From an optimization exercise on the open Yosys and OpenROAD flow, aimed at small area; shortcuts taken in it are not production practice. In this exercise RTL edits were held to simulation tests only and were not proved equivalent to the original. Not every run is shown, and edits may drop behaviour that the tests do not exercise. Power and IR drop assume default switching activity. The clock port is modelled as an ideal driver; clocking choices that lean on that would not hold on a real chip.

==> flow/config.mk <==
export PLATFORM = sky130hd
export DESIGN_NAME = vacc
export DESIGN_NICKNAME = vacc
export VERILOG_FILES = /design/flow/design.v
export SDC_FILE = /design/flow/constraint.sdc
export NUM_CORES = 4
export LEC_CHECK = 0
export CAP_MARGIN = 20
export CORE_MARGIN = 2
export CORE_UTILIZATION = 40
export SLEW_MARGIN = 20
==> flow/constraint.sdc <==
create_clock -name core_clock -period 8.0 [get_ports {clk}]
set_input_delay 1.6000 -clock core_clock [delete_from_list [all_inputs] [get_ports {clk}]]
set_output_delay 1.6000 -clock core_clock [all_outputs]
set_load 0.01 [all_outputs]
==> flow/design.v <==
module dpram (
	clk,
	rst,
	in_a,
	addr_a,
	en_a,
	we_a,
	in_b,
	addr_b,
	en_b,
	we_b,
	out_a,
	out_b
);
	parameter integer ADDR_WIDTH = 11;
	parameter integer DATA_WIDTH = 16;
	input wire clk;
	input wire rst;
	input wire [DATA_WIDTH - 1:0] in_a;
	input wire [ADDR_WIDTH - 1:0] addr_a;
	input wire en_a;
	input wire we_a;
	input wire [DATA_WIDTH - 1:0] in_b;
	input wire [ADDR_WIDTH - 1:0] addr_b;
	input wire en_b;
	input wire we_b;
	output reg [DATA_WIDTH - 1:0] out_a;
	output reg [DATA_WIDTH - 1:0] out_b;
	reg [DATA_WIDTH - 1:0] RAM [0:(2 ** ADDR_WIDTH) - 1];
	integer i;
	always @(posedge clk)
		if (rst) begin
			for (i = 0; i < (2 ** ADDR_WIDTH); i = i + 1)
				RAM[i] <= 0;
		end
		else begin
			if (en_a && we_a)
				RAM[addr_a] <= in_a;
			if (en_b && we_b)
				RAM[addr_b] <= in_b;
		end
	always @(posedge clk) begin : portA
		if (en_a)
			out_a <= RAM[addr_a];
	end
	always @(posedge clk) begin : portB
		if (en_b)
			out_b <= RAM[addr_b];
	end
endmodule
module vacc (
	clk,
	ce,
	rst,
	acc_n,
	data_in,
	sync,
	trig,
	data_out,
	we,
	addr
);
	parameter integer VECTOR_WIDTH = 5;
	parameter integer INPUT_WIDTH = 36;
	parameter integer OUTPUT_WIDTH = 40;
	input wire clk;
	input wire ce;
	input wire rst;
	input wire [31:0] acc_n;
	input wire [INPUT_WIDTH - 1:0] data_in;
	input wire sync;
	input wire trig;
	output reg [OUTPUT_WIDTH - 1:0] data_out;
	output reg we;
	output reg [VECTOR_WIDTH - 1:0] addr;
	reg [2:0] state;
	reg [VECTOR_WIDTH - 1:0] data_addr;
	always @(posedge clk)
		if (rst)
			data_addr <= 0;
		else if (ce && (state != 3'd0))
			data_addr <= data_addr + 1;
		else
			data_addr <= data_addr;
	reg start;
	always @(*) start = data_addr == ((2 ** VECTOR_WIDTH) - 1);
	reg finish;
	always @(*) finish = addr == ((2 ** VECTOR_WIDTH) - 1);
	integer accumulations;
	always @(posedge clk)
		if (rst)
			state <= 3'd0;
		else if ((ce && (state == 3'd0)) && sync)
			state <= 3'd1;
		else if ((ce && (state == 3'd1)) && trig)
			state <= 3'd2;
		else if ((ce && (state == 3'd2)) && start)
			state <= 3'd3;
		else if ((ce && (state == 3'd3)) && (accumulations == acc_n))
			state <= 3'd4;
		else if ((ce && (state == 3'd4)) && finish)
			state <= 3'd1;
		else
			state <= state;
	reg [OUTPUT_WIDTH - 1:0] last_data_in;
	always @(posedge clk)
		if (rst)
			last_data_in <= 0;
		else if (ce && (state == 3'd3))
			last_data_in[INPUT_WIDTH - 1:0] <= data_in;
		else
			last_data_in <= 0;
	reg [VECTOR_WIDTH - 1:0] last_addr;
	always @(posedge clk)
		if (rst)
			last_addr <= 0;
		else if (ce && ((state == 3'd3) || (state == 3'd4)))
			last_addr <= data_addr;
		else
			last_addr <= last_addr;
	reg [OUTPUT_WIDTH - 1:0] in_a;
	reg [OUTPUT_WIDTH - 1:0] in_b;
	wire [OUTPUT_WIDTH - 1:0] out_a;
	wire [OUTPUT_WIDTH - 1:0] out_b;
	reg [VECTOR_WIDTH - 1:0] addr_a;
	reg [VECTOR_WIDTH - 1:0] addr_b;
	reg we_a;
	reg we_b;
	dpram #(
		.ADDR_WIDTH(VECTOR_WIDTH),
		.DATA_WIDTH(OUTPUT_WIDTH)
	) mem(
		.clk(clk),
		.rst(rst),
		.en_a(ce),
		.en_b(ce),
		.we_a(we_a),
		.we_b(we_b),
		.addr_a(addr_a),
		.addr_b(addr_b),
		.in_a(in_a),
		.in_b(in_b),
		.out_a(out_a),
		.out_b(out_b)
	);
	reg [OUTPUT_WIDTH - 1:0] acc;
	always @(posedge clk)
		if (rst)
			acc <= 0;
		else if (ce && (state == 3'd3))
			acc <= out_a + last_data_in;
		else
			acc <= 0;
	reg [VECTOR_WIDTH - 1:0] acc_addr;
	always @(posedge clk)
		if (rst)
			acc_addr <= 0;
		else if (ce && ((state == 3'd3) || (state == 3'd4)))
			acc_addr <= last_addr;
		else
			acc_addr <= acc_addr;
	reg [VECTOR_WIDTH - 1:0] out_addr;
	always @(posedge clk)
		if (rst)
			out_addr <= 0;
		else if (ce && ((state == 3'd3) || (state == 3'd4)))
			out_addr <= acc_addr;
		else
			out_addr <= out_addr;
	always @(posedge clk)
		if (rst)
			accumulations <= 0;
		else if ((ce && (state == 3'd3)) && (acc_addr == ((2 ** VECTOR_WIDTH) - 1)))
			accumulations <= accumulations + 1;
		else if (ce && (state == 3'd4))
			accumulations <= 0;
		else
			accumulations <= accumulations;
	always @(*)
		if (ce && (state == 3'd3)) begin
			in_a = 0;
			we_a = 0;
			addr_a = data_addr;
		end
		else if (ce && (state == 3'd4)) begin
			in_a = 0;
			we_a = 1;
			addr_a = out_addr;
		end
		else begin
			in_a = 0;
			we_a = 0;
			addr_a = 0;
		end
	always @(*)
		if (ce && (state == 3'd3)) begin
			in_b = acc;
			we_b = 1;
			addr_b = acc_addr;
		end
		else if (ce && (state == 3'd4)) begin
			in_b = 0;
			we_b = 0;
			addr_b = out_addr;
		end
		else begin
			in_b = 0;
			we_b = 0;
			addr_b = 0;
		end
	always @(*)
		if ((ce && (state == 3'd4)) && we)
			data_out = out_b;
		else
			data_out = 0;
	always @(posedge clk)
		if (rst)
			addr <= 0;
		else if (ce && (state == 3'd4))
			addr <= out_addr;
		else
			addr <= 0;
	always @(posedge clk)
		if (rst)
			we <= 0;
		else if ((ce && (state == 3'd4)) && !finish)
			we <= 1;
		else
			we <= 0;
endmodule
==> flow/run.sh <==
#!/bin/bash
# synth_recipe.tcl (not shown) runs the flow's synth.tcl, then flattens the netlist and writes it again
# the make line also repeats each setting of config.mk as NAME=value (left out here)
make -C /OpenROAD-flow-scripts/flow DESIGN_CONFIG=/design/flow/config.mk WORK_HOME=/design/flow/orfs CLKGATE_MAP_FILE= SYNTH_SCRIPT=/design/flow/synth_recipe.tcl finish
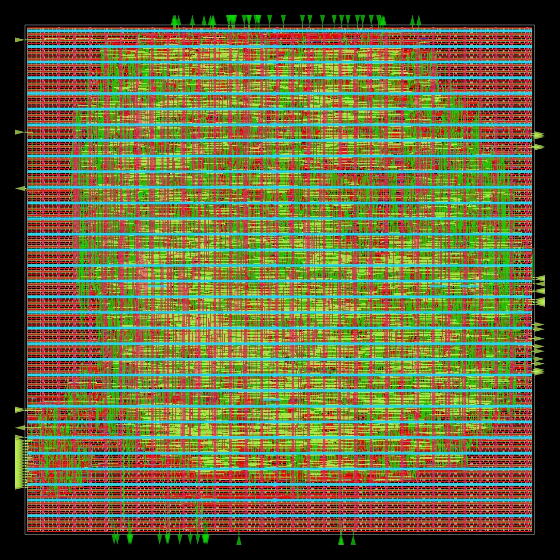
run_1/chip.png
Util after Layout: 44.9%
routed wire length: 330000 um
DIE HEIGHT: 443 um
# IOs: 119

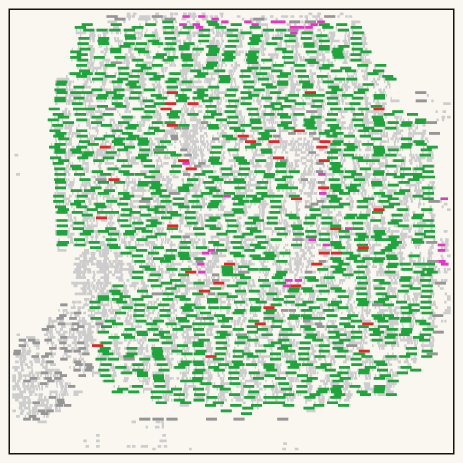
run_1/flops_by_reg.png
Drawn at 1 px/um. Other sequential cells in the stronger grey, the rest of the logic in the fainter grey.
Red shows `mem.out_a`, sequential cells 40. Magenta shows `last_data_in`, sequential cells 36. Green shows `mem.RAM`, sequential cells 1280, where widely spread.

==> run summary, run 1 <==
status=no timing/DRC/antenna violations; RSZ-0062 raised after global routing=false; number of flops mapped to enable cells by yosys=1360; H-tree levels=4; # hold bufs at CTS=0; Post-synth top cells=2393 x nand2_1, 1382 x nor2_1, 1360 x edfxtp_1; Max clock buf depth=3; CP Capture Type=output port; Hold WC Path Type=register to register; mapped cell area=just under 80000 um^2; final hold violation count=0; Reg clk slew, reported paths=0.06 ns; Rel. slew slack=between 15 and 20%; vias in the first global route=65500; CP top delay family=simple AND/OR/NAND/NOR gates; Final Cycle Share=69.5%; GPL Wtd Cong=0.922; Die ar.=196000 um^2; DRC Markers=0; CTS tree=yes; drt pass-1 iters=9; Synth cell types=between 60 and 70; crit path DAT=3.96 ns; initial antenna violation count=18; FP Rows=approximately 160; Final min period=5.56 ns; asr flop ratio synth=0%; leak pwr=29.1 nW; WS Path Type=register to output port; Iter 0 DRT Violations=11900; Crit-path slowest cell=nor3b_2; clock sink total=1497
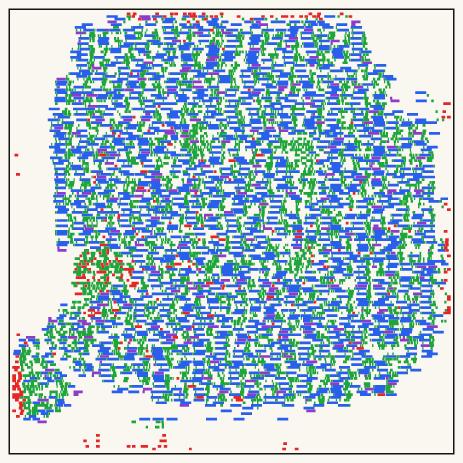
run_1/placement_by_type.png
Drawn at 1 px/um.
Purple shows clock drivers and dummy loads, cells 307, share of their area 6.6%. Red shows remaining buffers and delay cells, cells 287, share of their area 3.5%. Green shows combinational and other logic, cells 6249, share of their area 37%. Blue shows sequential cells, cells 1497, share of their area 52%.

[run 1: kinds of logic (layout without fill, tap and decap cells)]
family | count (synthesis) | in the layout | share of synthesized area (%)
simple gates | 4619 | 4619 | 25.2
other cells | 0 | 24 | 0
xor+xnor | 63 | 63 | 0.716
fa+ha+maj | 40 | 40 | 0.659
flops | 1497 | 1497 | 56.5
compound gates | 1474 | 1474 | 12.2
mux | 31 | 31 | 0.419
buf+inv | 814 | 616 | 4.26
[run 1: routing by layer]
layer	up-vias	wire length, um
met5	-	53
met4	8	21700
met3	1268	49200
met2	6222	140000
met1	33800	119000
li1	29200	-
[run 1: final cells by class]
cell class,count,area (um^2),area share (%)
sequential,1497,43600,50.5
multi-input combinational,6227,31000,35.9
clock buffer,228,4590,5.32
tap,2526,3160,3.66
timing repair buffer,287,2900,3.37
clock inverter,79,927,1.07
inverter,22,82.6,0.0957
antenna,24,60.1,0.0696
[run 1: worst paths after layout]
path	cells past startpoint	slack (ns)	end
max	5	2.44	data_out[31]
min	2	0.49	acc_addr[0]$_SDFFE_PP0P_
max reg2reg	10	2.98	mem.out_b[20]$_DFFE_PP_
min reg2reg	2	0.49	acc_addr[0]$_SDFFE_PP0P_
[run 1: state kept, by name (all words and copies together) (netlist names)]
name and count:
out_addr 5, acc 40, mem.RAM 1280, state 3
data_addr 5, addr 5, we 1, mem.out_b 40
mem.out_a 40, last_data_in 36, accumulations 32, acc_addr 5
last_addr 5
[run 1: placed cells by master, fill, tap and decap left out, types with 167 or more instances in the layout]
cell	synthesis	routed
a21oi_1	697	697
nor4_1	247	246
a211oi_1	167	167
and3_1	175	174
clkbuf_16	0	167
edfxtp_1	1360	1360
and2_1	261	258
a31oi_1	169	169
nand2_1	2393	2315
nor2_1	1382	1381
[run 1: stage by stage]
step	hold slack (ns)	total power, mW	setup slack (ns)	instance area [um^2]	cells
floorplan	0.443	9.47	3.55	77100	8538
global placement	0.469	9.83	2.35	80500	10600
detailed placement	0.483	9.86	2.29	80500	10600
CTS	0.497	17.6	2.39	86000	10900
global route	0.521	18.0	2.32	86200	10900
finish	0.494	17.7	2.44	86300	10900
[run 1: worst min-delay path, stage by stage (launching register included)]
cell,delay [ns]
dfxtp_1,0.32
mux2i_1,0.06
nor2_1,0.07
[run 1: power by group]
group          total, mW  internal, mW  switching [mW]
clock network       7.93          4.52            3.41
registers           9.03          8.85           0.182
logic              0.708         0.206           0.502
total               17.7          13.6            4.09
run_1/congestion.png
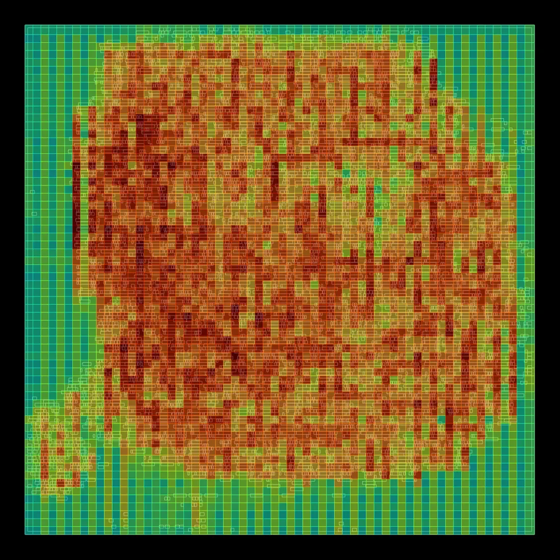

==> run 2, diff against run 1 <==
==> flow/design.v (replaced) <==
module vacc (
	clk,
	ce,
	rst,
	acc_n,
	data_in,
	sync,
	trig,
	data_out,
	we,
	addr
);
	parameter integer VECTOR_WIDTH = 5;
	parameter integer INPUT_WIDTH = 36;
	parameter integer OUTPUT_WIDTH = 40;
	localparam integer N = 2 ** VECTOR_WIDTH;
	localparam integer W = OUTPUT_WIDTH;
	input wire clk;
	input wire ce;
	input wire rst;
	input wire [31:0] acc_n;
	input wire [INPUT_WIDTH - 1:0] data_in;
	input wire sync;
	input wire trig;
	output reg [OUTPUT_WIDTH - 1:0] data_out;
	output reg we;
	output reg [VECTOR_WIDTH - 1:0] addr;
	localparam [2:0] S_WAIT_SYNC = 3'd0;
	localparam [2:0] S_WAIT_TRIG = 3'd1;
	localparam [2:0] S_WAIT_START = 3'd2;
	localparam [2:0] S_ACC = 3'd3;
	localparam [2:0] S_DRAIN = 3'd4;
	reg [2:0] state;
	reg [VECTOR_WIDTH - 1:0] data_addr;
	reg [VECTOR_WIDTH - 1:0] last_addr;
	reg [VECTOR_WIDTH - 1:0] acc_addr;
	reg [VECTOR_WIDTH - 1:0] out_addr;
	reg [31:0] accumulations;
	reg [INPUT_WIDTH - 1:0] last_data_in;
	wire in_acc = state == S_ACC;
	wire in_drain = state == S_DRAIN;
	wire start = data_addr == (N - 1);
	wire finish = addr == (N - 1);
	wire acc_done = accumulations == acc_n;
	always @(posedge clk)
		if (rst)
			data_addr <= 0;
		else if (ce && (state != S_WAIT_SYNC))
			data_addr <= data_addr + 1'b1;
	always @(posedge clk)
		if (rst)
			state <= S_WAIT_SYNC;
		else if (ce)
			case (state)
				S_WAIT_SYNC: if (sync) state <= S_WAIT_TRIG;
				S_WAIT_TRIG: if (trig) state <= S_WAIT_START;
				S_WAIT_START: if (start) state <= S_ACC;
				S_ACC: if (acc_done) state <= S_DRAIN;
				S_DRAIN: if (finish) state <= S_WAIT_TRIG;
				default: state <= state;
			endcase
	always @(posedge clk)
		if (rst) begin
			last_addr <= 0;
			acc_addr <= 0;
			out_addr <= 0;
		end
		else if (ce && (in_acc || in_drain)) begin
			last_addr <= data_addr;
			acc_addr <= last_addr;
			out_addr <= acc_addr;
		end
	always @(posedge clk)
		if (rst)
			accumulations <= 0;
		else if (ce && in_acc && (acc_addr == (N - 1)))
			accumulations <= accumulations + 1;
		else if (ce && in_drain)
			accumulations <= 0;
	always @(posedge clk)
		if (rst || !(ce && in_acc))
			last_data_in <= 0;
		else
			last_data_in <= data_in;
	always @(posedge clk)
		if (rst || !(ce && in_drain))
			addr <= 0;
		else
			addr <= out_addr;
	always @(posedge clk)
		if (rst)
			we <= 0;
		else
			we <= ce && in_drain && !finish;
	reg acc_zero;
	always @(posedge clk)
		acc_zero <= rst || !(ce && in_acc);
	reg [N * W - 1:0] ring;
	reg [N - 1:0] zero;
	wire add_now = in_acc && !acc_done;
	wire [W - 1:0] word31 = zero[N - 1] ? {W {1'b0}} : ring[(N - 1) * W +: W];
	wire [W - 1:0] sum = word31 + {{(W - INPUT_WIDTH) {1'b0}}, last_data_in};
	wire [VECTOR_WIDTH - 1:0] zaddr = in_acc ? acc_addr : out_addr;
	wire [VECTOR_WIDTH - 1:0] zpos = zaddr + ~data_addr;
	wire in_place = acc_addr == (data_addr - 2'd2);
	wire zwrite = in_drain || (in_acc && (acc_zero || !in_place));
	integer k;
	always @(posedge clk)
		if (ce) begin
			ring[(N - 2) * W - 1:0] <= ring[(N - 1) * W - 1:W];
			ring[(N - 2) * W +: W] <= add_now ? sum : ring[(N - 1) * W +: W];
			ring[(N - 1) * W +: W] <= ring[0 +: W];
		end
	always @(posedge clk)
		if (rst)
			zero <= {N {1'b1}};
		else if (ce) begin
			for (k = 0; k < N; k = k + 1)
				zero[k] <= zero[(k + 1) % N] || (zwrite && (zpos == k));
			if (add_now)
				zero[N - 2] <= 1'b0;
		end
	wire [VECTOR_WIDTH - 1:0] rpos = out_addr - data_addr;
	reg rd_sel;
	reg rd_zero;
	always @(posedge clk)
		if (ce) begin
			rd_sel <= rpos == 5'd1;
			rd_zero <= (rpos == 5'd1) ? zero[1] : ((rpos == 5'd29) ? zero[29] : 1'b1);
		end
	always @(*)
		if (ce && in_drain && we && !rd_zero)
			data_out = rd_sel ? ring[0 +: W] : ring[(N - 4) * W +: W];
		else
			data_out = 0;
endmodule
--- a/flow/config.mk
+++ b/flow/config.mk
@@ -10,2 +10,3 @@
 export CORE_UTILIZATION = 40
+export CTS_BUF_LIST = sky130_fd_sc_hd__clkbuf_4
 export SLEW_MARGIN = 20
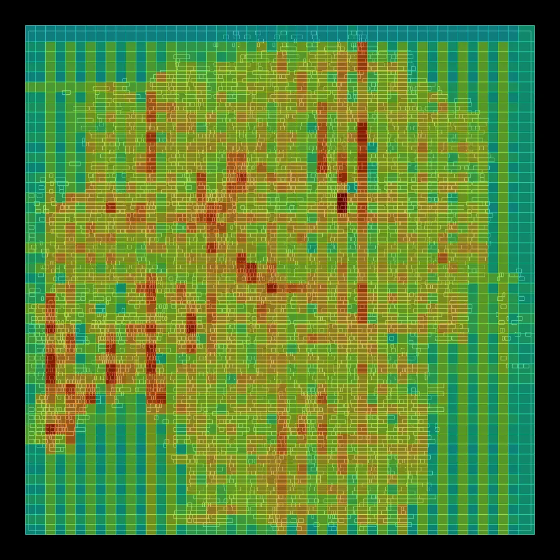
run_2/congestion.png
routed len/inst: 17.8 um
total track usage: 13.5%
Util after Layout: 46.7%
M3 GR Usage: 3.77%

==> run summary, run 2 <==
Rel. slew slack=27.2% (was 16.1%); Hold WC Path Type=register to register (unchanged); Clock power frac=39.0% (was 44.9%); WS Path Type=primary input to output port (was register to output port); Logic pwr share=3.0% (was 4.0%); number of flops mapped to enable cells by yosys=1282 (was 1360); fin cells=4653 (was 10900); Resized Gates After CTS=0 (unchanged); switch share=21.5% (was 23.2%); RSZ-0062 raised after global routing=false (unchanged); vias in the first global route=23100 (was 65500); crit path DAT=3.97 ns (was 3.96 ns); Mapped Avg Cell Area=19.7 um^2 (was 9.03 um^2); Synth cell types=65 (was 62); CP Capture Type=output port (unchanged); DRC Markers=0 (unchanged); P_int=11.7 mW (was 13.6 mW); Reg clk slew, reported paths=0.07 ns (was 0.06 ns); Die ar.=122000 um^2 (was 196000 um^2); FP Rows=126 (was 161); H-tree levels=5 (was 4); GPL Wtd Cong=0.828 (was 0.922); initial antenna violation count=6 (was 18); post-route setup slack=2.43 ns (was 2.44 ns); Peak Freq=179 MHz (was 180 MHz); final hold violation count=0 (unchanged); # hold bufs at CTS=0 (unchanged); Largest regs=ring x1280, last_data_in x36; drt pass-1 iters=7 (was 9); routed wire length=82800 um (was 330000 um); asr flop ratio synth=0% (unchanged); Most flops, register=ring (was mem.RAM); max reg flops=1280 (unchanged); mapped cell area=47700 um^2 (was 77100 um^2); Reg2Reg Depth=12 (was 10); Inst Count DP=4036 (was 10600); sw power=3.20 mW (was 4.09 mW); clock sink total=1412 (was 1497); Final min period=5.57 ns (was 5.56 ns); Reg power frac=58.0% (was 51.1%); RR Endpoint=ring[1220]$_DFFE_PP_ (was mem.out_b[20]$_DFFE_PP_); most common cell after layout, fill and taps aside=edfxtp_1 (was nand2_1); DP Worst Slack=2.40 ns (was 2.29 ns); most frequent cells in the layout=1282 x edfxtp_1, 525 x clkbuf_4, 130 x nor2_1, 129 x dfxtp_1, 116 x clkdlybuf4s50_1 (was 2315 x nand2_1, 1381 x nor2_1, 1360 x edfxtp_1, 697 x a21oi_1, 258 x and2_1); # IOs=119 (unchanged); CTS tree=yes (unchanged); Post-synth top cells=1282 x edfxtp_1, 131 x nor2_1, 130 x dfxtp_1 (was 2393 x nand2_1, 1382 x nor2_1, 1360 x edfxtp_1); top-count cell post-synth=edfxtp_1 (was nand2_1); Final Max Tran Viols=0 (unchanged); post-DR vias/cell=4.84 (was 6.47); Final Cycle Share=69.7% (was 69.5%); leak pwr=19.2 nW (was 29.1 nW); status=no timing/DRC/antenna violations (unchanged); Max clock buf depth=4 (was 3)
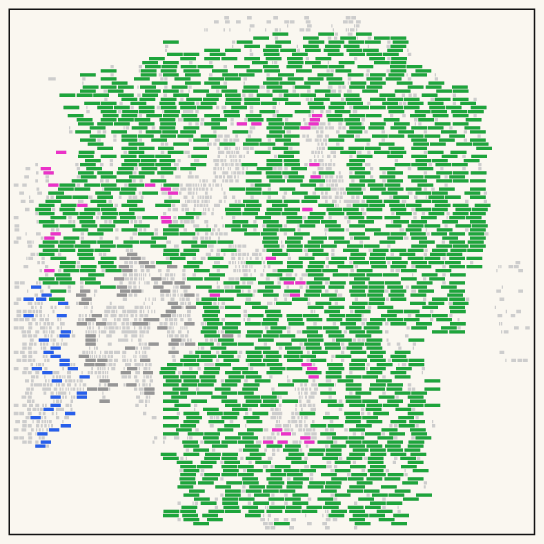
run_2/flops_by_reg.png
Drawn at 1.5 px/um. Other sequential cells in the stronger grey, the rest of the logic in the fainter grey.
Green shows `ring`, sequential cells 1280. Blue shows `accumulations`, sequential cells 32. Magenta shows `last_data_in`, sequential cells 36.
Another 64 sequential cells are not coloured.

## run 2: changes by cell type after synthesis, sizes merged, moves of 161 or more
cell / delta
nand2: -2298
and2: -218
a211oi: -165
clkbuf: -524
nor4: -240
and3: -162
buf: -204
a2111oi: -161
nor2: -1250
a21oi: -609
## run 2: kinds of logic (layout without fill, tap and decap cells)
family,after synthesis,in the layout,share of synthesized area (%)
AO/OA/AOI/OAI,254,254,3.53
XOR/XNOR,84,84,1.54
adder cells (fa/ha/maj),52,52,1.41
buffers and inverters,88,778,0.727
flip-flops,1412,1412,86.2
multiplexers,80,80,1.77
other,0,1,0
AND/OR/NAND/NOR,456,456,4.81
## run 2: through the flow
step	total power, mW	hold slack [ns]	cell area [um^2]
final	14.9	0.343	55100
after global routing	15.6	0.322	55100
after CTS	15.2	0.326	55100
after detailed placement	9.24	0.405	50700
after global placement	9.22	0.400	50700
after floorplan	8.92	0.400	47700
## run 2: how the worst max path moves through the flow
stage                     startpoint           end  slack, ns
after global placement            ce  data_out[35]       2.48
after detailed placement          ce  data_out[19]       2.40
after floorplan                   ce   data_out[0]       3.74
after CTS                         ce  data_out[19]       2.41
after global routing              ce  data_out[16]       2.27
final                             ce  data_out[29]       2.43
## run 2: final cells by class
cell class / instances / area [um^2]
Inverter: 24 / 90.1
Timing Repair Buffer: 138 / 1370
Tap cell: 1536 / 1920
Multi-Input combinational cell: 926 / 6250
Antenna cell: 1 / 2.50
Fill cell: 9861 / 63000
Sequential cell: 1412 / 41100
Clock inverter: 91 / 430
Clock buffer: 525 / 3940
## run 2: power groups by stage
stage / logic, mW / clock network [mW] / registers [mW]
after floorplan: 0.211 / 0 / 8.71
after global placement: 0.445 / 0 / 8.78
after detailed placement: 0.463 / 0 / 8.78
after CTS: 0.463 / 6.08 / 8.64
after global routing: 0.499 / 6.46 / 8.67
final: 0.453 / 5.81 / 8.64
## run 2: worst max-delay path, cell delays in order
cell	delay (ns)
buf_8	0.49
and3_1	0.49
nand3b_1	0.27
buf_4	0.33
nor2_1	0.16
clkdlybuf4s50_1	0.56
## run 2: per-layer routing
metal	wire length (um)	vias up
met5	0	-
met4	1570	0
met3	4390	133
met2	35800	670
met1	41100	11400
li1	-	10400
run_2/placement_by_type.png
Drawn at 1.5 px/um.
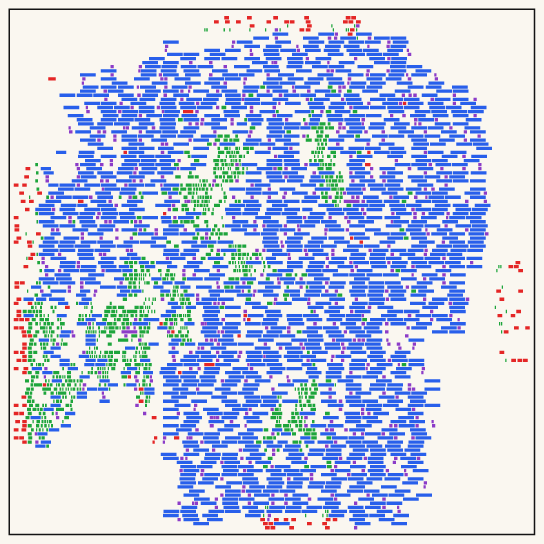

==> run 3, diff against run 2 <==
--- a/flow/config.mk
+++ b/flow/config.mk
@@ -10,3 +10,2 @@
 export CORE_UTILIZATION = 40
-export CTS_BUF_LIST = sky130_fd_sc_hd__clkbuf_4
 export SLEW_MARGIN = 20
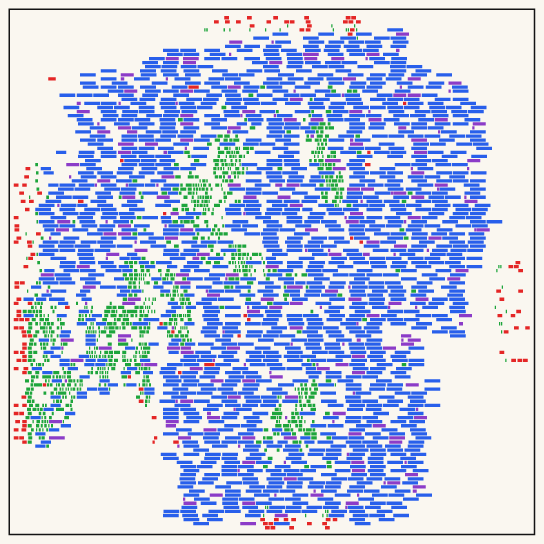
run_3/placement_by_type.png
Drawn at 1.5 px/um.
Green shows combinational and other logic, cells 950, share of their area 12%. Red shows remaining buffers and delay cells, cells 138, share of their area 2.6%. Purple shows clock drivers and dummy loads, cells 257, share of their area 8.5%. Blue shows sequential cells, cells 1412, share of their area 77%.

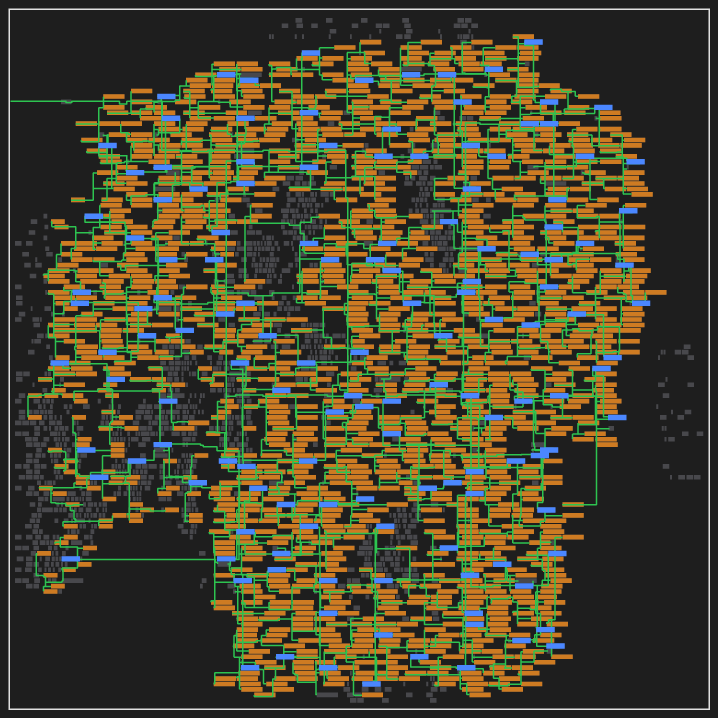
run_3/clk_routes.png
Drawn at 2 px/um.
Green shows clock wires, length 15600 um. Blue shows clock drivers, count 140. Orange shows flip-flops, count 1412.
There are 141 routed clock nets.

==> run summary, run 3 <==
final hold violation count=0 (unchanged); Die ar.=122000 um^2 (unchanged); WS Path Type=primary input to output port (unchanged); vias in the first global route=21000 (was 23100); mapped cell area=47700 um^2 (unchanged); status=no timing/DRC/antenna violations (unchanged); CP Capture Type=output port (unchanged); Mapped Avg Cell Area=19.7 um^2 (unchanged); asr flop ratio synth=0% (unchanged); leak pwr=18.8 nW (was 19.2 nW); Fill cells=9655 (was 9861); Final min period=5.55 ns (was 5.57 ns); number of flops mapped to enable cells by yosys=1282 (unchanged); clock sink total=1412 (unchanged); Final Cycle Share=69.4% (was 69.7%); Largest regs=ring x1280, last_data_in x36 (unchanged); M3 GR Usage=2.57% (was 3.77%); Reg clk slew, reported paths=0.06 ns (was 0.07 ns); post-DR vias/cell=4.95 (was 4.84); GPL Wtd Cong=0.828 (unchanged); Resized Gates After CTS=0 (unchanged); DP Worst Slack=2.40 ns (unchanged); Most flops, register=ring (unchanged); sw power=3.14 mW (was 3.20 mW); fin cells=4293 (was 4653); drt pass-1 iters=6 (was 7); Iter 0 DRT Violations=1980 (was 2104); most frequent cells in the layout=1282 x edfxtp_1, 144 x clkbuf_16, 130 x nor2_1, 129 x dfxtp_1, 116 x clkdlybuf4s50_1 (was 1282 x edfxtp_1, 525 x clkbuf_4, 130 x nor2_1, 129 x dfxtp_1, 116 x clkdlybuf4s50_1); Max clock buf depth=3 (was 4); # IOs=119 (unchanged); FP Rows=126 (unchanged); DRC Markers=0 (unchanged); max reg flops=1280 (unchanged); Hold WC Path Type=register to register (unchanged); Clock power frac=41.1% (was 39.0%); Inst Count DP=4036 (unchanged); total track usage=13.0% (was 13.5%); post-route setup slack=2.45 ns (was 2.43 ns); Post-synth top cells=1282 x edfxtp_1, 131 x nor2_1, 130 x dfxtp_1 (unchanged); RSZ-0062 raised after global routing=false (unchanged); Peak Freq=180 MHz (was 179 MHz); Rel. slew slack=27.0% (was 27.2%)
==> run 3: cell types whose count changed in the layout (fill, tap and decap cells not counted), moves of 3 or more <==
cell,previous run,this run
clkinv_1,70,21
clkbuf_16,0,144
clkinvlp_4,3,7
inv_6,0,3
clkbuf_4,525,0
inv_2,6,0
inv_16,0,4
clkinv_8,0,3
clkinv_2,8,30
clkbuf_8,0,3
bufinv_16,2,9
clkbuf_1,0,31
==> run 3: layer usage <==
metal,vias to the layer above,wire [um],part of all wire [%]
li1,9722,-,-
met3,143,3780,4.7
met1,10800,39600,50
met2,566,34500,43
met5,-,0,0
met4,0,1960,2.5
==> run 3: worst paths after layout <==
check / startpoint / slack (ns) / end / depth (start not counted)
hold reg to reg: ring[803]$_DFFE_PP_ / 0.39 / ring[763]$_DFFE_PP_ / 0
setup / recovery: ce / 2.45 / data_out[18] / 6
hold / removal: ring[803]$_DFFE_PP_ / 0.39 / ring[763]$_DFFE_PP_ / 0
setup reg to reg: zero[31]$_SDFFE_PP1P_ / 3.88 / ring[1224]$_DFFE_PP_ / 12
==> run 3: layout make-up <==
class / count / area, um^2 / area share, %
timing repair buffer: 138 / 1370 / 2.48
clock buffer: 178 / 3760 / 6.81
tap: 1536 / 1920 / 3.48
clock inverter: 79 / 751 / 1.36
sequential: 1412 / 41100 / 74.4
multi-input combinational: 926 / 6250 / 11.3
inverter: 24 / 90.1 / 0.163
==> run 3: cells by family (layout without fill, tap and decap cells) <==
group,Yosys count,in the layout,synth area share (%)
adders and majority gates,52,52,1.41
and+or+nand+nor,456,456,4.81
xor gates and xnor gates,84,84,1.54
AOI/OAI and AO/OA,254,254,3.53
DFF,1412,1412,86.2
muxes,80,80,1.77
buffers and inverters,88,419,0.727
==> run 3: power groups by stage <==
stage	sequential, mW	combinational (mW)	clock (mW)
final	8.64	0.451	6.35
after global routing	8.67	0.499	6.85
after CTS	8.64	0.463	6.55
after detailed placement	8.78	0.463	0
after global placement	8.78	0.445	0
after floorplan	8.71	0.211	0
==> run 3: metrics by stage <==
stage	hold slack, ns	instance area [um^2]	power [mW]	util (%)
2_1_floorplan	0.400	47700	8.92	-
3_3_place_gp	0.400	50700	9.22	43.0
3_5_place_dp	0.405	50700	9.24	43.0
4_1_cts	0.397	55200	15.7	46.8
5_1_grt	0.399	55200	16.0	46.8
6_report	0.392	55200	15.4	46.8
==> run 3: critical path: stages <==
cell	delay, ns
buf_8	0.49
and3_1	0.51
nand3b_1	0.25
buf_4	0.32
nor2_1	0.17
clkdlybuf4s50_1	0.55
run_3/chip.png
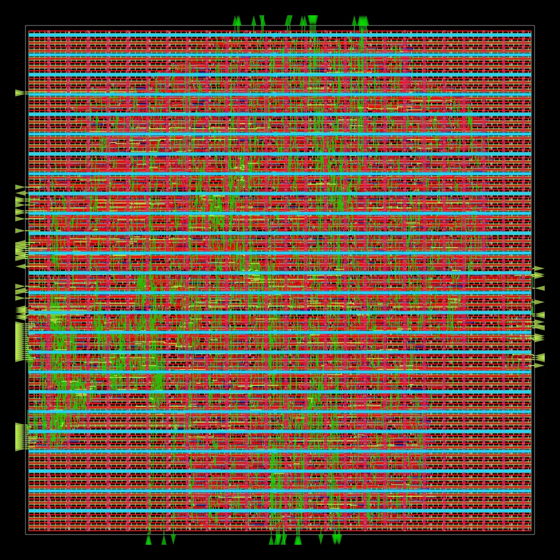

==> run 4, diff against run 3 <==
--- a/flow/config.mk
+++ b/flow/config.mk
@@ -10,2 +10,4 @@
 export CORE_UTILIZATION = 40
+export CTS_BUF_LIST = sky130_fd_sc_hd__clkbuf_8
+export CTS_CLUSTER_SIZE = 30
 export SLEW_MARGIN = 20
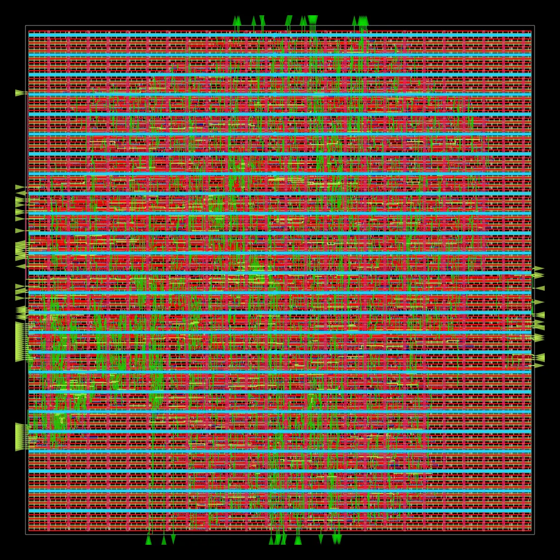
run_4/chip.png
fin area: 54800 um^2
FP Rows: 126
fin cells: 4431
Util after Layout: 46.4%
Die Span X: 349 um

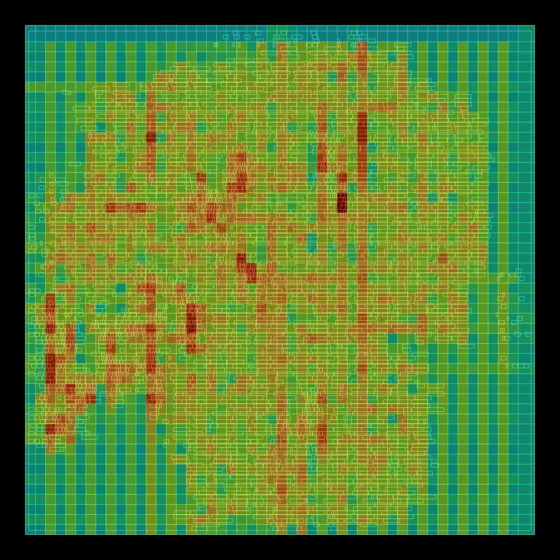
run_4/congestion.png
routed len/inst: 18.3 um
M3 GR Usage: 3.07%
GRT busiest layer: met1

==> run summary, run 4 <==
status=no timing/DRC/antenna violations (unchanged); Fill cells=9767 (was 9655); Max clock buf depth=3 (unchanged); Inst Count DP=4036 (unchanged); Hold Path Cell Cnt=0 (unchanged); DP Area=50700 um^2 (unchanged); drt pass-1 iters=5 (was 6); RR Endpoint=ring[1224]$_DFFE_PP_ (unchanged); top-count cell post-synth=edfxtp_1 (unchanged); Clock power frac=37.9% (was 41.1%); Hold Path End=ring[716]$_DFFE_PP_ (was ring[763]$_DFFE_PP_); initial antenna violation count=6 (was 4); Final Cycle Share=69.8% (was 69.4%); CP top delay family=buffers and inverters (unchanged); Post-synth top cells=1282 x edfxtp_1, 131 x nor2_1, 130 x dfxtp_1 (unchanged); number of flops mapped to enable cells by yosys=1282 (unchanged); CP Capture Type=output port (unchanged); Reg2Reg Depth=12 (unchanged); most frequent cells in the layout=1282 x edfxtp_1, 221 x clkbuf_8, 130 x nor2_1, 129 x dfxtp_1, 116 x clkdlybuf4s50_1 (was 1282 x edfxtp_1, 144 x clkbuf_16, 130 x nor2_1, 129 x dfxtp_1, 116 x clkdlybuf4s50_1); Resized Gates After CTS=0 (unchanged); Peak Freq=179 MHz (was 180 MHz); Die ar.=122000 um^2 (unchanged); final hold violation count=0 (unchanged); crit path DAT=3.98 ns (was 3.95 ns); maximum VDD drop=0.147 mV (was 0.184 mV); leak pwr=19.0 nW (was 18.8 nW); FF-to-FF setup slack=3.84 ns (was 3.88 ns); Hold WC Path Type=register to register (unchanged); WS Path Type=primary input to output port (unchanged); CTS tree=yes (unchanged); GPL Wtd Cong=0.828 (unchanged); Hold Path Origin=ring[756]$_DFFE_PP_ (was ring[803]$_DFFE_PP_); routed wire length=81200 um (was 79800 um); Logic pwr share=3.1% (was 2.9%); sw power=3.16 mW (was 3.14 mW); CP bufs+invs=3 (unchanged); Critical path origin=ce (unchanged); switch share=21.6% (was 20.4%); Reg clk slew, reported paths=0.06 ns (about the same); R2R Path Start=zero[31]$_SDFFE_PP1P_ (unchanged); total track usage=13.3% (was 13.0%); P_int=11.5 mW (was 12.3 mW); most common cell after layout, fill and taps aside=edfxtp_1 (unchanged); mapped cell area=47700 um^2 (unchanged); vias in the first global route=21700 (was 21000); RSZ-0062 raised after global routing=false (unchanged); main flop type after synthesis=edfxtp_1 (unchanged); clock sink total=1412 (unchanged); Final Max Tran Viols=0 (unchanged); H-tree levels=4 (unchanged)
[run 4: cell counts after synthesis]
No cell type changed its count.
[run 4: final cells by class]
class,count,area (um^2),share of cell area (%)
clock inverters,172,1010,1.85
repair buffers,139,1400,2.54
diodes,1,2.50,0.00456
inverters,24,90.1,0.164
well taps,1536,1920,3.51
clock buffers,221,3040,5.55
flip-flops and latches,1412,41100,75.0
multi-input cells,926,6250,11.4
[run 4: logic make-up (layout without fill, tap and decap cells)]
family	after synthesis	count (layout)	share of synthesized area, %
xor gates and xnor gates	84	84	1.54
muxes	80	80	1.77
and+or+nand+nor	456	456	4.81
buffers and inverters	88	556	0.727
other	0	1	0
adders and majority gates	52	52	1.41
AOI/OAI and AO/OA	254	254	3.53
DFF	1412	1412	86.2
[run 4: worst max-delay path by stage]
stage / end / slack [ns]
4_1_cts: data_out[19] / 2.39
6_report: data_out[18] / 2.42
3_3_place_gp: data_out[35] / 2.48
5_1_grt: data_out[16] / 2.25
3_5_place_dp: data_out[19] / 2.40
2_1_floorplan: data_out[0] / 3.74
[run 4: worst register-to-register path, cell delays in order, from the launching register on]
cell	delay (ns)
dfxtp_2	0.48
buf_4	0.47
nor2b_1	0.11
ha_1	0.40
o211ai_1	0.13
nor2_1	0.06
o21ai_0	0.27
nand2_1	0.28
a2111oi_0	0.88
o211ai_1	0.27
a31oi_1	0.22
xnor2_1	0.10
mux2_2	0.27
[run 4: metal layers]
metal | vias to the layer above | routed length [um] | global-route usage [%]
met2 | 561 | 34900 | 18.7
met3 | 132 | 3930 | 3.07
met5 | - | 0 | 0
met1 | 10900 | 40500 | 19.9
met4 | 0 | 1820 | 5.07
li1 | 9918 | - | -
[run 4: through the flow]
stage                     power, mW  setup slack (ns)  utilization [%]
final                          14.6              2.42             46.4
after global routing           15.3              2.25             46.4
after CTS                      14.9              2.39             46.4
after detailed placement       9.24              2.40             43.0
after global placement         9.22              2.48             43.0
after floorplan                8.92              3.74                -
[run 4: power by group through the flow]
stage | clock (mW) | sequential [mW] | combinational [mW]
2_1_floorplan | 0 | 8.71 | 0.211
3_3_place_gp | 0 | 8.78 | 0.445
3_5_place_dp | 0 | 8.78 | 0.463
4_1_cts | 5.79 | 8.64 | 0.463
5_1_grt | 6.10 | 8.67 | 0.501
6_report | 5.55 | 8.64 | 0.455
run_4/placement_by_type.png
Drawn at 1.5 px/um.
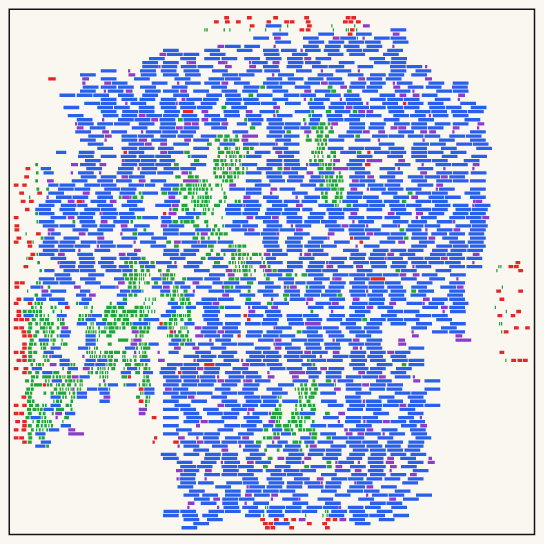

==> run 5, diff against run 4 <==
--- a/flow/design.v
+++ b/flow/design.v
@@ -80,6 +80,3 @@
 	always @(posedge clk)
-		if (rst || !(ce && in_acc))
-			last_data_in <= 0;
-		else
-			last_data_in <= data_in;
+		last_data_in <= data_in;
 	always @(posedge clk)
@@ -94,8 +91,9 @@
 			we <= ce && in_drain && !finish;
-	reg acc_zero;
+	reg acc_valid;
 	always @(posedge clk)
-		acc_zero <= rst || !(ce && in_acc);
+		acc_valid <= !rst && ce && in_acc;
 	reg [N * W - 1:0] ring;
 	reg [N - 1:0] zero;
-	wire add_now = in_acc && !acc_done;
+	wire add_now = in_acc && !acc_done && acc_valid;
+	wire keep_now = in_acc && !acc_done && !acc_valid;
 	wire [W - 1:0] word31 = zero[N - 1] ? {W {1'b0}} : ring[(N - 1) * W +: W];
@@ -105,3 +103,3 @@
 	wire in_place = acc_addr == (data_addr - 2'd2);
-	wire zwrite = in_drain || (in_acc && (acc_zero || !in_place));
+	wire zwrite = in_drain || (in_acc && (!acc_valid || !in_place));
 	integer k;
@@ -118,5 +116,10 @@
 			for (k = 0; k < N; k = k + 1)
-				zero[k] <= zero[(k + 1) % N] || (zwrite && (zpos == k));
+				if ((k >= N - 4) || (k <= 1))
+					zero[k] <= zero[(k + 1) % N] || (zwrite && (zpos == k));
+				else
+					zero[k] <= zero[(k + 1) % N];
 			if (add_now)
 				zero[N - 2] <= 1'b0;
+			else if (keep_now)
+				zero[N - 2] <= zero[N - 1];
 		end
--- a/flow/config.mk
+++ b/flow/config.mk
@@ -10,3 +10,4 @@
 export CORE_UTILIZATION = 40
-export CTS_BUF_LIST = sky130_fd_sc_hd__clkbuf_8
+export CTS_BUF_LIST = sky130_fd_sc_hd__clkbuf_16
+export CTS_CLUSTER_DIAMETER = 100
 export CTS_CLUSTER_SIZE = 30
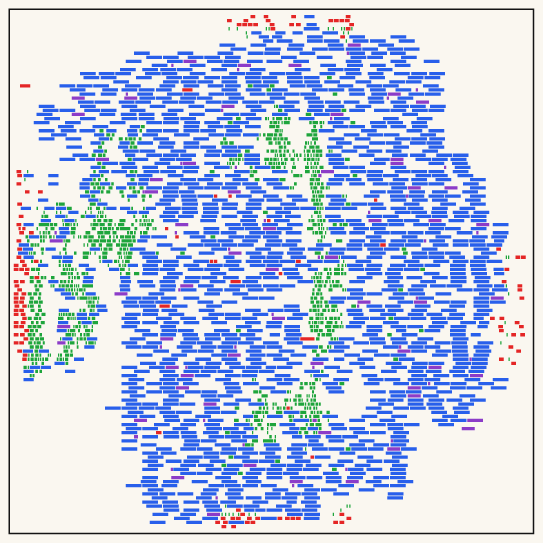
run_5/placement_by_type.png
Drawn at 1.5 px/um.
Red shows remaining buffers and delay cells, cells 136, share of their area 2.8%. Blue shows sequential cells, cells 1412, share of their area 82%. Purple shows clock drivers and dummy loads, cells 102, share of their area 3.3%. Green shows combinational and other logic, cells 929, share of their area 12%.

==> run summary, run 5 <==
status=no timing/DRC/antenna violations (unchanged); leak pwr=17.7 nW (was 19.0 nW); worst path cell trace=buf_12 > and3_1 > nand3b_1 > buf_4 > nor2_1 > clkdlybuf4s50_1 (was buf_8 > and3_1 > nand3b_1 > buf_4 > nor2_1 > clkdlybuf4s50_1); Reg clk slew, reported paths=0.11 ns (was 0.06 ns); vias in the first global route=19500 (was 21700); number of flops mapped to enable cells by yosys=1282 (unchanged); most frequent cells in the layout=1282 x edfxtp_1, 129 x dfxtp_1, 120 x nor2_1, 116 x clkdlybuf4s50_1, 90 x nand2_1 (was 1282 x edfxtp_1, 221 x clkbuf_8, 130 x nor2_1, 129 x dfxtp_1, 116 x clkdlybuf4s50_1); Hold WC Path Type=register to register (unchanged); post-DR vias/cell=4.94 (was 4.86); Crit path largest cell delay=0.55 ns (about the same); fin cells=4115 (was 4431); GPL Wtd Cong=0.890 (was 0.828); Reg2Reg Depth=11 (was 12); RR Endpoint=ring[1239]$_DFFE_PP_ (was ring[1224]$_DFFE_PP_); Final Max Tran Viols=0 (unchanged); DRC Markers=0 (unchanged); routed wire length=75800 um (was 81200 um); Peak Freq=181 MHz (was 179 MHz); FP Rows=126 (unchanged); DIE HEIGHT=348 um (was 349 um); CP bufs+invs=3 (unchanged); Hold Path Cell Cnt=0 (unchanged); clock sink total=1412 (unchanged); Largest regs=ring x1280, last_data_in x36 (unchanged); Rel. slew slack=28.5% (was 30.7%); WS Path Type=primary input to output port (unchanged); RSZ-0062 raised after global routing=false (unchanged); fin area=52200 um^2 (was 54800 um^2); crit path DAT=3.92 ns (was 3.98 ns); # IOs=119 (unchanged); M3 GR Usage=1.95% (was 3.07%); Synth cell types=69 (was 65); top-count cell post-synth=edfxtp_1 (unchanged); Resized Gates After CTS=0 (unchanged); CP top delay family=buffers and inverters (unchanged); n_diodes=0 (was 1); drt pass-1 iters=5 (unchanged); Hold WS=0.413 ns (was 0.393 ns); GR Util met1=19.0% (was 19.9%); CTS tree=yes (unchanged); Hold Path Origin=ring[443]$_DFFE_PP_ (was ring[756]$_DFFE_PP_); Die ar.=121000 um^2 (was 122000 um^2); max reg flops=1280 (unchanged); main flop type after synthesis=edfxtp_1 (unchanged); # hold bufs at CTS=0 (unchanged); total track usage=12.2% (was 13.3%); Die Span X=348 um (was 349 um); Inst Count DP=4012 (was 4036); GRT busiest layer=met1 (unchanged); Hold Path End=ring[403]$_DFFE_PP_ (was ring[716]$_DFFE_PP_); Post-synth top cells=1282 x edfxtp_1, 130 x dfxtp_1, 120 x nor2_1 (was 1282 x edfxtp_1, 131 x nor2_1, 130 x dfxtp_1); CP Capture Type=output port (unchanged); Mapped Avg Cell Area=19.8 um^2 (was 19.7 um^2); Iter 0 DRT Violations=2138 (was 1938); Util after Layout=44.3% (was 46.4%); H-tree levels=2 (was 4); asr flop ratio synth=0% (unchanged); Final Cycle Share=69.0% (was 69.8%)
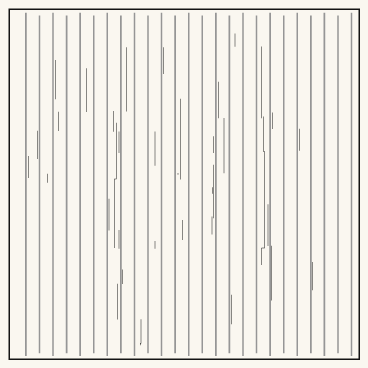
run_5/layer_met4.png
Drawn at 1 px/um. Supply wires on this layer in grey.
The wires run mostly vertical. 13 nets have wire on it. The layer carries 1300 um of wire.

[run 5: changes by cell type after synthesis, sizes merged, moves of 9 or more]
cell	delta
and2	-37
inv	+10
mux2	-22
mux2i	+10
nand2b	-9
nor2	-12
nor2b	+24
o21a	-31
o21ai	+33
xnor2	-13
[run 5: cell families after synthesis]
kind of cell               after synthesis  synth area share (%)
AOI/OAI and AO/OA                      277                  3.80
buffers and inverters                   94                 0.778
muxes                                   68                  1.47
adders and majority gates               52                  1.42
and+or+nand+nor                        423                  4.52
DFF                                   1412                  86.6
xor gates and xnor gates                76                  1.40
[run 5: report_power, final]
| part | leakage, nW | switching, mW | total, mW | internal (mW) |
|---|---|---|---|---|
| logic | 3.09 | 0.226 | 0.329 | 0.103 |
| registers | 13.6 | 0.141 | 8.62 | 8.47 |
| clock network | 0.948 | 2.05 | 3.40 | 1.34 |
| total | 17.7 | 2.42 | 12.3 | 9.92 |
[run 5: worst max path at each step]
stage / start / to / slack (ns) / depth (start not counted)
floorplan: ce / data_out[0] / 3.91 / 5
global placement: ce / data_out[13] / 2.55 / 6
detailed placement: ce / data_out[13] / 2.46 / 6
CTS: ce / data_out[13] / 2.46 / 6
global route: ce / data_out[16] / 2.32 / 6
finish: ce / data_out[13] / 2.48 / 6
[run 5: per-layer routing]
layer	part of all wire, %	wire, um	vias up
met1	51	38400	10400
met5	0.016	12	-
li1	-	-	9428
met3	4.2	3220	86
met2	43	32800	387
met4	1.7	1300	2
[run 5: final cells by class]
cell class | count | area, um^2
inverters | 33 | 124
clock buffers | 58 | 1450
fillers | 9986 | 65700
clock inverters | 44 | 219
repair buffers | 136 | 1390
flip-flops and latches | 1412 | 41100
well taps | 1536 | 1920
multi-input cells | 896 | 6000
run_5/flops_by_reg.png
Drawn at 1.5 px/um. Other sequential cells in the stronger grey, the rest of the logic in the fainter grey.
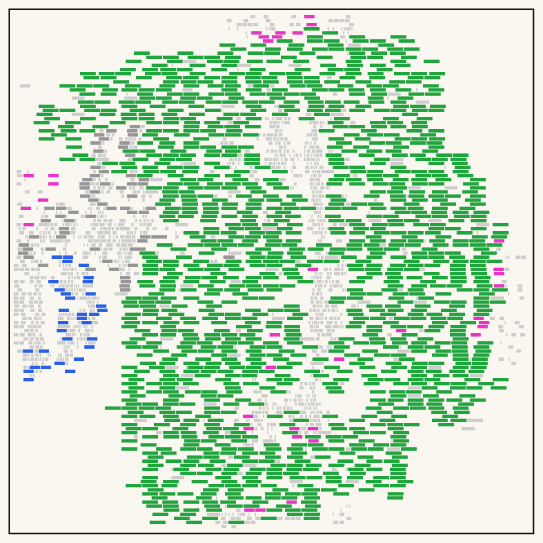

==> run 6, diff against run 5 <==
--- a/flow/design.v
+++ b/flow/design.v
@@ -72,2 +72,10 @@
 		end
+	wire [32:0] acc_carry;
+	assign acc_carry[0] = 1'b1;
+	genvar gi;
+	generate
+		for (gi = 0; gi < 32; gi = gi + 1) begin : inc
+			assign acc_carry[gi + 1] = acc_carry[gi] & accumulations[gi];
+		end
+	endgenerate
 	always @(posedge clk)
@@ -76,3 +84,3 @@
 		else if (ce && in_acc && (acc_addr == (N - 1)))
-			accumulations <= accumulations + 1;
+			accumulations <= accumulations ^ acc_carry[31:0];
 		else if (ce && in_drain)
@@ -99,3 +107,5 @@
 	wire [W - 1:0] word31 = zero[N - 1] ? {W {1'b0}} : ring[(N - 1) * W +: W];
-	wire [W - 1:0] sum = word31 + {{(W - INPUT_WIDTH) {1'b0}}, last_data_in};
+	wire [W - 1:0] addend = {{(W - INPUT_WIDTH) {1'b0}}, last_data_in};
+	wire [W - 1:0] sum;
+	vacc_add #(.W(W), .K(5)) adder (.a(word31), .b(addend), .s(sum));
 	wire [VECTOR_WIDTH - 1:0] zaddr = in_acc ? acc_addr : out_addr;
@@ -139 +149,44 @@
 endmodule
+module vacc_add (
+	a,
+	b,
+	s
+);
+	parameter integer W = 40;
+	parameter integer K = 5;
+	localparam integer NG = (W + K - 1) / K;
+	input wire [W - 1:0] a;
+	input wire [W - 1:0] b;
+	output wire [W - 1:0] s;
+	wire [W - 1:0] g = a & b;
+	wire [W - 1:0] p = a ^ b;
+	wire [W:0] c;
+	wire [NG:0] gc;
+	wire [NG - 1:0] gg;
+	wire [NG - 1:0] gp;
+	assign gc[0] = 1'b0;
+	genvar j, i;
+	generate
+		for (j = 0; j < NG; j = j + 1) begin : grp
+			localparam integer LO = j * K;
+			localparam integer HI = ((LO + K) < W ? (LO + K) : W) - 1;
+			wire [HI - LO + 1:0] gs;
+			wire [HI - LO + 1:0] ps;
+			assign gs[0] = 1'b0;
+			assign ps[0] = 1'b1;
+			for (i = LO; i <= HI; i = i + 1) begin : bt
+				assign gs[i - LO + 1] = g[i] | (p[i] & gs[i - LO]);
+				assign ps[i - LO + 1] = p[i] & ps[i - LO];
+				if (i > LO) begin : rip
+					assign c[i] = g[i - 1] | (p[i - 1] & c[i - 1]);
+				end
+			end
+			assign gg[j] = gs[HI - LO + 1];
+			assign gp[j] = ps[HI - LO + 1];
+			assign c[LO] = gc[j];
+			assign gc[j + 1] = gg[j] | (gp[j] & gc[j]);
+		end
+	endgenerate
+	assign c[W] = gc[NG];
+	assign s = p ^ c[W - 1:0];
+endmodule
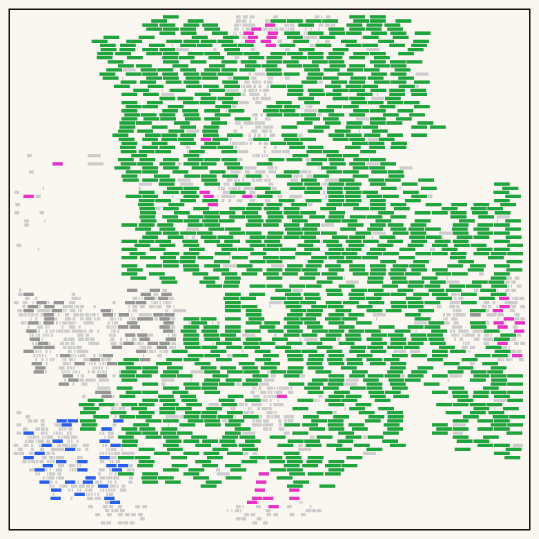
run_6/flops_by_reg.png
Drawn at 1.5 px/um. Other sequential cells in the stronger grey, the rest of the logic in the fainter grey.
seq pwr: 8.60 mW
Util after Layout: 44.4%
sequential share of cell area: 79.7%

==> run summary, run 6 <==
status=no timing/DRC/antenna violations (unchanged); leak pwr=17.5 nW (was 17.7 nW); Iter 0 DRT Violations=1801 (was 2138); # hold bufs at CTS=0 (unchanged); FF-to-FF setup slack=1.50 ns (was 3.71 ns); post-DR vias/cell=4.78 (was 4.94); clock sink total=1412 (unchanged); Resized Gates After CTS=0 (unchanged); top-count cell post-synth=edfxtp_1 (unchanged); FP Rows=125 (was 126); final hold violation count=0 (unchanged); Hold WC Path Type=register to register (unchanged); routed wire length=69000 um (was 75800 um); GPL Wtd Cong=0.744 (was 0.890); crit path DAT=6.92 ns (was 3.92 ns); Final Cycle Share=81.2% (was 69.0%); vias in the first global route=18200 (was 19500); # IOs=119 (unchanged); worst path cell trace=nor2b_1 > ha_1 > fa_1 > fa_1 > fa_1 > fa_1 > a21o_1 > a21oi_1 > o21ai_0 > and3_1 > or2_2 > a211o_1 > fa_1 > fa_1 > fa_1 > fa_1 > mux2_2 (was buf_12 > and3_1 > nand3b_1 > buf_4 > nor2_1 > clkdlybuf4s50_1); maximum VDD drop=0.181 mV (was 0.163 mV); Mapped Avg Cell Area=21.5 um^2 (was 19.8 um^2); most frequent cells in the layout=1282 x edfxtp_1, 129 x dfxtp_1, 116 x clkdlybuf4s50_1, 95 x nand2_1, 79 x a21oi_1 (was 1282 x edfxtp_1, 129 x dfxtp_1, 120 x nor2_1, 116 x clkdlybuf4s50_1, 90 x nand2_1); total track usage=11.3% (was 12.2%); Largest regs=ring x1280, last_data_in x36 (unchanged); Final Max Tran Viols=0 (unchanged); max reg flops=1280 (unchanged)
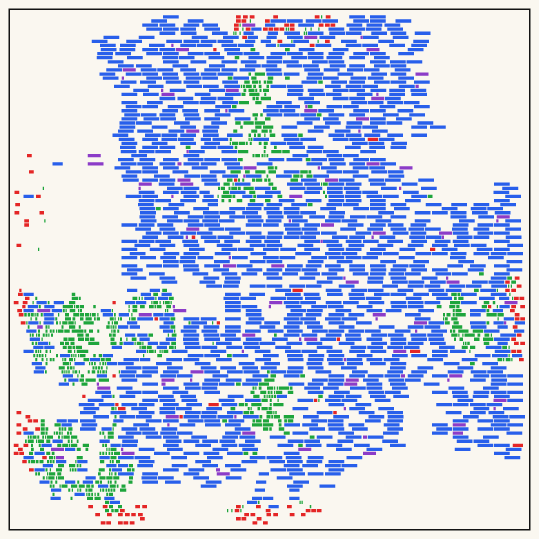
run_6/placement_by_type.png
Drawn at 1.5 px/um.
Green shows combinational and other logic, cells 715, share of their area 11%. Red shows remaining buffers and delay cells, cells 139, share of their area 2.8%. Blue shows sequential cells, cells 1412, share of their area 83%. Purple shows clock drivers and dummy loads, cells 104, share of their area 3.3%.

## run 6: worst paths after layout
| kind | start | cells after the start | endpoint |
|---|---|---|---|
| worst max register to register | ring[1240]$_DFFE_PP_ | 17 | ring[1233]$_DFFE_PP_ |
| worst min register to register | ring[669]$_DFFE_PP_ | 0 | ring[629]$_DFFE_PP_ |
| worst max-delay path | ring[1240]$_DFFE_PP_ | 17 | ring[1233]$_DFFE_PP_ |
| worst min-delay path | ring[669]$_DFFE_PP_ | 0 | ring[629]$_DFFE_PP_ |
## run 6: kinds of logic after synthesis
family | share of synthesized area [%]
flops | 87.9
simple gates | 3.29
compound gates | 1.44
fa+ha+maj | 3.36
mux | 2.38
buf+inv | 0.605
xor+xnor | 1.07
## run 6: area by class of cell
cell class | instances | share of cell area [%]
flip-flops and latches | 1412 | 79.7
multi-input cells | 698 | 10.5
well taps | 1524 | 3.70
repair buffers | 139 | 2.73
clock buffers | 55 | 2.67
clock inverters | 49 | 0.536
inverters | 17 | 0.124
diodes | 1 | 0.00485
## run 6: per-layer routing
metal	track usage [%]	up-vias	share of wire, %
met5	0	-	0
met4	3.20	0	2.2
met3	2.03	86	4.0
met2	16.2	326	43
met1	17.5	9626	50
li1	-	8573	-
## run 6: report_power, final
part / switching (mW) / internal, mW / leakage (nW)
Sequential: 0.134 / 8.47 / 13.6
Clock: 2.09 / 1.30 / 0.937
Combinational: 0.197 / 0.0886 / 2.96
## run 6: per-stage QoR
stage	cell area, um^2	worst slack, ns	instances	power (mW)
2_1_floorplan	46800	1.98	2177	8.78
3_3_place_gp	49900	1.51	3789	9.04
3_5_place_dp	49900	1.44	3790	9.05
4_1_cts	51500	1.41	3894	12.5
5_1_grt	51500	1.24	3894	12.8
6_report	51500	1.50	3895	12.3
## run 6: worst max-delay path, delay by kind of cell (launching register included)
kind,cells,cell delay (ns)
fa+ha+maj,9,3.66
flops,1,0.40
simple gates,3,0.90
compound gates,4,1.01
mux,1,0.27
run_6/congestion.png
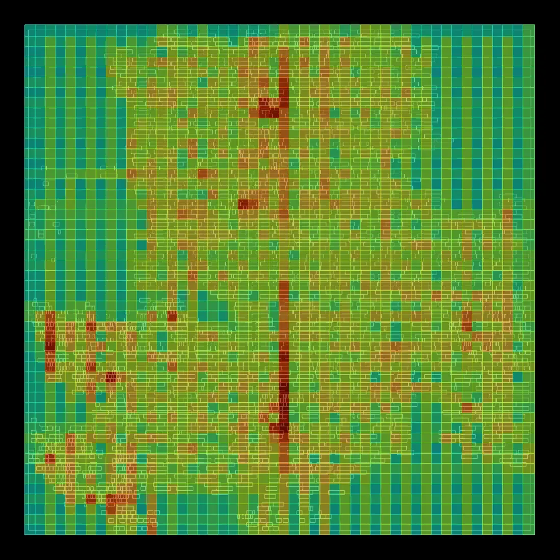

==> run 7, diff against run 6 <==
--- a/flow/design.v
+++ b/flow/design.v
@@ -34,5 +34,4 @@
 	reg [VECTOR_WIDTH - 1:0] data_addr;
-	reg [VECTOR_WIDTH - 1:0] last_addr;
-	reg [VECTOR_WIDTH - 1:0] acc_addr;
-	reg [VECTOR_WIDTH - 1:0] out_addr;
+	reg stale_drain;
+	reg [1:0] shifts;
 	reg [31:0] accumulations;
@@ -63,11 +62,21 @@
 		if (rst) begin
-			last_addr <= 0;
-			acc_addr <= 0;
-			out_addr <= 0;
-		end
-		else if (ce && (in_acc || in_drain)) begin
-			last_addr <= data_addr;
-			acc_addr <= last_addr;
-			out_addr <= acc_addr;
-		end
+			stale_drain <= 1'b0;
+			shifts <= 2'd0;
+		end
+		else if (ce && in_drain && finish) begin
+			stale_drain <= 1'b1;
+			shifts <= 2'd0;
+		end
+		else if (ce && (in_acc || in_drain) && (shifts != 2'd3))
+			shifts <= shifts + 1'b1;
+	wire steady = shifts == 2'd3;
+	wire in_place = shifts[1];
+	reg [VECTOR_WIDTH - 1:0] out_addr;
+	always @(*)
+		if (steady)
+			out_addr = data_addr - 2'd3;
+		else if (stale_drain)
+			out_addr = {3'd0, shifts} + 1'b1;
+		else
+			out_addr = 0;
 	wire [32:0] acc_carry;
@@ -83,3 +92,3 @@
 			accumulations <= 0;
-		else if (ce && in_acc && (acc_addr == (N - 1)))
+		else if (ce && in_acc && in_place && (data_addr == 5'd1))
 			accumulations <= accumulations ^ acc_carry[31:0];
@@ -110,5 +119,8 @@
 	vacc_add #(.W(W), .K(5)) adder (.a(word31), .b(addend), .s(sum));
-	wire [VECTOR_WIDTH - 1:0] zaddr = in_acc ? acc_addr : out_addr;
-	wire [VECTOR_WIDTH - 1:0] zpos = zaddr + ~data_addr;
-	wire in_place = acc_addr == (data_addr - 2'd2);
+	reg [VECTOR_WIDTH - 1:0] zpos;
+	always @(*)
+		if (in_acc)
+			zpos = in_place ? 5'd29 : (stale_drain ? 5'd1 : ~{3'd0, shifts});
+		else
+			zpos = steady ? 5'd28 : (stale_drain ? 5'd0 : ~{3'd0, shifts});
 	wire zwrite = in_drain || (in_acc && (!acc_valid || !in_place));
@@ -135,3 +147,2 @@
 		end
-	wire [VECTOR_WIDTH - 1:0] rpos = out_addr - data_addr;
 	reg rd_sel;
@@ -140,4 +151,4 @@
 		if (ce) begin
-			rd_sel <= rpos == 5'd1;
-			rd_zero <= (rpos == 5'd1) ? zero[1] : ((rpos == 5'd29) ? zero[29] : 1'b1);
+			rd_sel <= !steady && stale_drain;
+			rd_zero <= steady ? zero[N - 3] : (stale_drain ? zero[1] : 1'b1);
 		end
--- a/flow/config.mk
+++ b/flow/config.mk
@@ -12,3 +12,3 @@
 export CTS_CLUSTER_DIAMETER = 100
-export CTS_CLUSTER_SIZE = 30
+export CTS_CLUSTER_SIZE = 24
 export SLEW_MARGIN = 20
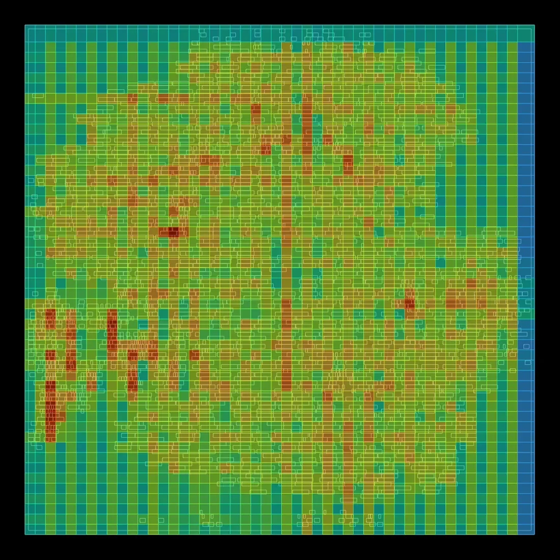
run_7/congestion.png
total track usage: 11.3%
GR Util met1: 17.7%
routed len/inst: 17.8 um
Util after Layout: 44.8%
M3 GR Usage: 2.27%

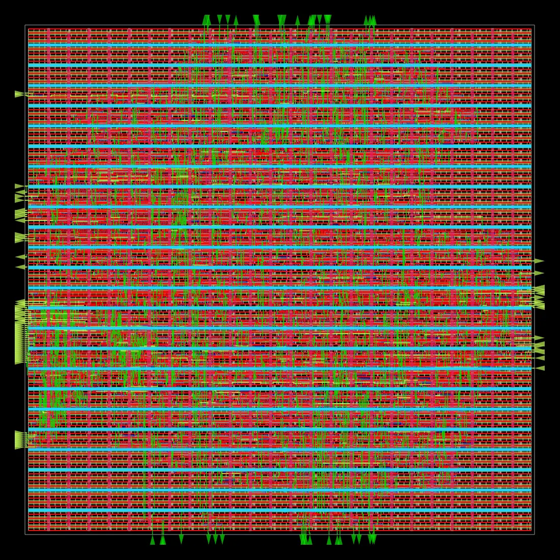
run_7/chip.png
Die Span X: 343 um
routed wire length: 67700 um

==> run summary, run 7 <==
Mapped Avg Cell Area=22.1 um^2 (was 21.5 um^2); # hold bufs at CTS=0 (unchanged); Post-Synth Simple-Gate Area=2.83% (was 3.29%); compound-gate portion of the synthesized area=1.16% (was 1.44%); Peak Freq=156 MHz (was 154 MHz); number of flops mapped to enable cells by yosys=1282 (unchanged); Hold WS=0.406 ns (was 0.410 ns); DRC Markers=0 (unchanged); GRT busiest layer=met1 (unchanged); crit path DAT=6.83 ns (was 6.92 ns); max reg flops=1280 (unchanged); R2R Path Start=ring[1240]$_DFFE_PP_ (unchanged); status=no timing/DRC/antenna violations (unchanged); CTS tree=yes (unchanged); top-count cell post-synth=edfxtp_1 (unchanged); most common cell after layout, fill and taps aside=edfxtp_1 (unchanged); Hold Path End=ring[1072]$_DFFE_PP_ (was ring[629]$_DFFE_PP_); asr flop ratio synth=0% (unchanged); Rel. slew slack=20.1% (was 25.0%); Post-synth top cells=1282 x edfxtp_1, 118 x dfxtp_1, 76 x nand2_1 (was 1282 x edfxtp_1, 130 x dfxtp_1, 95 x nand2_1); Synth cell types=49 (was 50); post-synthesis xor/xnor area fraction=0.878% (was 1.07%); Die ar.=117000 um^2 (was 120000 um^2); met2 usage=16.2% (about the same); CP Capture Type=register (unchanged); maximum VDD drop=0.151 mV (was 0.181 mV)
## run 7: cell count changes after synthesis, sizes merged, moves of 5 or more
cell	change
a21o	-7
a21oi	-23
and3	-5
buf	-9
dfxtp	-12
ha	-8
nand2	-20
nand3	-19
nor4	+8
xnor2	-37
xor2	+31
## run 7: cell families after synthesis
group	after synthesis
AOI/OAI and AO/OA	92
xor gates and xnor gates	46
adders and majority gates	97
buffers and inverters	62
DFF	1400
muxes	103
and+or+nand+nor	272
## run 7: area by class of cell
type,instances,area [um^2],area share [%]
clock inverters,50,241,0.473
inverters,17,63.8,0.125
well taps,1512,1890,3.71
flip-flops and latches,1400,40900,80.0
multi-input cells,610,4770,9.34
diodes,1,2.50,0.00490
repair buffers,138,1420,2.79
clock buffers,72,1800,3.53
## run 7: power breakdown
group | internal (mW) | switching [mW]
logic | 0.0769 | 0.178
registers | 8.41 | 0.133
clock network | 1.66 | 2.14
## run 7: metrics by stage
| stage | setup WS (ns) | power (mW) | util (%) | instance area, um^2 | cells |
|---|---|---|---|---|---|
| after floorplan | 2.16 | 8.70 | - | 45900 | 2072 |
| after global placement | 1.47 | 8.94 | 42.9 | 48900 | 3674 |
| after detailed placement | 1.42 | 8.96 | 42.9 | 49000 | 3675 |
| after CTS | 1.40 | 12.8 | 44.7 | 51000 | 3797 |
| after global routing | 1.11 | 13.1 | 44.8 | 51000 | 3799 |
| final | 1.58 | 12.6 | 44.8 | 51100 | 3800 |
## run 7: how the worst max path moves through the flow
stage                                              from                        endpoint  cells after the start
after detailed placement           ring[1240]$_DFFE_PP_            ring[1233]$_DFFE_PP_                     17
final                              ring[1240]$_DFFE_PP_            ring[1233]$_DFFE_PP_                     17
after global routing               ring[1240]$_DFFE_PP_            ring[1233]$_DFFE_PP_                     17
after CTS                          ring[1240]$_DFFE_PP_            ring[1233]$_DFFE_PP_                     17
after global placement             ring[1240]$_DFFE_PP_            ring[1233]$_DFFE_PP_                     17
after floorplan           accumulations[1]$_SDFFE_PP0P_  accumulations[31]$_SDFFE_PP0P_                     33
## run 7: per-layer routing
layer  part of all wire, %  vias up
met5                     0        -
met4                   2.0        0
met3                   4.0       93
met2                    43      279
met1                    51     9333
li1                      -     8257
run_7/flops_by_reg.png
Drawn at 1.5 px/um. Other sequential cells in the stronger grey, the rest of the logic in the fainter grey.
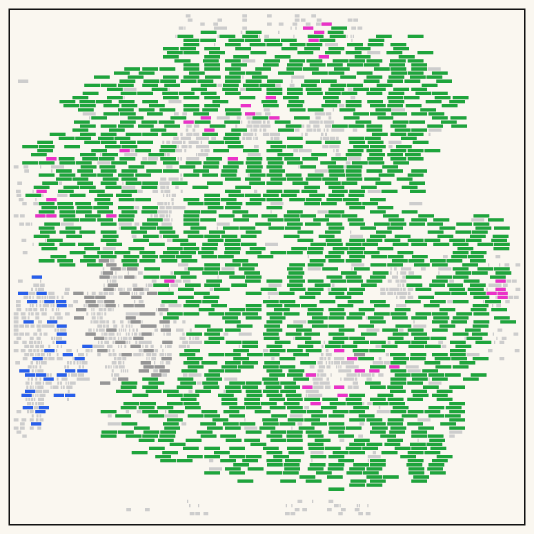

==> run 8, diff against run 7 <==
--- a/flow/config.mk
+++ b/flow/config.mk
@@ -12,3 +12,3 @@
 export CTS_CLUSTER_DIAMETER = 100
-export CTS_CLUSTER_SIZE = 24
+export CTS_CLUSTER_SIZE = 30
 export SLEW_MARGIN = 20
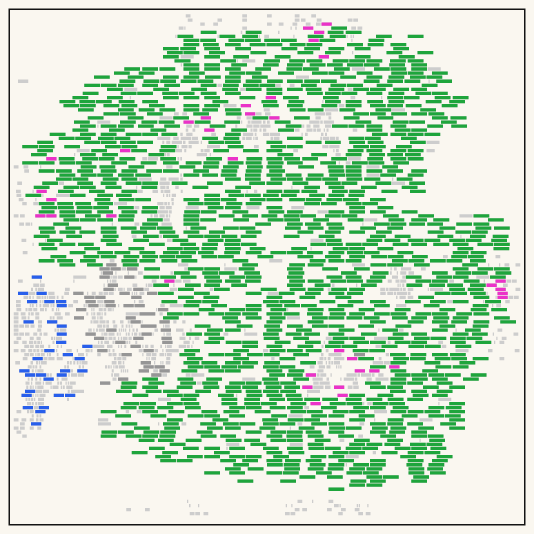
run_8/flops_by_reg.png
Drawn at 1.5 px/um. Other sequential cells in the stronger grey, the rest of the logic in the fainter grey.
Magenta shows `last_data_in`, sequential cells 36, where widely spread. Blue shows `accumulations`, sequential cells 32. Green shows `ring`, sequential cells 1280, where widely spread.
Another 52 sequential cells are not coloured.

==> run summary, run 8 <==
Reg clk slew, reported paths=0.11 ns (was 0.10 ns); status=no timing/DRC/antenna violations (unchanged); DIE HEIGHT=343 um (unchanged); asr flop ratio synth=0% (unchanged); Final #Nets=2389 (was 2406); Final Cycle Share=80.2% (about the same); Synth cell types=49 (unchanged); top-count cell post-synth=edfxtp_1 (unchanged); Final Power=12.1 mW (was 12.6 mW); mapped cell area=45900 um^2 (unchanged); number of flops mapped to enable cells by yosys=1282 (unchanged); H-tree levels=2 (was 3); Rel. slew slack=26.6% (was 20.1%); drt pass-1 iters=5 (unchanged); RR Endpoint=ring[1233]$_DFFE_PP_ (unchanged); Die Span X=343 um (unchanged); routed len/inst=17.9 um (was 17.8 um); Largest regs=ring x1280, last_data_in x36 (unchanged); CTS tree=yes (unchanged); Post-synth top cells=1282 x edfxtp_1, 118 x dfxtp_1, 76 x nand2_1 (unchanged); final hold violation count=0 (unchanged); GPL Wtd Cong=0.814 (unchanged); Final Max Tran Viols=0 (unchanged); WS Path Type=register to register (unchanged); FF-to-FF setup slack=1.58 ns (about the same); Hold WS=0.411 ns (was 0.406 ns); Iter 0 DRT Violations=1718 (was 1650); initial antenna violation count=3 (was 2); Most flops, register=ring (unchanged); vias in the first global route=17500 (was 17600); Resized Gates After CTS=0 (unchanged); crit path DAT=6.85 ns (was 6.83 ns); most common cell after layout, fill and taps aside=edfxtp_1 (unchanged); CP Capture Type=register (unchanged); Setup crit end=ring[1233]$_DFFE_PP_ (unchanged); post-DR vias/cell=4.73 (about the same); Peak Freq=156 MHz (about the same); Fill cells=9539 (was 9492); Max clock buf depth=3 (unchanged); # IOs=119 (unchanged); Util after Layout=44.3% (was 44.8%); Mapped Avg Cell Area=22.1 um^2 (unchanged); Final min period=6.42 ns (about the same); clock sink total=1400 (unchanged); RSZ-0062 raised after global routing=false (unchanged); DRC Markers=0 (unchanged); setup TNS=0 ns (unchanged); # hold bufs at CTS=0 (unchanged); max reg flops=1280 (unchanged)
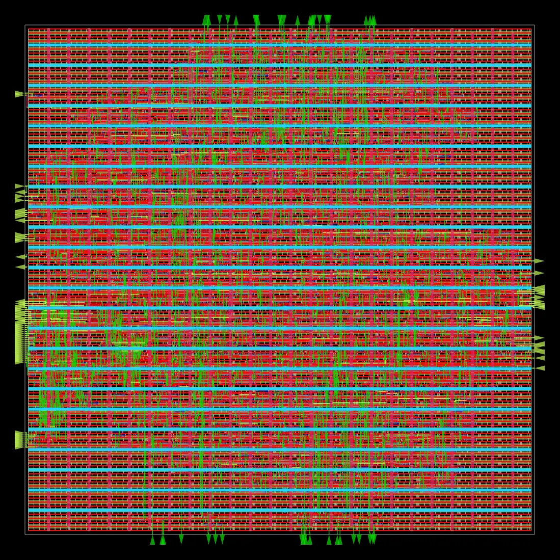
run_8/chip.png
routed wire length: 67500 um
fin area: 50600 um^2
FP Rows: 124

run 8: power by group:
group / internal [mW] / switching [mW]
clock: 1.28 / 2.04
sequential: 8.41 / 0.133
combinational: 0.0761 / 0.178
total: 9.76 / 2.35
run 8: how the worst min path moves through the flow:
| stage | startpoint | to | slack [ns] | cells after the start |
|---|---|---|---|---|
| finish | ring[519]$_DFFE_PP_ | ring[479]$_DFFE_PP_ | 0.41 | 0 |
| global route | ring[519]$_DFFE_PP_ | ring[479]$_DFFE_PP_ | 0.41 | 0 |
| CTS | ring[54]$_DFFE_PP_ | ring[14]$_DFFE_PP_ | 0.41 | 0 |
| detailed placement | ring[1081]$_DFFE_PP_ | ring[1041]$_DFFE_PP_ | 0.40 | 0 |
| global placement | ring[1161]$_DFFE_PP_ | ring[1121]$_DFFE_PP_ | 0.40 | 0 |
| floorplan | ring[40]$_DFFE_PP_ | ring[0]$_DFFE_PP_ | 0.40 | 0 |
run 8: cell type report:
class                   count  area (um^2)  area share [%]
clock inverters            44          200           0.396
diodes                      1         2.50         0.00495
multi-input cells         610         4770            9.43
flip-flops and latches   1400        40900            80.8
inverters                  17         63.8           0.126
clock buffers              55         1380            2.72
repair buffers            137         1410            2.78
well taps                1512         1890            3.74
run 8: layer usage:
layer | wire, um | global-route usage, %
met1 | 34700 | 17.7
met2 | 29000 | 16.1
met3 | 2460 | 1.86
met4 | 1310 | 3.00
met5 | 0 | 0
run 8: logic make-up (layout without fill, tap and decap cells):
kind of cell	count (synthesis)	in the layout	synth area share, %
AOI/OAI and AO/OA	92	92	1.16
xor gates and xnor gates	46	46	0.878
adders and majority gates	97	97	3.12
buffers and inverters	62	253	0.551
DFF	1400	1400	89.1
muxes	103	103	2.37
other	0	1	0
and+or+nand+nor	272	272	2.83
run 8: through the flow:
stage	setup slack [ns]	instances	area, um^2
finish	1.58	3776	50600
global route	1.10	3775	50600
CTS	1.38	3774	50500
detailed placement	1.42	3675	49000
global placement	1.47	3674	48900
floorplan	2.16	2072	45900
run 8: worst max-delay path, cell delays in order (launching register included):
cell and delay, ns:
edfxtp_1 0.40, nor2b_1 0.15, ha_1 0.20, fa_1 0.42
fa_1 0.43, fa_1 0.42, fa_1 0.43, a21oi_1 0.14
o21ai_0 0.16, a31oi_1 0.40, o21ai_0 0.31, a31oi_1 0.48
o21bai_1 0.18, fa_1 0.43, fa_1 0.45, fa_1 0.44
fa_1 0.46, mux2_2 0.28
run_8/layer_met4.png
Drawn at 1 px/um. Supply wires on this layer in grey.
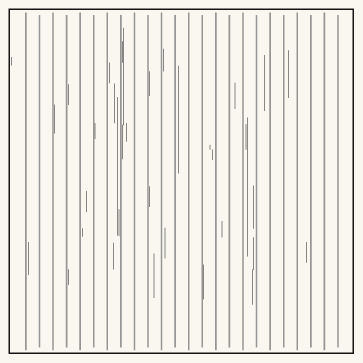

==> run 9, diff against run 8 <==
==> flow/flow/run.sh (new file) <==
#!/bin/bash
# Layout flow: the standard layout (standard.sh), with two changes made
# through the ORFS variables the standard scripts read:
#  - the input and output ports get a sky130_fd_sc_hd__buf_1 buffer each
#    (the standard flow picks a larger delay buffer);
#  - clock tree synthesis uses clkbuf_16 buffers on sink clusters of up to 30
#    flip-flops within 100 um, and inserts no dummy loads.
# The whole make output goes to flow_make.log in this folder; ORFS keeps each
# step's own log under orfs/logs/.
set -euo pipefail
export BUFFER_PORTS_ARGS="-buffer_cell sky130_fd_sc_hd__buf_1"
export CTS_ARGS="-sink_clustering_enable -repair_clock_nets -sink_clustering_size 40 -sink_clustering_max_diameter 60 -buf_list sky130_fd_sc_hd__clkbuf_16 -dont_use_dummy_load"
bash standard.sh > flow_make.log 2>&1
==> flow/standard.sh (new file) <==
#!/bin/bash
# synth_recipe.tcl (not shown) runs the flow's synth.tcl, then flattens the netlist and writes it again
# the make line also repeats each setting of config.mk as NAME=value (left out here)
make -C /OpenROAD-flow-scripts/flow DESIGN_CONFIG=/design/flow/config.mk WORK_HOME=/design/flow/orfs CLKGATE_MAP_FILE= SYNTH_SCRIPT=/design/flow/synth_recipe.tcl "${@:-finish}"
removed: flow/run.sh
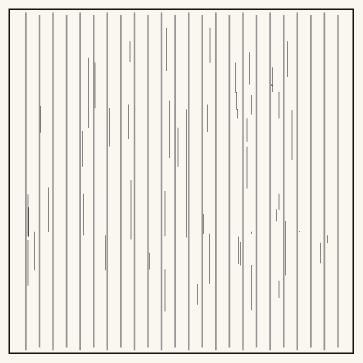
run_9/layer_met4.png
Drawn at 1 px/um. Supply wires on this layer in grey.
The longest straight run is 128 um. The layer carries 1660 um of wire. 15 nets have wire on it. The wires run mostly vertical.

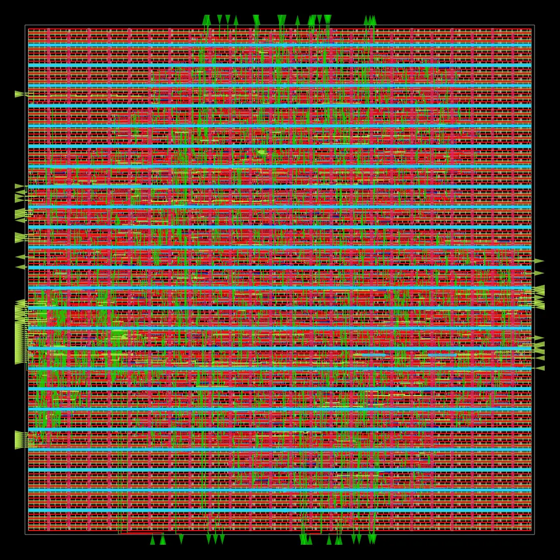
run_9/chip.png
routed wire length: 67400 um
DIE HEIGHT: 343 um

==> run summary, run 9 <==
# hold bufs at CTS=0 (unchanged); most used cell, CP=fa_1 (unchanged); main flop type after synthesis=edfxtp_1 (unchanged); most frequent cells in the layout=1282 x edfxtp_1, 117 x dfxtp_1, 116 x buf_1, 93 x clkbuf_16, 76 x nand2_1 (was 1282 x edfxtp_1, 117 x dfxtp_1, 117 x clkdlybuf4s50_1, 76 x nand2_1, 71 x nor2_1); routed len/inst=17.9 um (about the same); setup TNS=0 ns (unchanged); H-tree levels=3 (was 2); CP top delay family=adder cells (unchanged); leak pwr=17.1 nW (was 17.2 nW); Die Span X=343 um (unchanged); top-count cell post-synth=edfxtp_1 (unchanged); status=no timing/DRC/antenna violations (unchanged); Reg clk slew, reported paths=0.09 ns (was 0.11 ns); maximum VDD drop=0.191 mV (was 0.149 mV); worst path cell trace=nor2b_1 > ha_1 > fa_1 > fa_1 > fa_1 > fa_1 > a21oi_1 > o21ai_0 > a31oi_1 > o21ai_0 > a31oi_1 > o21bai_1 > fa_1 > fa_1 > fa_1 > fa_1 > mux2_2 (unchanged); WS Path Type=register to register (unchanged); Resized Gates After CTS=0 (unchanged); Final min period=6.46 ns (was 6.42 ns); CP bufs+invs=0 (unchanged); vias in the first global route=17500 (about the same); clock sink total=1400 (unchanged); Post-synth top cells=1282 x edfxtp_1, 118 x dfxtp_1, 76 x nand2_1 (unchanged); Peak Freq=155 MHz (was 156 MHz); GPL Wtd Cong=0.824 (was 0.814); Final Cycle Share=80.7% (was 80.2%); DRC Markers=0 (unchanged); n_diodes=0 (was 1); crit path DAT=6.86 ns (was 6.85 ns); Final Power=13.0 mW (was 12.1 mW); initial antenna violation count=5 (was 3); FP Rows=124 (unchanged); CP Capture Type=register (unchanged); # IOs=119 (unchanged); drt pass-1 iters=5 (unchanged)
## run 9: changes by cell type in the layout (fill, tap and decap cells not counted), moves of 3 or more
cell	before	now
clkdlybuf4s50_1	117	0
buf_1	0	116
inv_1	55	16
clkbuf_16	55	93
buf_4	11	14
## run 9: worst paths after layout
check / from / endpoint / slack (ns) / cells past startpoint
max reg2reg: ring[1240]$_DFFE_PP_ / ring[1233]$_DFFE_PP_ / 1.54 / 17
max: ring[1240]$_DFFE_PP_ / ring[1233]$_DFFE_PP_ / 1.54 / 17
min: ring[491]$_DFFE_PP_ / ring[451]$_DFFE_PP_ / 0.37 / 0
min reg2reg: ring[491]$_DFFE_PP_ / ring[451]$_DFFE_PP_ / 0.37 / 0
## run 9: area by class of cell
cell class / instances / area [um^2] / area share [%]
well taps: 1512 / 1890 / 3.74
inverters: 17 / 63.8 / 0.126
flip-flops and latches: 1400 / 40900 / 80.8
multi-input cells: 610 / 4770 / 9.43
repair buffers: 137 / 639 / 1.26
clock buffers: 93 / 2330 / 4.60
## run 9: layer usage
| metal | track usage [%] | vias to the layer above | routed length [um] |
|---|---|---|---|
| met5 | 0 | - | 31 |
| met4 | 3.36 | 4 | 1660 |
| met3 | 2.30 | 125 | 2990 |
| met2 | 15.8 | 337 | 29000 |
| met1 | 17.7 | 9352 | 33800 |
| li1 | - | 8263 | - |
## run 9: cell families (layout without fill, tap and decap cells)
kind of cell	after synthesis	count (layout)	synth area share, %
DFF	1400	1400	89.1
and+or+nand+nor	272	272	2.83
muxes	103	103	2.37
adders and majority gates	97	97	3.12
AOI/OAI and AO/OA	92	92	1.16
buffers and inverters	62	247	0.551
xor gates and xnor gates	46	46	0.878
## run 9: power breakdown
group	switching [mW]	internal, mW
Sequential	0.134	8.42
Clock	2.13	2.05
Combinational	0.174	0.0508
## run 9: through the flow
stage          cell area, um^2  hold WS [ns]  instances  util, %  setup slack [ns]
6_report                 50500         0.366       3769     44.3              1.54
3_5_place_dp             48200         0.405       3676     42.3              1.40
5_1_grt                  50500         0.363       3769     44.3              1.04
3_3_place_gp             48200         0.401       3674     42.3              1.46
4_1_cts                  50500         0.367       3769     44.3              1.31
2_1_floorplan            45900         0.400       2072        -              2.16
run_9/congestion.png
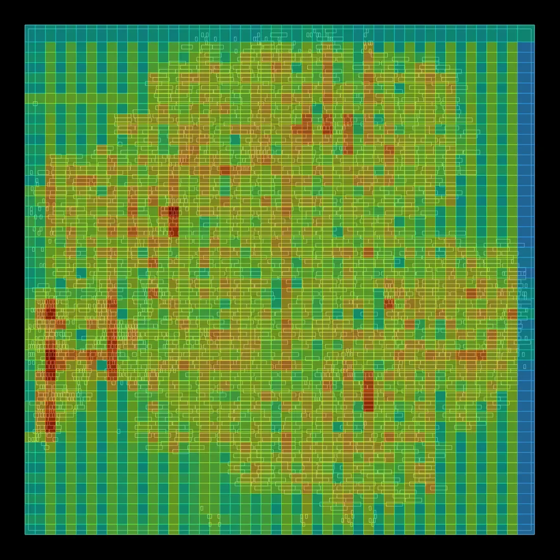

==> run 10, diff against run 9 <==
--- a/flow/flow/run.sh
+++ b/flow/flow/run.sh
@@ -11,3 +11,3 @@
 export BUFFER_PORTS_ARGS="-buffer_cell sky130_fd_sc_hd__buf_1"
-export CTS_ARGS="-sink_clustering_enable -repair_clock_nets -sink_clustering_size 40 -sink_clustering_max_diameter 60 -buf_list sky130_fd_sc_hd__clkbuf_16 -dont_use_dummy_load"
+export CTS_ARGS="-sink_clustering_enable -repair_clock_nets -sink_clustering_size 30 -sink_clustering_max_diameter 100 -buf_list sky130_fd_sc_hd__clkbuf_16 -dont_use_dummy_load"
 bash standard.sh > flow_make.log 2>&1
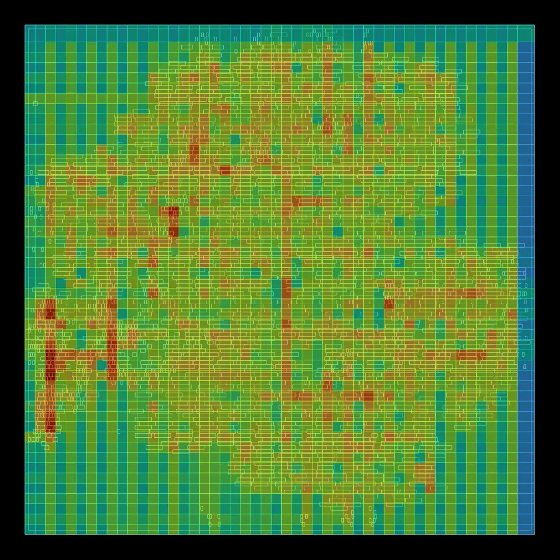
run_10/congestion.png
total track usage: 11.0%
GR Util met1: 17.5%

==> run summary, run 10 <==
status=no timing/DRC/antenna violations (unchanged); Hold Path Origin=ring[287]$_DFFE_PP_ (was ring[491]$_DFFE_PP_); most common cell after layout, fill and taps aside=edfxtp_1 (unchanged); # hold bufs at CTS=0 (unchanged); crit path DAT=6.92 ns (was 6.86 ns); Post-synth top cells=1282 x edfxtp_1, 118 x dfxtp_1, 76 x nand2_1 (unchanged); post-DR vias/cell=4.78 (was 4.80); H-tree levels=2 (was 3); Synth cell types=49 (unchanged); Peak Freq=154 MHz (was 155 MHz); Final Max Tran Viols=0 (unchanged); DIE HEIGHT=343 um (unchanged); Resized Gates After CTS=0 (unchanged); sw power=2.26 mW (was 2.44 mW); Logic pwr share=1.9% (was 1.7%); Final min period=6.51 ns (was 6.46 ns); Clock power frac=26.6% (was 32.3%); main flop type after synthesis=edfxtp_1 (unchanged); Hold WC Path Type=register to register (unchanged); Die Span X=343 um (unchanged); Final Power=11.9 mW (was 13.0 mW); leak pwr=16.6 nW (was 17.1 nW); Die ar.=117000 um^2 (unchanged); final hold violation count=0 (unchanged); Critical path origin=ring[1240]$_DFFE_PP_ (unchanged); Reg power frac=71.5% (was 66.0%); CP Capture Type=register (unchanged); vias in the first global route=17200 (was 17500); asr flop ratio synth=0% (unchanged); # IOs=119 (unchanged)
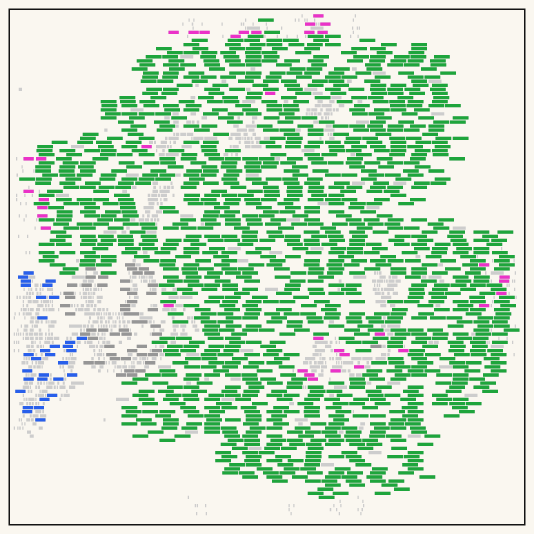
run_10/flops_by_reg.png
Drawn at 1.5 px/um. Other sequential cells in the stronger grey, the rest of the logic in the fainter grey.
Magenta shows `last_data_in`, sequential cells 36, where widely spread. Blue shows `accumulations`, sequential cells 32. Green shows `ring`, sequential cells 1280.
Another 52 sequential cells are not coloured.

[run 10: cell counts after synthesis]
Identical to the previous run, type by type.
[run 10: metrics by stage]
step           std cells  hold slack [ns]  area (um^2)
2_1_floorplan       2072            0.400        45900
3_3_place_gp        3674            0.401        48200
4_1_cts             3730            0.385        49600
5_1_grt             3730            0.396        49600
3_5_place_dp        3676            0.405        48200
6_report            3731            0.389        49600
[run 10: critical path: stages, from the launching register on]
cell	delay, ns
edfxtp_1	0.41
nor2b_1	0.15
ha_1	0.20
fa_1	0.42
fa_1	0.42
fa_1	0.42
fa_1	0.42
a21oi_1	0.14
o21ai_0	0.16
a31oi_1	0.42
o21ai_0	0.33
a31oi_1	0.50
o21bai_1	0.18
fa_1	0.44
fa_1	0.43
fa_1	0.44
fa_1	0.48
mux2_2	0.28
[run 10: worst paths after layout]
path	end	slack, ns	cells past startpoint
setup / recovery	ring[1233]$_DFFE_PP_	1.49	17
hold / removal	ring[247]$_DFFE_PP_	0.39	0
setup reg to reg	ring[1233]$_DFFE_PP_	1.49	17
hold reg to reg	ring[247]$_DFFE_PP_	0.39	0
[run 10: cells by family (layout without fill, tap and decap cells)]
group	count (synthesis)	count (layout)	share of synthesized area, %
multiplexers	103	103	2.37
AO/OA/AOI/OAI	92	92	1.16
AND/OR/NAND/NOR	272	272	2.83
buffers and inverters	62	208	0.551
XOR/XNOR	46	46	0.878
adder cells (fa/ha/maj)	97	97	3.12
other	0	1	0
flip-flops	1400	1400	89.1
[run 10: layout make-up]
| type | count | area (um^2) |
|---|---|---|
| Sequential cell | 1400 | 40900 |
| Tap cell | 1512 | 1890 |
| Inverter | 17 | 63.8 |
| Multi-Input combinational cell | 610 | 4770 |
| Fill cell | 9658 | 64500 |
| Timing Repair Buffer | 137 | 639 |
| Antenna cell | 1 | 2.50 |
| Clock buffer | 54 | 1350 |
[run 10: power by group through the flow]
stage | Combinational (mW) | Clock [mW] | Sequential [mW]
after detailed placement | 0.234 | 0 | 8.70
after global routing | 0.253 | 3.56 | 8.58
after floorplan | 0.0650 | 0 | 8.63
final | 0.225 | 3.17 | 8.54
after CTS | 0.232 | 3.34 | 8.55
after global placement | 0.221 | 0 | 8.70
[run 10: per-layer routing]
| layer | routed length, um | part of all wire (%) | GRT usage [%] |
|---|---|---|---|
| met5 | 27 | 0.041 | 0 |
| met4 | 1260 | 1.9 | 2.67 |
| met3 | 2930 | 4.4 | 2.08 |
| met2 | 28800 | 43 | 15.7 |
| met1 | 33600 | 50 | 17.5 |
run_10/layer_met4.png
Drawn at 1 px/um. Supply wires on this layer in grey.
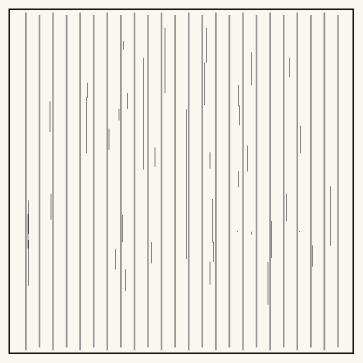

==> run 11, diff against run 10 <==
--- a/flow/design.v
+++ b/flow/design.v
@@ -112,36 +112,31 @@
 	reg [N * W - 1:0] ring;
-	reg [N - 1:0] zero;
 	wire add_now = in_acc && !acc_done && acc_valid;
-	wire keep_now = in_acc && !acc_done && !acc_valid;
-	wire [W - 1:0] word31 = zero[N - 1] ? {W {1'b0}} : ring[(N - 1) * W +: W];
 	wire [W - 1:0] addend = {{(W - INPUT_WIDTH) {1'b0}}, last_data_in};
 	wire [W - 1:0] sum;
-	vacc_add #(.W(W), .K(5)) adder (.a(word31), .b(addend), .s(sum));
-	reg [VECTOR_WIDTH - 1:0] zpos;
-	always @(*)
-		if (in_acc)
-			zpos = in_place ? 5'd29 : (stale_drain ? 5'd1 : ~{3'd0, shifts});
-		else
-			zpos = steady ? 5'd28 : (stale_drain ? 5'd0 : ~{3'd0, shifts});
-	wire zwrite = in_drain || (in_acc && (!acc_valid || !in_place));
-	integer k;
+	vacc_add #(.W(W), .K(5)) adder (.a(ring[(N - 1) * W +: W]), .b(addend), .s(sum));
+	reg post_reset;
+	reg clr_28;
+	reg clr_0;
+	always @(posedge clk)
+		if (rst)
+			post_reset <= 1'b1;
+		else if (ce && in_acc)
+			post_reset <= 1'b0;
 	always @(posedge clk)
 		if (ce) begin
-			ring[(N - 2) * W - 1:0] <= ring[(N - 1) * W - 1:W];
+			clr_28 <= in_drain && steady;
+			clr_0 <= in_drain && !steady && stale_drain;
+		end
+	wire clr_30 = in_acc && in_place && !acc_valid;
+	wire clr_2 = in_acc && !in_place && stale_drain;
+	always @(posedge clk)
+		if (ce) begin
+			ring[W - 1:0] <= ring[2 * W - 1:W];
+			ring[W +: W] <= clr_2 ? {W {1'b0}} : ring[2 * W +: W];
+			ring[(N - 5) * W - 1:2 * W] <= ring[(N - 4) * W - 1:3 * W];
+			ring[(N - 5) * W +: W] <= (clr_28 || post_reset) ? {W {1'b0}} : ring[(N - 4) * W +: W];
+			ring[(N - 4) * W +: W] <= ring[(N - 3) * W +: W];
+			ring[(N - 3) * W +: W] <= clr_30 ? {W {1'b0}} : ring[(N - 2) * W +: W];
 			ring[(N - 2) * W +: W] <= add_now ? sum : ring[(N - 1) * W +: W];
-			ring[(N - 1) * W +: W] <= ring[0 +: W];
-		end
-	always @(posedge clk)
-		if (rst)
-			zero <= {N {1'b1}};
-		else if (ce) begin
-			for (k = 0; k < N; k = k + 1)
-				if ((k >= N - 4) || (k <= 1))
-					zero[k] <= zero[(k + 1) % N] || (zwrite && (zpos == k));
-				else
-					zero[k] <= zero[(k + 1) % N];
-			if (add_now)
-				zero[N - 2] <= 1'b0;
-			else if (keep_now)
-				zero[N - 2] <= zero[N - 1];
+			ring[(N - 1) * W +: W] <= clr_0 ? {W {1'b0}} : ring[0 +: W];
 		end
@@ -152,3 +147,3 @@
 			rd_sel <= !steady && stale_drain;
-			rd_zero <= steady ? zero[N - 3] : (stale_drain ? zero[1] : 1'b1);
+			rd_zero <= !steady && !stale_drain;
 		end
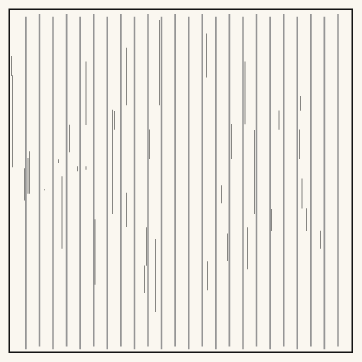
run_11/layer_met4.png
Drawn at 1 px/um. Supply wires on this layer in grey.
The longest straight run is 104 um. 13 nets have wire on it. The layer holds 2.1% of the routed length. The wires run mostly vertical. The layer carries 1420 um of wire.

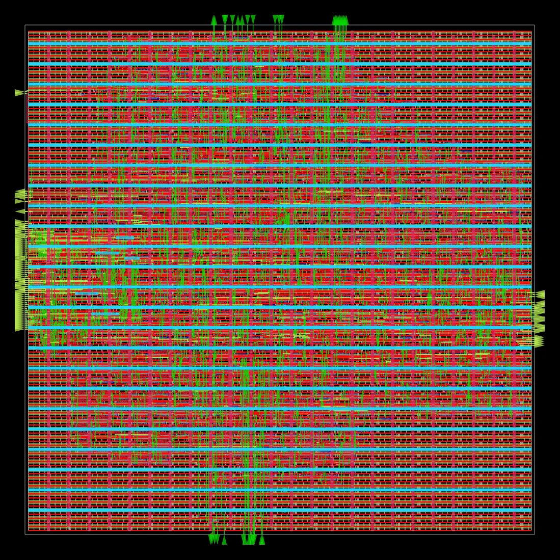
run_11/chip.png
fin cells: 3712
fin area: 49200 um^2
Die Span X: 342 um
routed wire length: 69100 um
Die ar.: 117000 um^2

==> run summary, run 11 <==
FP Rows=123 (was 124); post-DR vias/cell=4.78 (about the same); most common cell after layout, fill and taps aside=edfxtp_1 (unchanged); Hold WS=0.389 ns (about the same); CP Capture Type=register (unchanged); Util after Layout=43.6% (was 43.5%); drt pass-1 iters=4 (was 5); RSZ-0062 raised after global routing=false (unchanged); mapped cell area=45600 um^2 (was 45900 um^2); initial antenna violation count=7 (was 5); status=no timing/DRC/antenna violations (unchanged); Synth cell types=50 (was 49); P_int=9.53 mW (was 9.67 mW); GPL Wtd Cong=0.808 (was 0.824); total track usage=11.6% (was 11.0%); H-tree levels=2 (unchanged); Final #Nets=2380 (was 2390); max reg flops=1280 (unchanged); WS Path Type=register to register (unchanged); Hold WC Path Type=register to register (unchanged); Reg2Reg Depth=17 (unchanged); Hold Path End=ring[824]$_DFFE_PP_ (was ring[247]$_DFFE_PP_); Most flops, register=ring (unchanged); Logic pwr share=2.7% (was 1.9%); switch share=19.3% (was 19.0%); Mapped Avg Cell Area=22.0 um^2 (was 22.1 um^2); Peak Freq=152 MHz (was 154 MHz); most frequent cells in the layout=1284 x edfxtp_1, 122 x nor2b_1, 117 x buf_1, 87 x dfxtp_1, 68 x ha_1 (was 1282 x edfxtp_1, 117 x dfxtp_1, 116 x buf_1, 76 x nand2_1, 71 x nor2_1); Largest regs=ring x1280, last_data_in x36, accumulations x32 (was ring x1280, last_data_in x36); Final min period=6.58 ns (was 6.51 ns); Reg clk slew, reported paths=0.11 ns (about the same); Final Cycle Share=82.3% (was 81.4%); leak pwr=16.4 nW (was 16.6 nW); R2R Path Start=ring[1240]$_SDFFCE_PP0P_ (was ring[1240]$_DFFE_PP_); DRC Markers=0 (unchanged); # hold bufs at CTS=0 (unchanged); clock sink total=1371 (was 1400); Hold Path Origin=ring[864]$_DFFE_PP_ (was ring[287]$_DFFE_PP_); routed len/inst=18.6 um (was 17.8 um); post-route setup slack=1.42 ns (was 1.49 ns); Resized Gates After CTS=0 (unchanged); RR Endpoint=ring[1234]$_DFFE_PP_ (was ring[1233]$_DFFE_PP_); Reg power frac=71.1% (was 71.5%); asr flop ratio synth=0% (unchanged); number of flops mapped to enable cells by yosys=1284 (was 1282)
-- run 11: changes by cell type in the layout (fill, tap and decap cells not counted), sizes merged, moves of 6 or more --
cell	delta
nor4	-8
mux2	+7
nand4	+7
dfxtp	-31
and2	+39
inv	-6
a21oi	-10
xnor2	+28
nand2	-31
mux2i	-28
xor2	-27
o21ai	-9
nor2b	+83
nor2	-14
-- run 11: metal layers --
metal / track usage [%] / wire length, um
met5: 0 / 62
met4: 2.89 / 1420
met3: 2.43 / 3600
met2: 16.5 / 29500
met1: 18.1 / 34500
-- run 11: metrics by stage --
| stage | power (mW) | area (um^2) |
|---|---|---|
| after floorplan | 8.62 | 45600 |
| after global placement | 8.85 | 47900 |
| after detailed placement | 8.87 | 47900 |
| after CTS | 12.0 | 49200 |
| after global routing | 12.3 | 49200 |
| final | 11.8 | 49200 |
-- run 11: logic make-up (layout without fill, tap and decap cells) --
family          Yosys count  in the layout  synth area share, %
compound gates           70             70                0.906
flops                  1371           1371                 88.4
other cells               0              4                    0
buf+inv                  58            197                0.571
fa+ha+maj                97             97                 3.14
mux                      82             82                 1.99
xor+xnor                 47             47                0.903
simple gates            344            344                 4.10
-- run 11: how the worst max path moves through the flow --
stage | start | endpoint | slack (ns) | depth (start not counted)
after floorplan | accumulations[1]$_SDFFE_PP0P_ | accumulations[31]$_SDFFE_PP0P_ | 2.16 | 33
final | ring[1240]$_SDFFCE_PP0P_ | ring[1234]$_DFFE_PP_ | 1.42 | 17
after global routing | ring[1240]$_SDFFCE_PP0P_ | ring[1234]$_DFFE_PP_ | 1.07 | 17
after CTS | ring[1240]$_SDFFCE_PP0P_ | ring[1229]$_DFFE_PP_ | 1.19 | 17
after detailed placement | ring[1240]$_SDFFCE_PP0P_ | ring[1234]$_DFFE_PP_ | 1.23 | 17
after global placement | ring[1240]$_SDFFCE_PP0P_ | ring[1229]$_DFFE_PP_ | 1.19 | 17
-- run 11: cell type report --
type                       instances  area [um^2]  area share [%]
antenna                            4         10.0          0.0203
clock buffer                      52         1300            2.64
inverter                          10         37.5          0.0763
multi-input combinational        640         5060            10.3
sequential                      1371        40300            81.9
tap                             1500         1880            3.81
timing repair buffer             135          641            1.30
-- run 11: worst max-delay path, cell delays in order, from the launching register on --
cell      delay, ns
edfxtp_1       0.41
ha_1           0.21
fa_1           0.39
fa_1           0.40
fa_1           0.38
fa_1           0.41
a21oi_1        0.18
o22ai_1        0.25
a311oi_1       0.54
o21ai_0        0.28
a31oi_1        0.62
o21bai_1       0.22
fa_1           0.42
fa_1           0.41
fa_1           0.39
fa_1           0.39
xor2_1         0.17
mux2_4         0.25
-- run 11: power groups by stage --
stage	Clock (mW)	Sequential, mW	Combinational [mW]
2_1_floorplan	0	8.49	0.127
3_3_place_gp	0	8.54	0.309
3_5_place_dp	0	8.55	0.326
4_1_cts	3.25	8.40	0.326
5_1_grt	3.47	8.43	0.360
6_report	3.10	8.39	0.318
run_11/flops_by_reg.png
Drawn at 1.5 px/um. Other sequential cells in the stronger grey, the rest of the logic in the fainter grey.
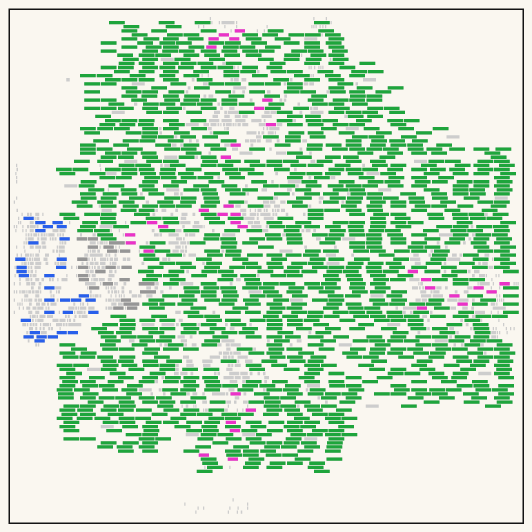

==> run 12, diff against run 11 <==
--- a/flow/design.v
+++ b/flow/design.v
@@ -117,4 +117,7 @@
 	reg post_reset;
-	reg clr_28;
-	reg clr_0;
+	reg zero_29;
+	reg zero_28;
+	reg drained_28;
+	reg zero_1;
+	reg zero_0;
 	always @(posedge clk)
@@ -126,17 +129,16 @@
 		if (ce) begin
-			clr_28 <= in_drain && steady;
-			clr_0 <= in_drain && !steady && stale_drain;
-		end
-	wire clr_30 = in_acc && in_place && !acc_valid;
-	wire clr_2 = in_acc && !in_place && stale_drain;
+			zero_29 <= in_acc && in_place && !acc_valid;
+			zero_28 <= zero_29;
+			drained_28 <= in_drain && steady;
+			zero_1 <= in_acc && !in_place && stale_drain;
+			zero_0 <= zero_1 || (in_drain && !steady && stale_drain);
+		end
+	wire clear_28 = post_reset || drained_28 || zero_28;
 	always @(posedge clk)
 		if (ce) begin
-			ring[W - 1:0] <= ring[2 * W - 1:W];
-			ring[W +: W] <= clr_2 ? {W {1'b0}} : ring[2 * W +: W];
-			ring[(N - 5) * W - 1:2 * W] <= ring[(N - 4) * W - 1:3 * W];
-			ring[(N - 5) * W +: W] <= (clr_28 || post_reset) ? {W {1'b0}} : ring[(N - 4) * W +: W];
-			ring[(N - 4) * W +: W] <= ring[(N - 3) * W +: W];
-			ring[(N - 3) * W +: W] <= clr_30 ? {W {1'b0}} : ring[(N - 2) * W +: W];
+			ring[(N - 5) * W - 1:0] <= ring[(N - 4) * W - 1:W];
+			ring[(N - 5) * W +: W] <= clear_28 ? {W {1'b0}} : ring[(N - 4) * W +: W];
+			ring[(N - 2) * W - 1:(N - 4) * W] <= ring[(N - 1) * W - 1:(N - 3) * W];
 			ring[(N - 2) * W +: W] <= add_now ? sum : ring[(N - 1) * W +: W];
-			ring[(N - 1) * W +: W] <= clr_0 ? {W {1'b0}} : ring[0 +: W];
+			ring[(N - 1) * W +: W] <= zero_0 ? {W {1'b0}} : ring[0 +: W];
 		end
@@ -147,3 +149,3 @@
 			rd_sel <= !steady && stale_drain;
-			rd_zero <= !steady && !stale_drain;
+			rd_zero <= steady ? zero_29 : (!stale_drain || zero_1);
 		end
--- a/flow/config.mk
+++ b/flow/config.mk
@@ -9,6 +9,3 @@
 export CORE_MARGIN = 2
-export CORE_UTILIZATION = 40
-export CTS_BUF_LIST = sky130_fd_sc_hd__clkbuf_16
-export CTS_CLUSTER_DIAMETER = 100
-export CTS_CLUSTER_SIZE = 30
+export CORE_UTILIZATION = 60
 export SLEW_MARGIN = 20
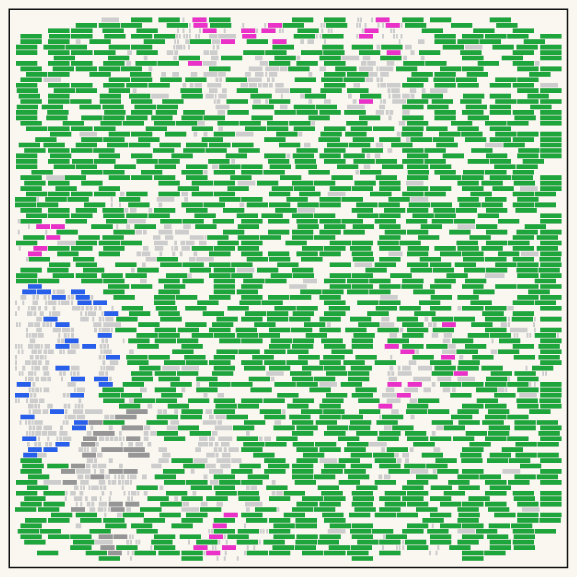
run_12/flops_by_reg.png
Drawn at 2 px/um. Other sequential cells in the stronger grey, the rest of the logic in the fainter grey.
seq pwr: 8.41 mW
FF+latch area: 40400 um^2
sequential share of cell area: 83.9%

==> run summary, run 12 <==
Final Power=11.7 mW (was 11.8 mW); initial antenna violation count=2 (was 7); total track usage=16.0% (was 11.6%); Die ar.=77500 um^2 (was 117000 um^2); # IOs=119 (unchanged); Post-synth top cells=1287 x edfxtp_1, 87 x dfxtp_1, 68 x ha_1 (was 1284 x edfxtp_1, 122 x nor2b_1, 87 x dfxtp_1); Iter 0 DRT Violations=1635 (was 1842); setup TNS=0 ns (unchanged); Hold WC Path Type=register to register (unchanged); Mapped Avg Cell Area=22.7 um^2 (was 22.0 um^2); leak pwr=16.2 nW (was 16.4 nW); vias in the first global route=16700 (was 17500); H-tree levels=2 (unchanged); max reg flops=1280 (unchanged); routed len/inst=19.9 um (was 18.6 um); Clock power frac=25.8% (was 26.2%); # hold bufs at CTS=0 (unchanged); Max clock buf depth=3 (unchanged); number of flops mapped to enable cells by yosys=1287 (was 1284); final hold violation count=0 (unchanged); Peak Freq=161 MHz (was 152 MHz); P_int=9.52 mW (was 9.53 mW); RSZ-0062 raised after global routing=false (unchanged); Crit path largest cell delay=0.35 ns (was 0.62 ns); status=no timing/DRC/antenna violations (unchanged); multi-input combinational cell area=4570 um^2 (was 5060 um^2); mapped cell area=45200 um^2 (was 45600 um^2); Resized Gates After CTS=0 (unchanged); switch share=18.9% (was 19.3%); CTS tree=yes (unchanged); Final Cycle Share=77.9% (was 82.3%); post-DR vias/cell=5.48 (was 4.78); Final Max Tran Viols=0 (unchanged); Logic pwr share=2.5% (was 2.7%); Synth cell types=44 (was 50); maximum VDD drop=0.177 mV (was 0.170 mV); sw power=2.21 mW (was 2.28 mW)
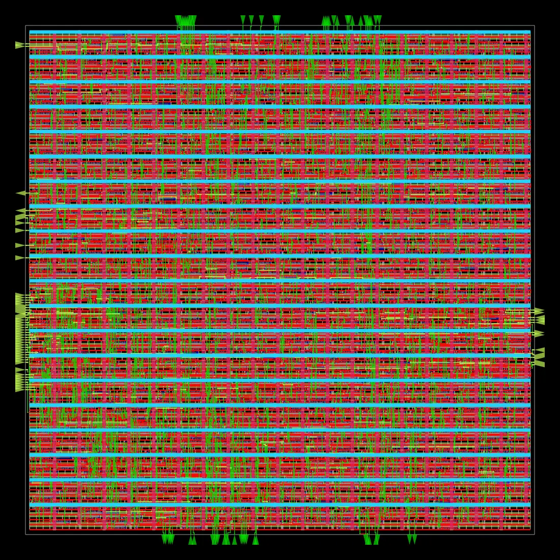
run_12/chip.png
routed wire length: 62000 um
Die Span X: 278 um
Util after Layout: 64.7%
fin cells: 3112

==> run 12: cell count changes after synthesis, sizes merged, moves of 2 or more <==
cell / change
nor2b: -78
clkbuf: -8
edfxtp: +3
nor2: +3
a21oi: +2
buf: -2
nor3b: +2
==> run 12: kinds of logic (layout without fill, tap and decap cells) <==
family,after synthesis,count (layout),synth area share [%]
adders and majority gates,97,97,3.17
DFF,1374,1374,89.5
xor gates and xnor gates,47,47,0.912
and+or+nand+nor,271,271,3.11
AOI/OAI and AO/OA,71,71,0.892
muxes,82,82,2.01
buffers and inverters,47,201,0.449
==> run 12: final timing paths <==
check	startpoint	end	slack (ns)	cells after the start
setup / recovery	accumulations[1]$_SDFFE_PP0P_	accumulations[31]$_SDFFE_PP0P_	1.77	33
hold / removal	ring[580]$_DFFE_PP_	ring[540]$_DFFE_PP_	0.40	0
setup reg to reg	accumulations[1]$_SDFFE_PP0P_	accumulations[31]$_SDFFE_PP0P_	1.77	33
hold reg to reg	ring[580]$_DFFE_PP_	ring[540]$_DFFE_PP_	0.40	0
==> run 12: power by group through the flow <==
stage          sequential, mW  combinational [mW]  clock [mW]
2_1_floorplan            8.51               0.113           0
3_3_place_gp             8.57               0.290           0
3_5_place_dp             8.56               0.300           0
4_1_cts                  8.42               0.298        3.17
5_1_grt                  8.45               0.333        3.39
6_report                 8.41               0.290        3.03
==> run 12: per-stage QoR <==
stage	hold WS [ns]	setup WS, ns	util (%)	cell area (um^2)
2_1_floorplan	0.400	2.16	-	45200
3_3_place_gp	0.401	1.75	62.9	46800
3_5_place_dp	0.405	1.70	62.9	46800
4_1_cts	0.392	1.65	64.6	48100
5_1_grt	0.419	1.43	64.7	48200
6_report	0.401	1.77	64.7	48200
==> run 12: layer usage <==
metal | wire [um] | share of wire, % | vias up | track usage, %
met2 | 26800 | 43 | 261 | 22.7
met3 | 2210 | 3.6 | 79 | 2.26
met4 | 1460 | 2.4 | 0 | 4.49
met1 | 31500 | 51 | 8842 | 26.2
li1 | - | - | 7887 | -
met5 | 0 | 0 | - | 0
==> run 12: worst max-delay path: cells and delay by family (launching register included) <==
family | cells | cell delay (ns)
XOR/XNOR | 1 | 0.15
AND/OR/NAND/NOR | 2 | 0.13
flip-flops | 1 | 0.35
adder cells (fa/ha/maj) | 30 | 5.46
==> run 12: final cells by class <==
cell class | instances | share of cell area, %
sequential | 1374 | 83.9
multi-input combinational | 568 | 9.50
clock buffer | 51 | 2.65
tap | 969 | 2.52
timing repair buffer | 141 | 1.40
inverter | 9 | 0.0701
run_12/congestion.png
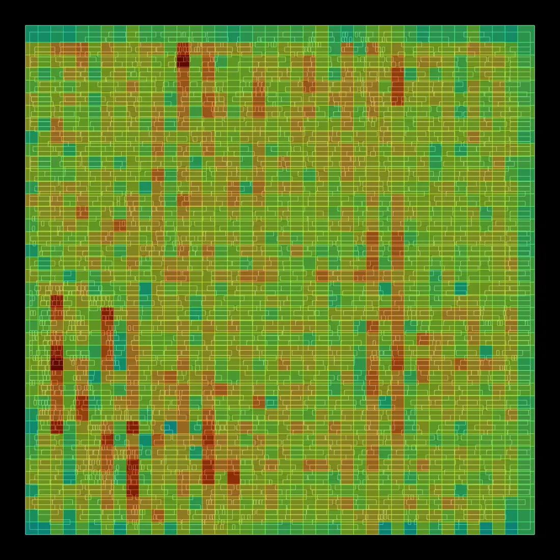

==> run 13, diff against run 12 <==
--- a/flow/config.mk
+++ b/flow/config.mk
@@ -7,5 +7,5 @@
 export LEC_CHECK = 0
-export CAP_MARGIN = 20
+export CAP_MARGIN = 0
 export CORE_MARGIN = 2
-export CORE_UTILIZATION = 60
-export SLEW_MARGIN = 20
+export CORE_UTILIZATION = 40
+export SLEW_MARGIN = 0
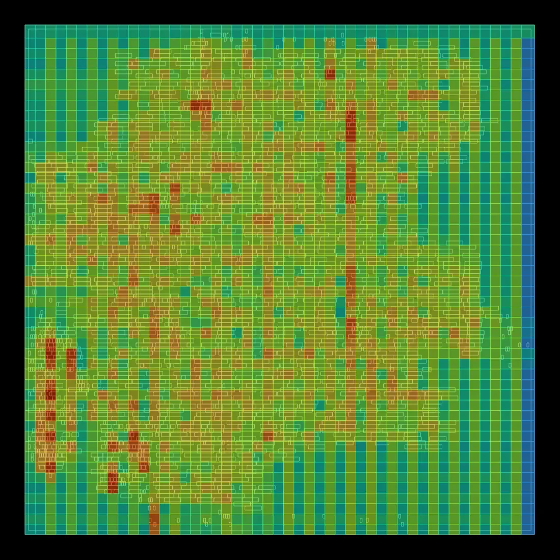
run_13/congestion.png
met2 usage: 16.7%
total track usage: 11.3%
GR Util met1: 17.7%
routed len/inst: 18.3 um

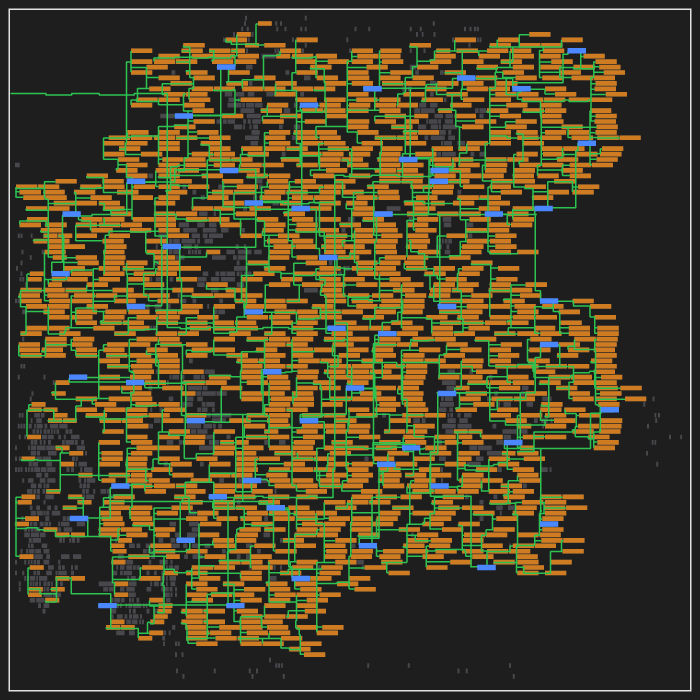
run_13/clk_routes.png
Drawn at 2 px/um.
Orange shows flip-flops, count 1374. Blue shows clock drivers, count 53. Green shows clock wires, length 13200 um.
Position of the flops: widely spread. There are 54 routed clock nets.

==> run summary, run 13 <==
status=no timing/DRC/antenna violations (unchanged); top-count cell post-synth=edfxtp_1 (unchanged); RSZ-0062 raised after global routing=false (unchanged); mapped cell area=45200 um^2 (unchanged); CP top delay family=adder cells (unchanged); vias in the first global route=17100 (was 16700); Iter 0 DRT Violations=1852 (was 1635); WS Path Type=register to register (unchanged); Largest regs=ring x1280, last_data_in x36, accumulations x32 (unchanged); max reg flops=1280 (unchanged); Final Max Tran Viols=0 (unchanged); post-route setup slack=1.28 ns (was 1.77 ns); DRC Markers=0 (unchanged); Resized Gates After CTS=0 (unchanged); final hold violation count=0 (unchanged); Die Span X=340 um (was 278 um); main flop type after synthesis=edfxtp_1 (unchanged); DIE HEIGHT=340 um (was 278 um); asr flop ratio synth=0% (unchanged); Mapped Avg Cell Area=22.7 um^2 (unchanged); CP bufs+invs=1 (was 0); # IOs=119 (unchanged); setup TNS=0 ns (unchanged); initial antenna violation count=1 (was 2); Crit path largest cell delay=0.73 ns (was 0.35 ns); FP Rows=123 (was 100); crit path DAT=7.13 ns (was 6.70 ns); clock sink total=1374 (unchanged); n_diodes=0 (unchanged); worst path cell trace=ha_1 > fa_1 > fa_1 > fa_1 > fa_1 > a21oi_1 > o22ai_1 > a311oi_1 > o21ai_0 > a31oi_1 > inv_1 > fa_1 > fa_1 > fa_1 > fa_1 > xor2_1 > mux2_4; DP Worst Slack=1.16 ns (was 1.70 ns); leak pwr=16.2 nW (about the same); Final min period=6.72 ns (was 6.23 ns); CTS tree=yes (unchanged); Clock power frac=26.3% (was 25.8%); CP Capture Type=register (unchanged); Most flops, register=ring (unchanged); drt pass-1 iters=5 (unchanged); P_int=9.56 mW (was 9.52 mW); Reg power frac=71.2% (was 71.7%); Peak Freq=149 MHz (was 161 MHz); number of flops mapped to enable cells by yosys=1287 (unchanged); switch share=19.1% (was 18.9%); routed wire length=66400 um (was 62000 um); maximum VDD drop=0.161 mV (was 0.177 mV); Max clock buf depth=3 (unchanged); most common cell after layout, fill and taps aside=edfxtp_1 (unchanged); Post-synth top cells=1287 x edfxtp_1, 87 x dfxtp_1, 68 x ha_1 (unchanged); most frequent cells in the layout=1287 x edfxtp_1, 116 x buf_1, 87 x dfxtp_1, 68 x ha_1, 60 x nor2_1 (unchanged)
[run 13: logic make-up after synthesis]
kind of cell,count (synthesis)
buffers and inverters,47
adder cells (fa/ha/maj),97
flip-flops,1374
XOR/XNOR,47
AO/OA/AOI/OAI,71
AND/OR/NAND/NOR,271
multiplexers,82
[run 13: final timing paths]
| check | from | endpoint | cells past startpoint |
|---|---|---|---|
| max | ring[1240]$_SDFFCE_PP0P_ | ring[1229]$_DFFE_PP_ | 17 |
| min | ring[923]$_DFFE_PP_ | ring[883]$_DFFE_PP_ | 0 |
| max reg2reg | ring[1240]$_SDFFCE_PP0P_ | ring[1229]$_DFFE_PP_ | 17 |
| min reg2reg | ring[923]$_DFFE_PP_ | ring[883]$_DFFE_PP_ | 0 |
[run 13: worst reg2reg max path: stages (launching register included)]
cell and delay, ns:
edfxtp_1 0.42, ha_1 0.21, fa_1 0.39, fa_1 0.39
fa_1 0.39, fa_1 0.42, a21oi_1 0.17, o22ai_1 0.17
a311oi_1 0.73, o21ai_0 0.39, a31oi_1 0.55, inv_1 0.12
fa_1 0.41, fa_1 0.42, fa_1 0.43, fa_1 0.42
xor2_1 0.18, mux2_4 0.27
[run 13: final cells by class]
cell class              instances  area [um^2]
fillers                      9466        63400
flip-flops and latches       1374        40400
well taps                    1500         1880
repair buffers                135          626
inverters                       9         33.8
multi-input cells             568         4570
clock buffers                  53         1330
[run 13: layer usage]
layer / routed length (um) / GRT usage (%) / vias to the layer above
met4: 1230 / 2.65 / 0
met3: 2340 / 1.66 / 81
met1: 33500 / 17.7 / 8983
met5: 0 / 0 / -
li1: - / - / 7888
met2: 29400 / 16.7 / 294
[run 13: power groups by stage]
stage          combinational [mW]  clock (mW)  sequential, mW
2_1_floorplan               0.113           0            8.51
4_1_cts                     0.309        3.28            8.42
3_5_place_dp                0.309           0            8.56
6_report                    0.298        3.11            8.41
3_3_place_gp                0.292           0            8.56
5_1_grt                     0.341        3.50            8.45
[run 13: per-stage QoR]
stage | hold WS [ns] | instances | power (mW) | utilization, %
6_report | 0.391 | 3639 | 11.8 | 43.5
5_1_grt | 0.398 | 3639 | 12.3 | 43.5
4_1_cts | 0.395 | 3639 | 12.0 | 43.5
3_5_place_dp | 0.405 | 3586 | 8.87 | 42.3
3_3_place_gp | 0.401 | 3586 | 8.86 | 42.3
2_1_floorplan | 0.400 | 1989 | 8.62 | -

==> layout pictures side by side <==
Where the registers sit.
Drawn at 1.5 px/um. Other sequential cells in the stronger grey, the rest of the logic in the fainter grey.
Plate I
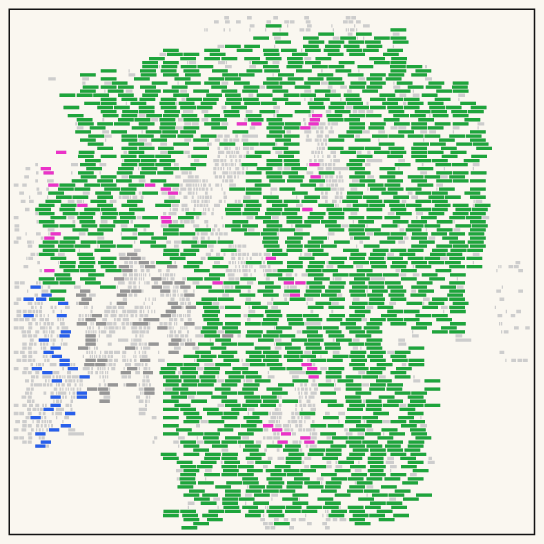
Plate II
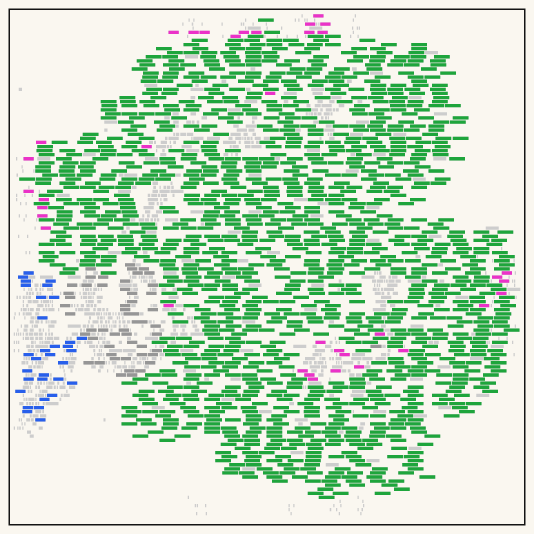
Plate III
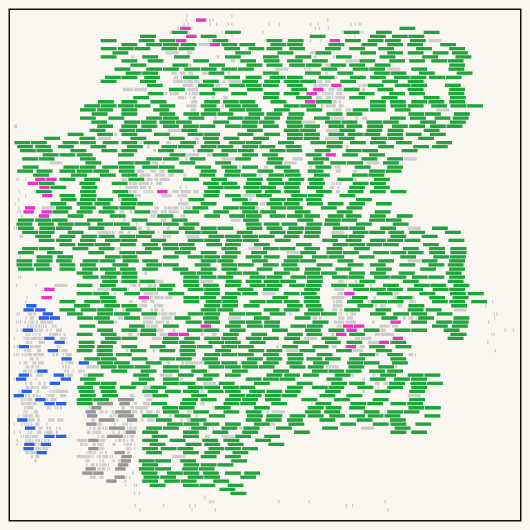
Of these, most cells: Plate I
Plate I: run 4
Plate II: run 9
Plate III: run 13

Key to Plate II:
Magenta shows `last_data_in`, sequential cells 36, where widely spread. Green shows `ring`, sequential cells 1280. Blue shows `accumulations`, sequential cells 32.

==> port drivers added, routing unchanged <==
How much do the figures lean on ideal ports? The routed layouts below were timed once more, with nothing changed but the port constraints. Step 1 (the two cells are an assumption about what drives the block):
set clk [get_ports {clk}]
set_driving_cell -lib_cell sky130_fd_sc_hd__clkbuf_16 $clk
set_driving_cell -lib_cell sky130_fd_sc_hd__buf_2 [delete_from_list [all_inputs] $clk]
Step 2, shift: input delay + t, output delay - t, t = (earliest + latest rising clock arrival at the registers) / 2. This alone moves slack from input paths to output paths. Three values: no drivers, after step 1, after step 2; two values: the first two.
run | shift t [ns] | setup slack, ns | worst setup path at the end | worst data-port slew with drivers (ns) | cell pins on the clock port's net
run 1 | 0.915 | 2.439 / 2.350 / 2.123 | input to register | 0.07 | 1
run 2 | 1.155 | 2.426 / 2.367 / 2.367 | input to output | 0.07 | 1
run 3 | 0.784 | 2.448 / 2.387 / 2.387 | input to output | 0.07 | 1
run 4 | 0.893 | 2.419 / 2.360 / 2.360 | input to output | 0.08 | 1
run 5 | 0.729 | 2.482 / 2.419 / 2.419 | input to output | 0.16 | 1
run 6 | 0.722 | 1.501 / 1.501 / 1.501 | register to register | 0.07 | 1
run 7 | 0.699 | 1.581 / 1.581 / 1.581 | register to register | 0.06 | 1
run 8 | 0.721 | 1.585 / 1.585 / 1.585 | register to register | 0.06 | 1
run 9 | 0.709 | 1.540 / 1.540 / 1.540 | register to register | 0.11 | 1
run 10 | 0.694 | 1.491 / 1.491 / 1.491 | register to register | 0.11 | 1
run 11 | 0.702 | 1.417 / 1.417 / 1.417 | register to register | 0.09 | 1
run 12 | 0.679 | 1.769 / 1.770 / 1.770 | register to register | 0.07 | 1
run 13 | 0.688 | 1.283 / 1.283 / 1.283 | register to register | 0.05 | 1
After both steps setup and hold are still met in every run listed. For run 1, which loses most, drivers alone change the setup slack by -0.089 ns; drivers and shift together by -0.316 ns.
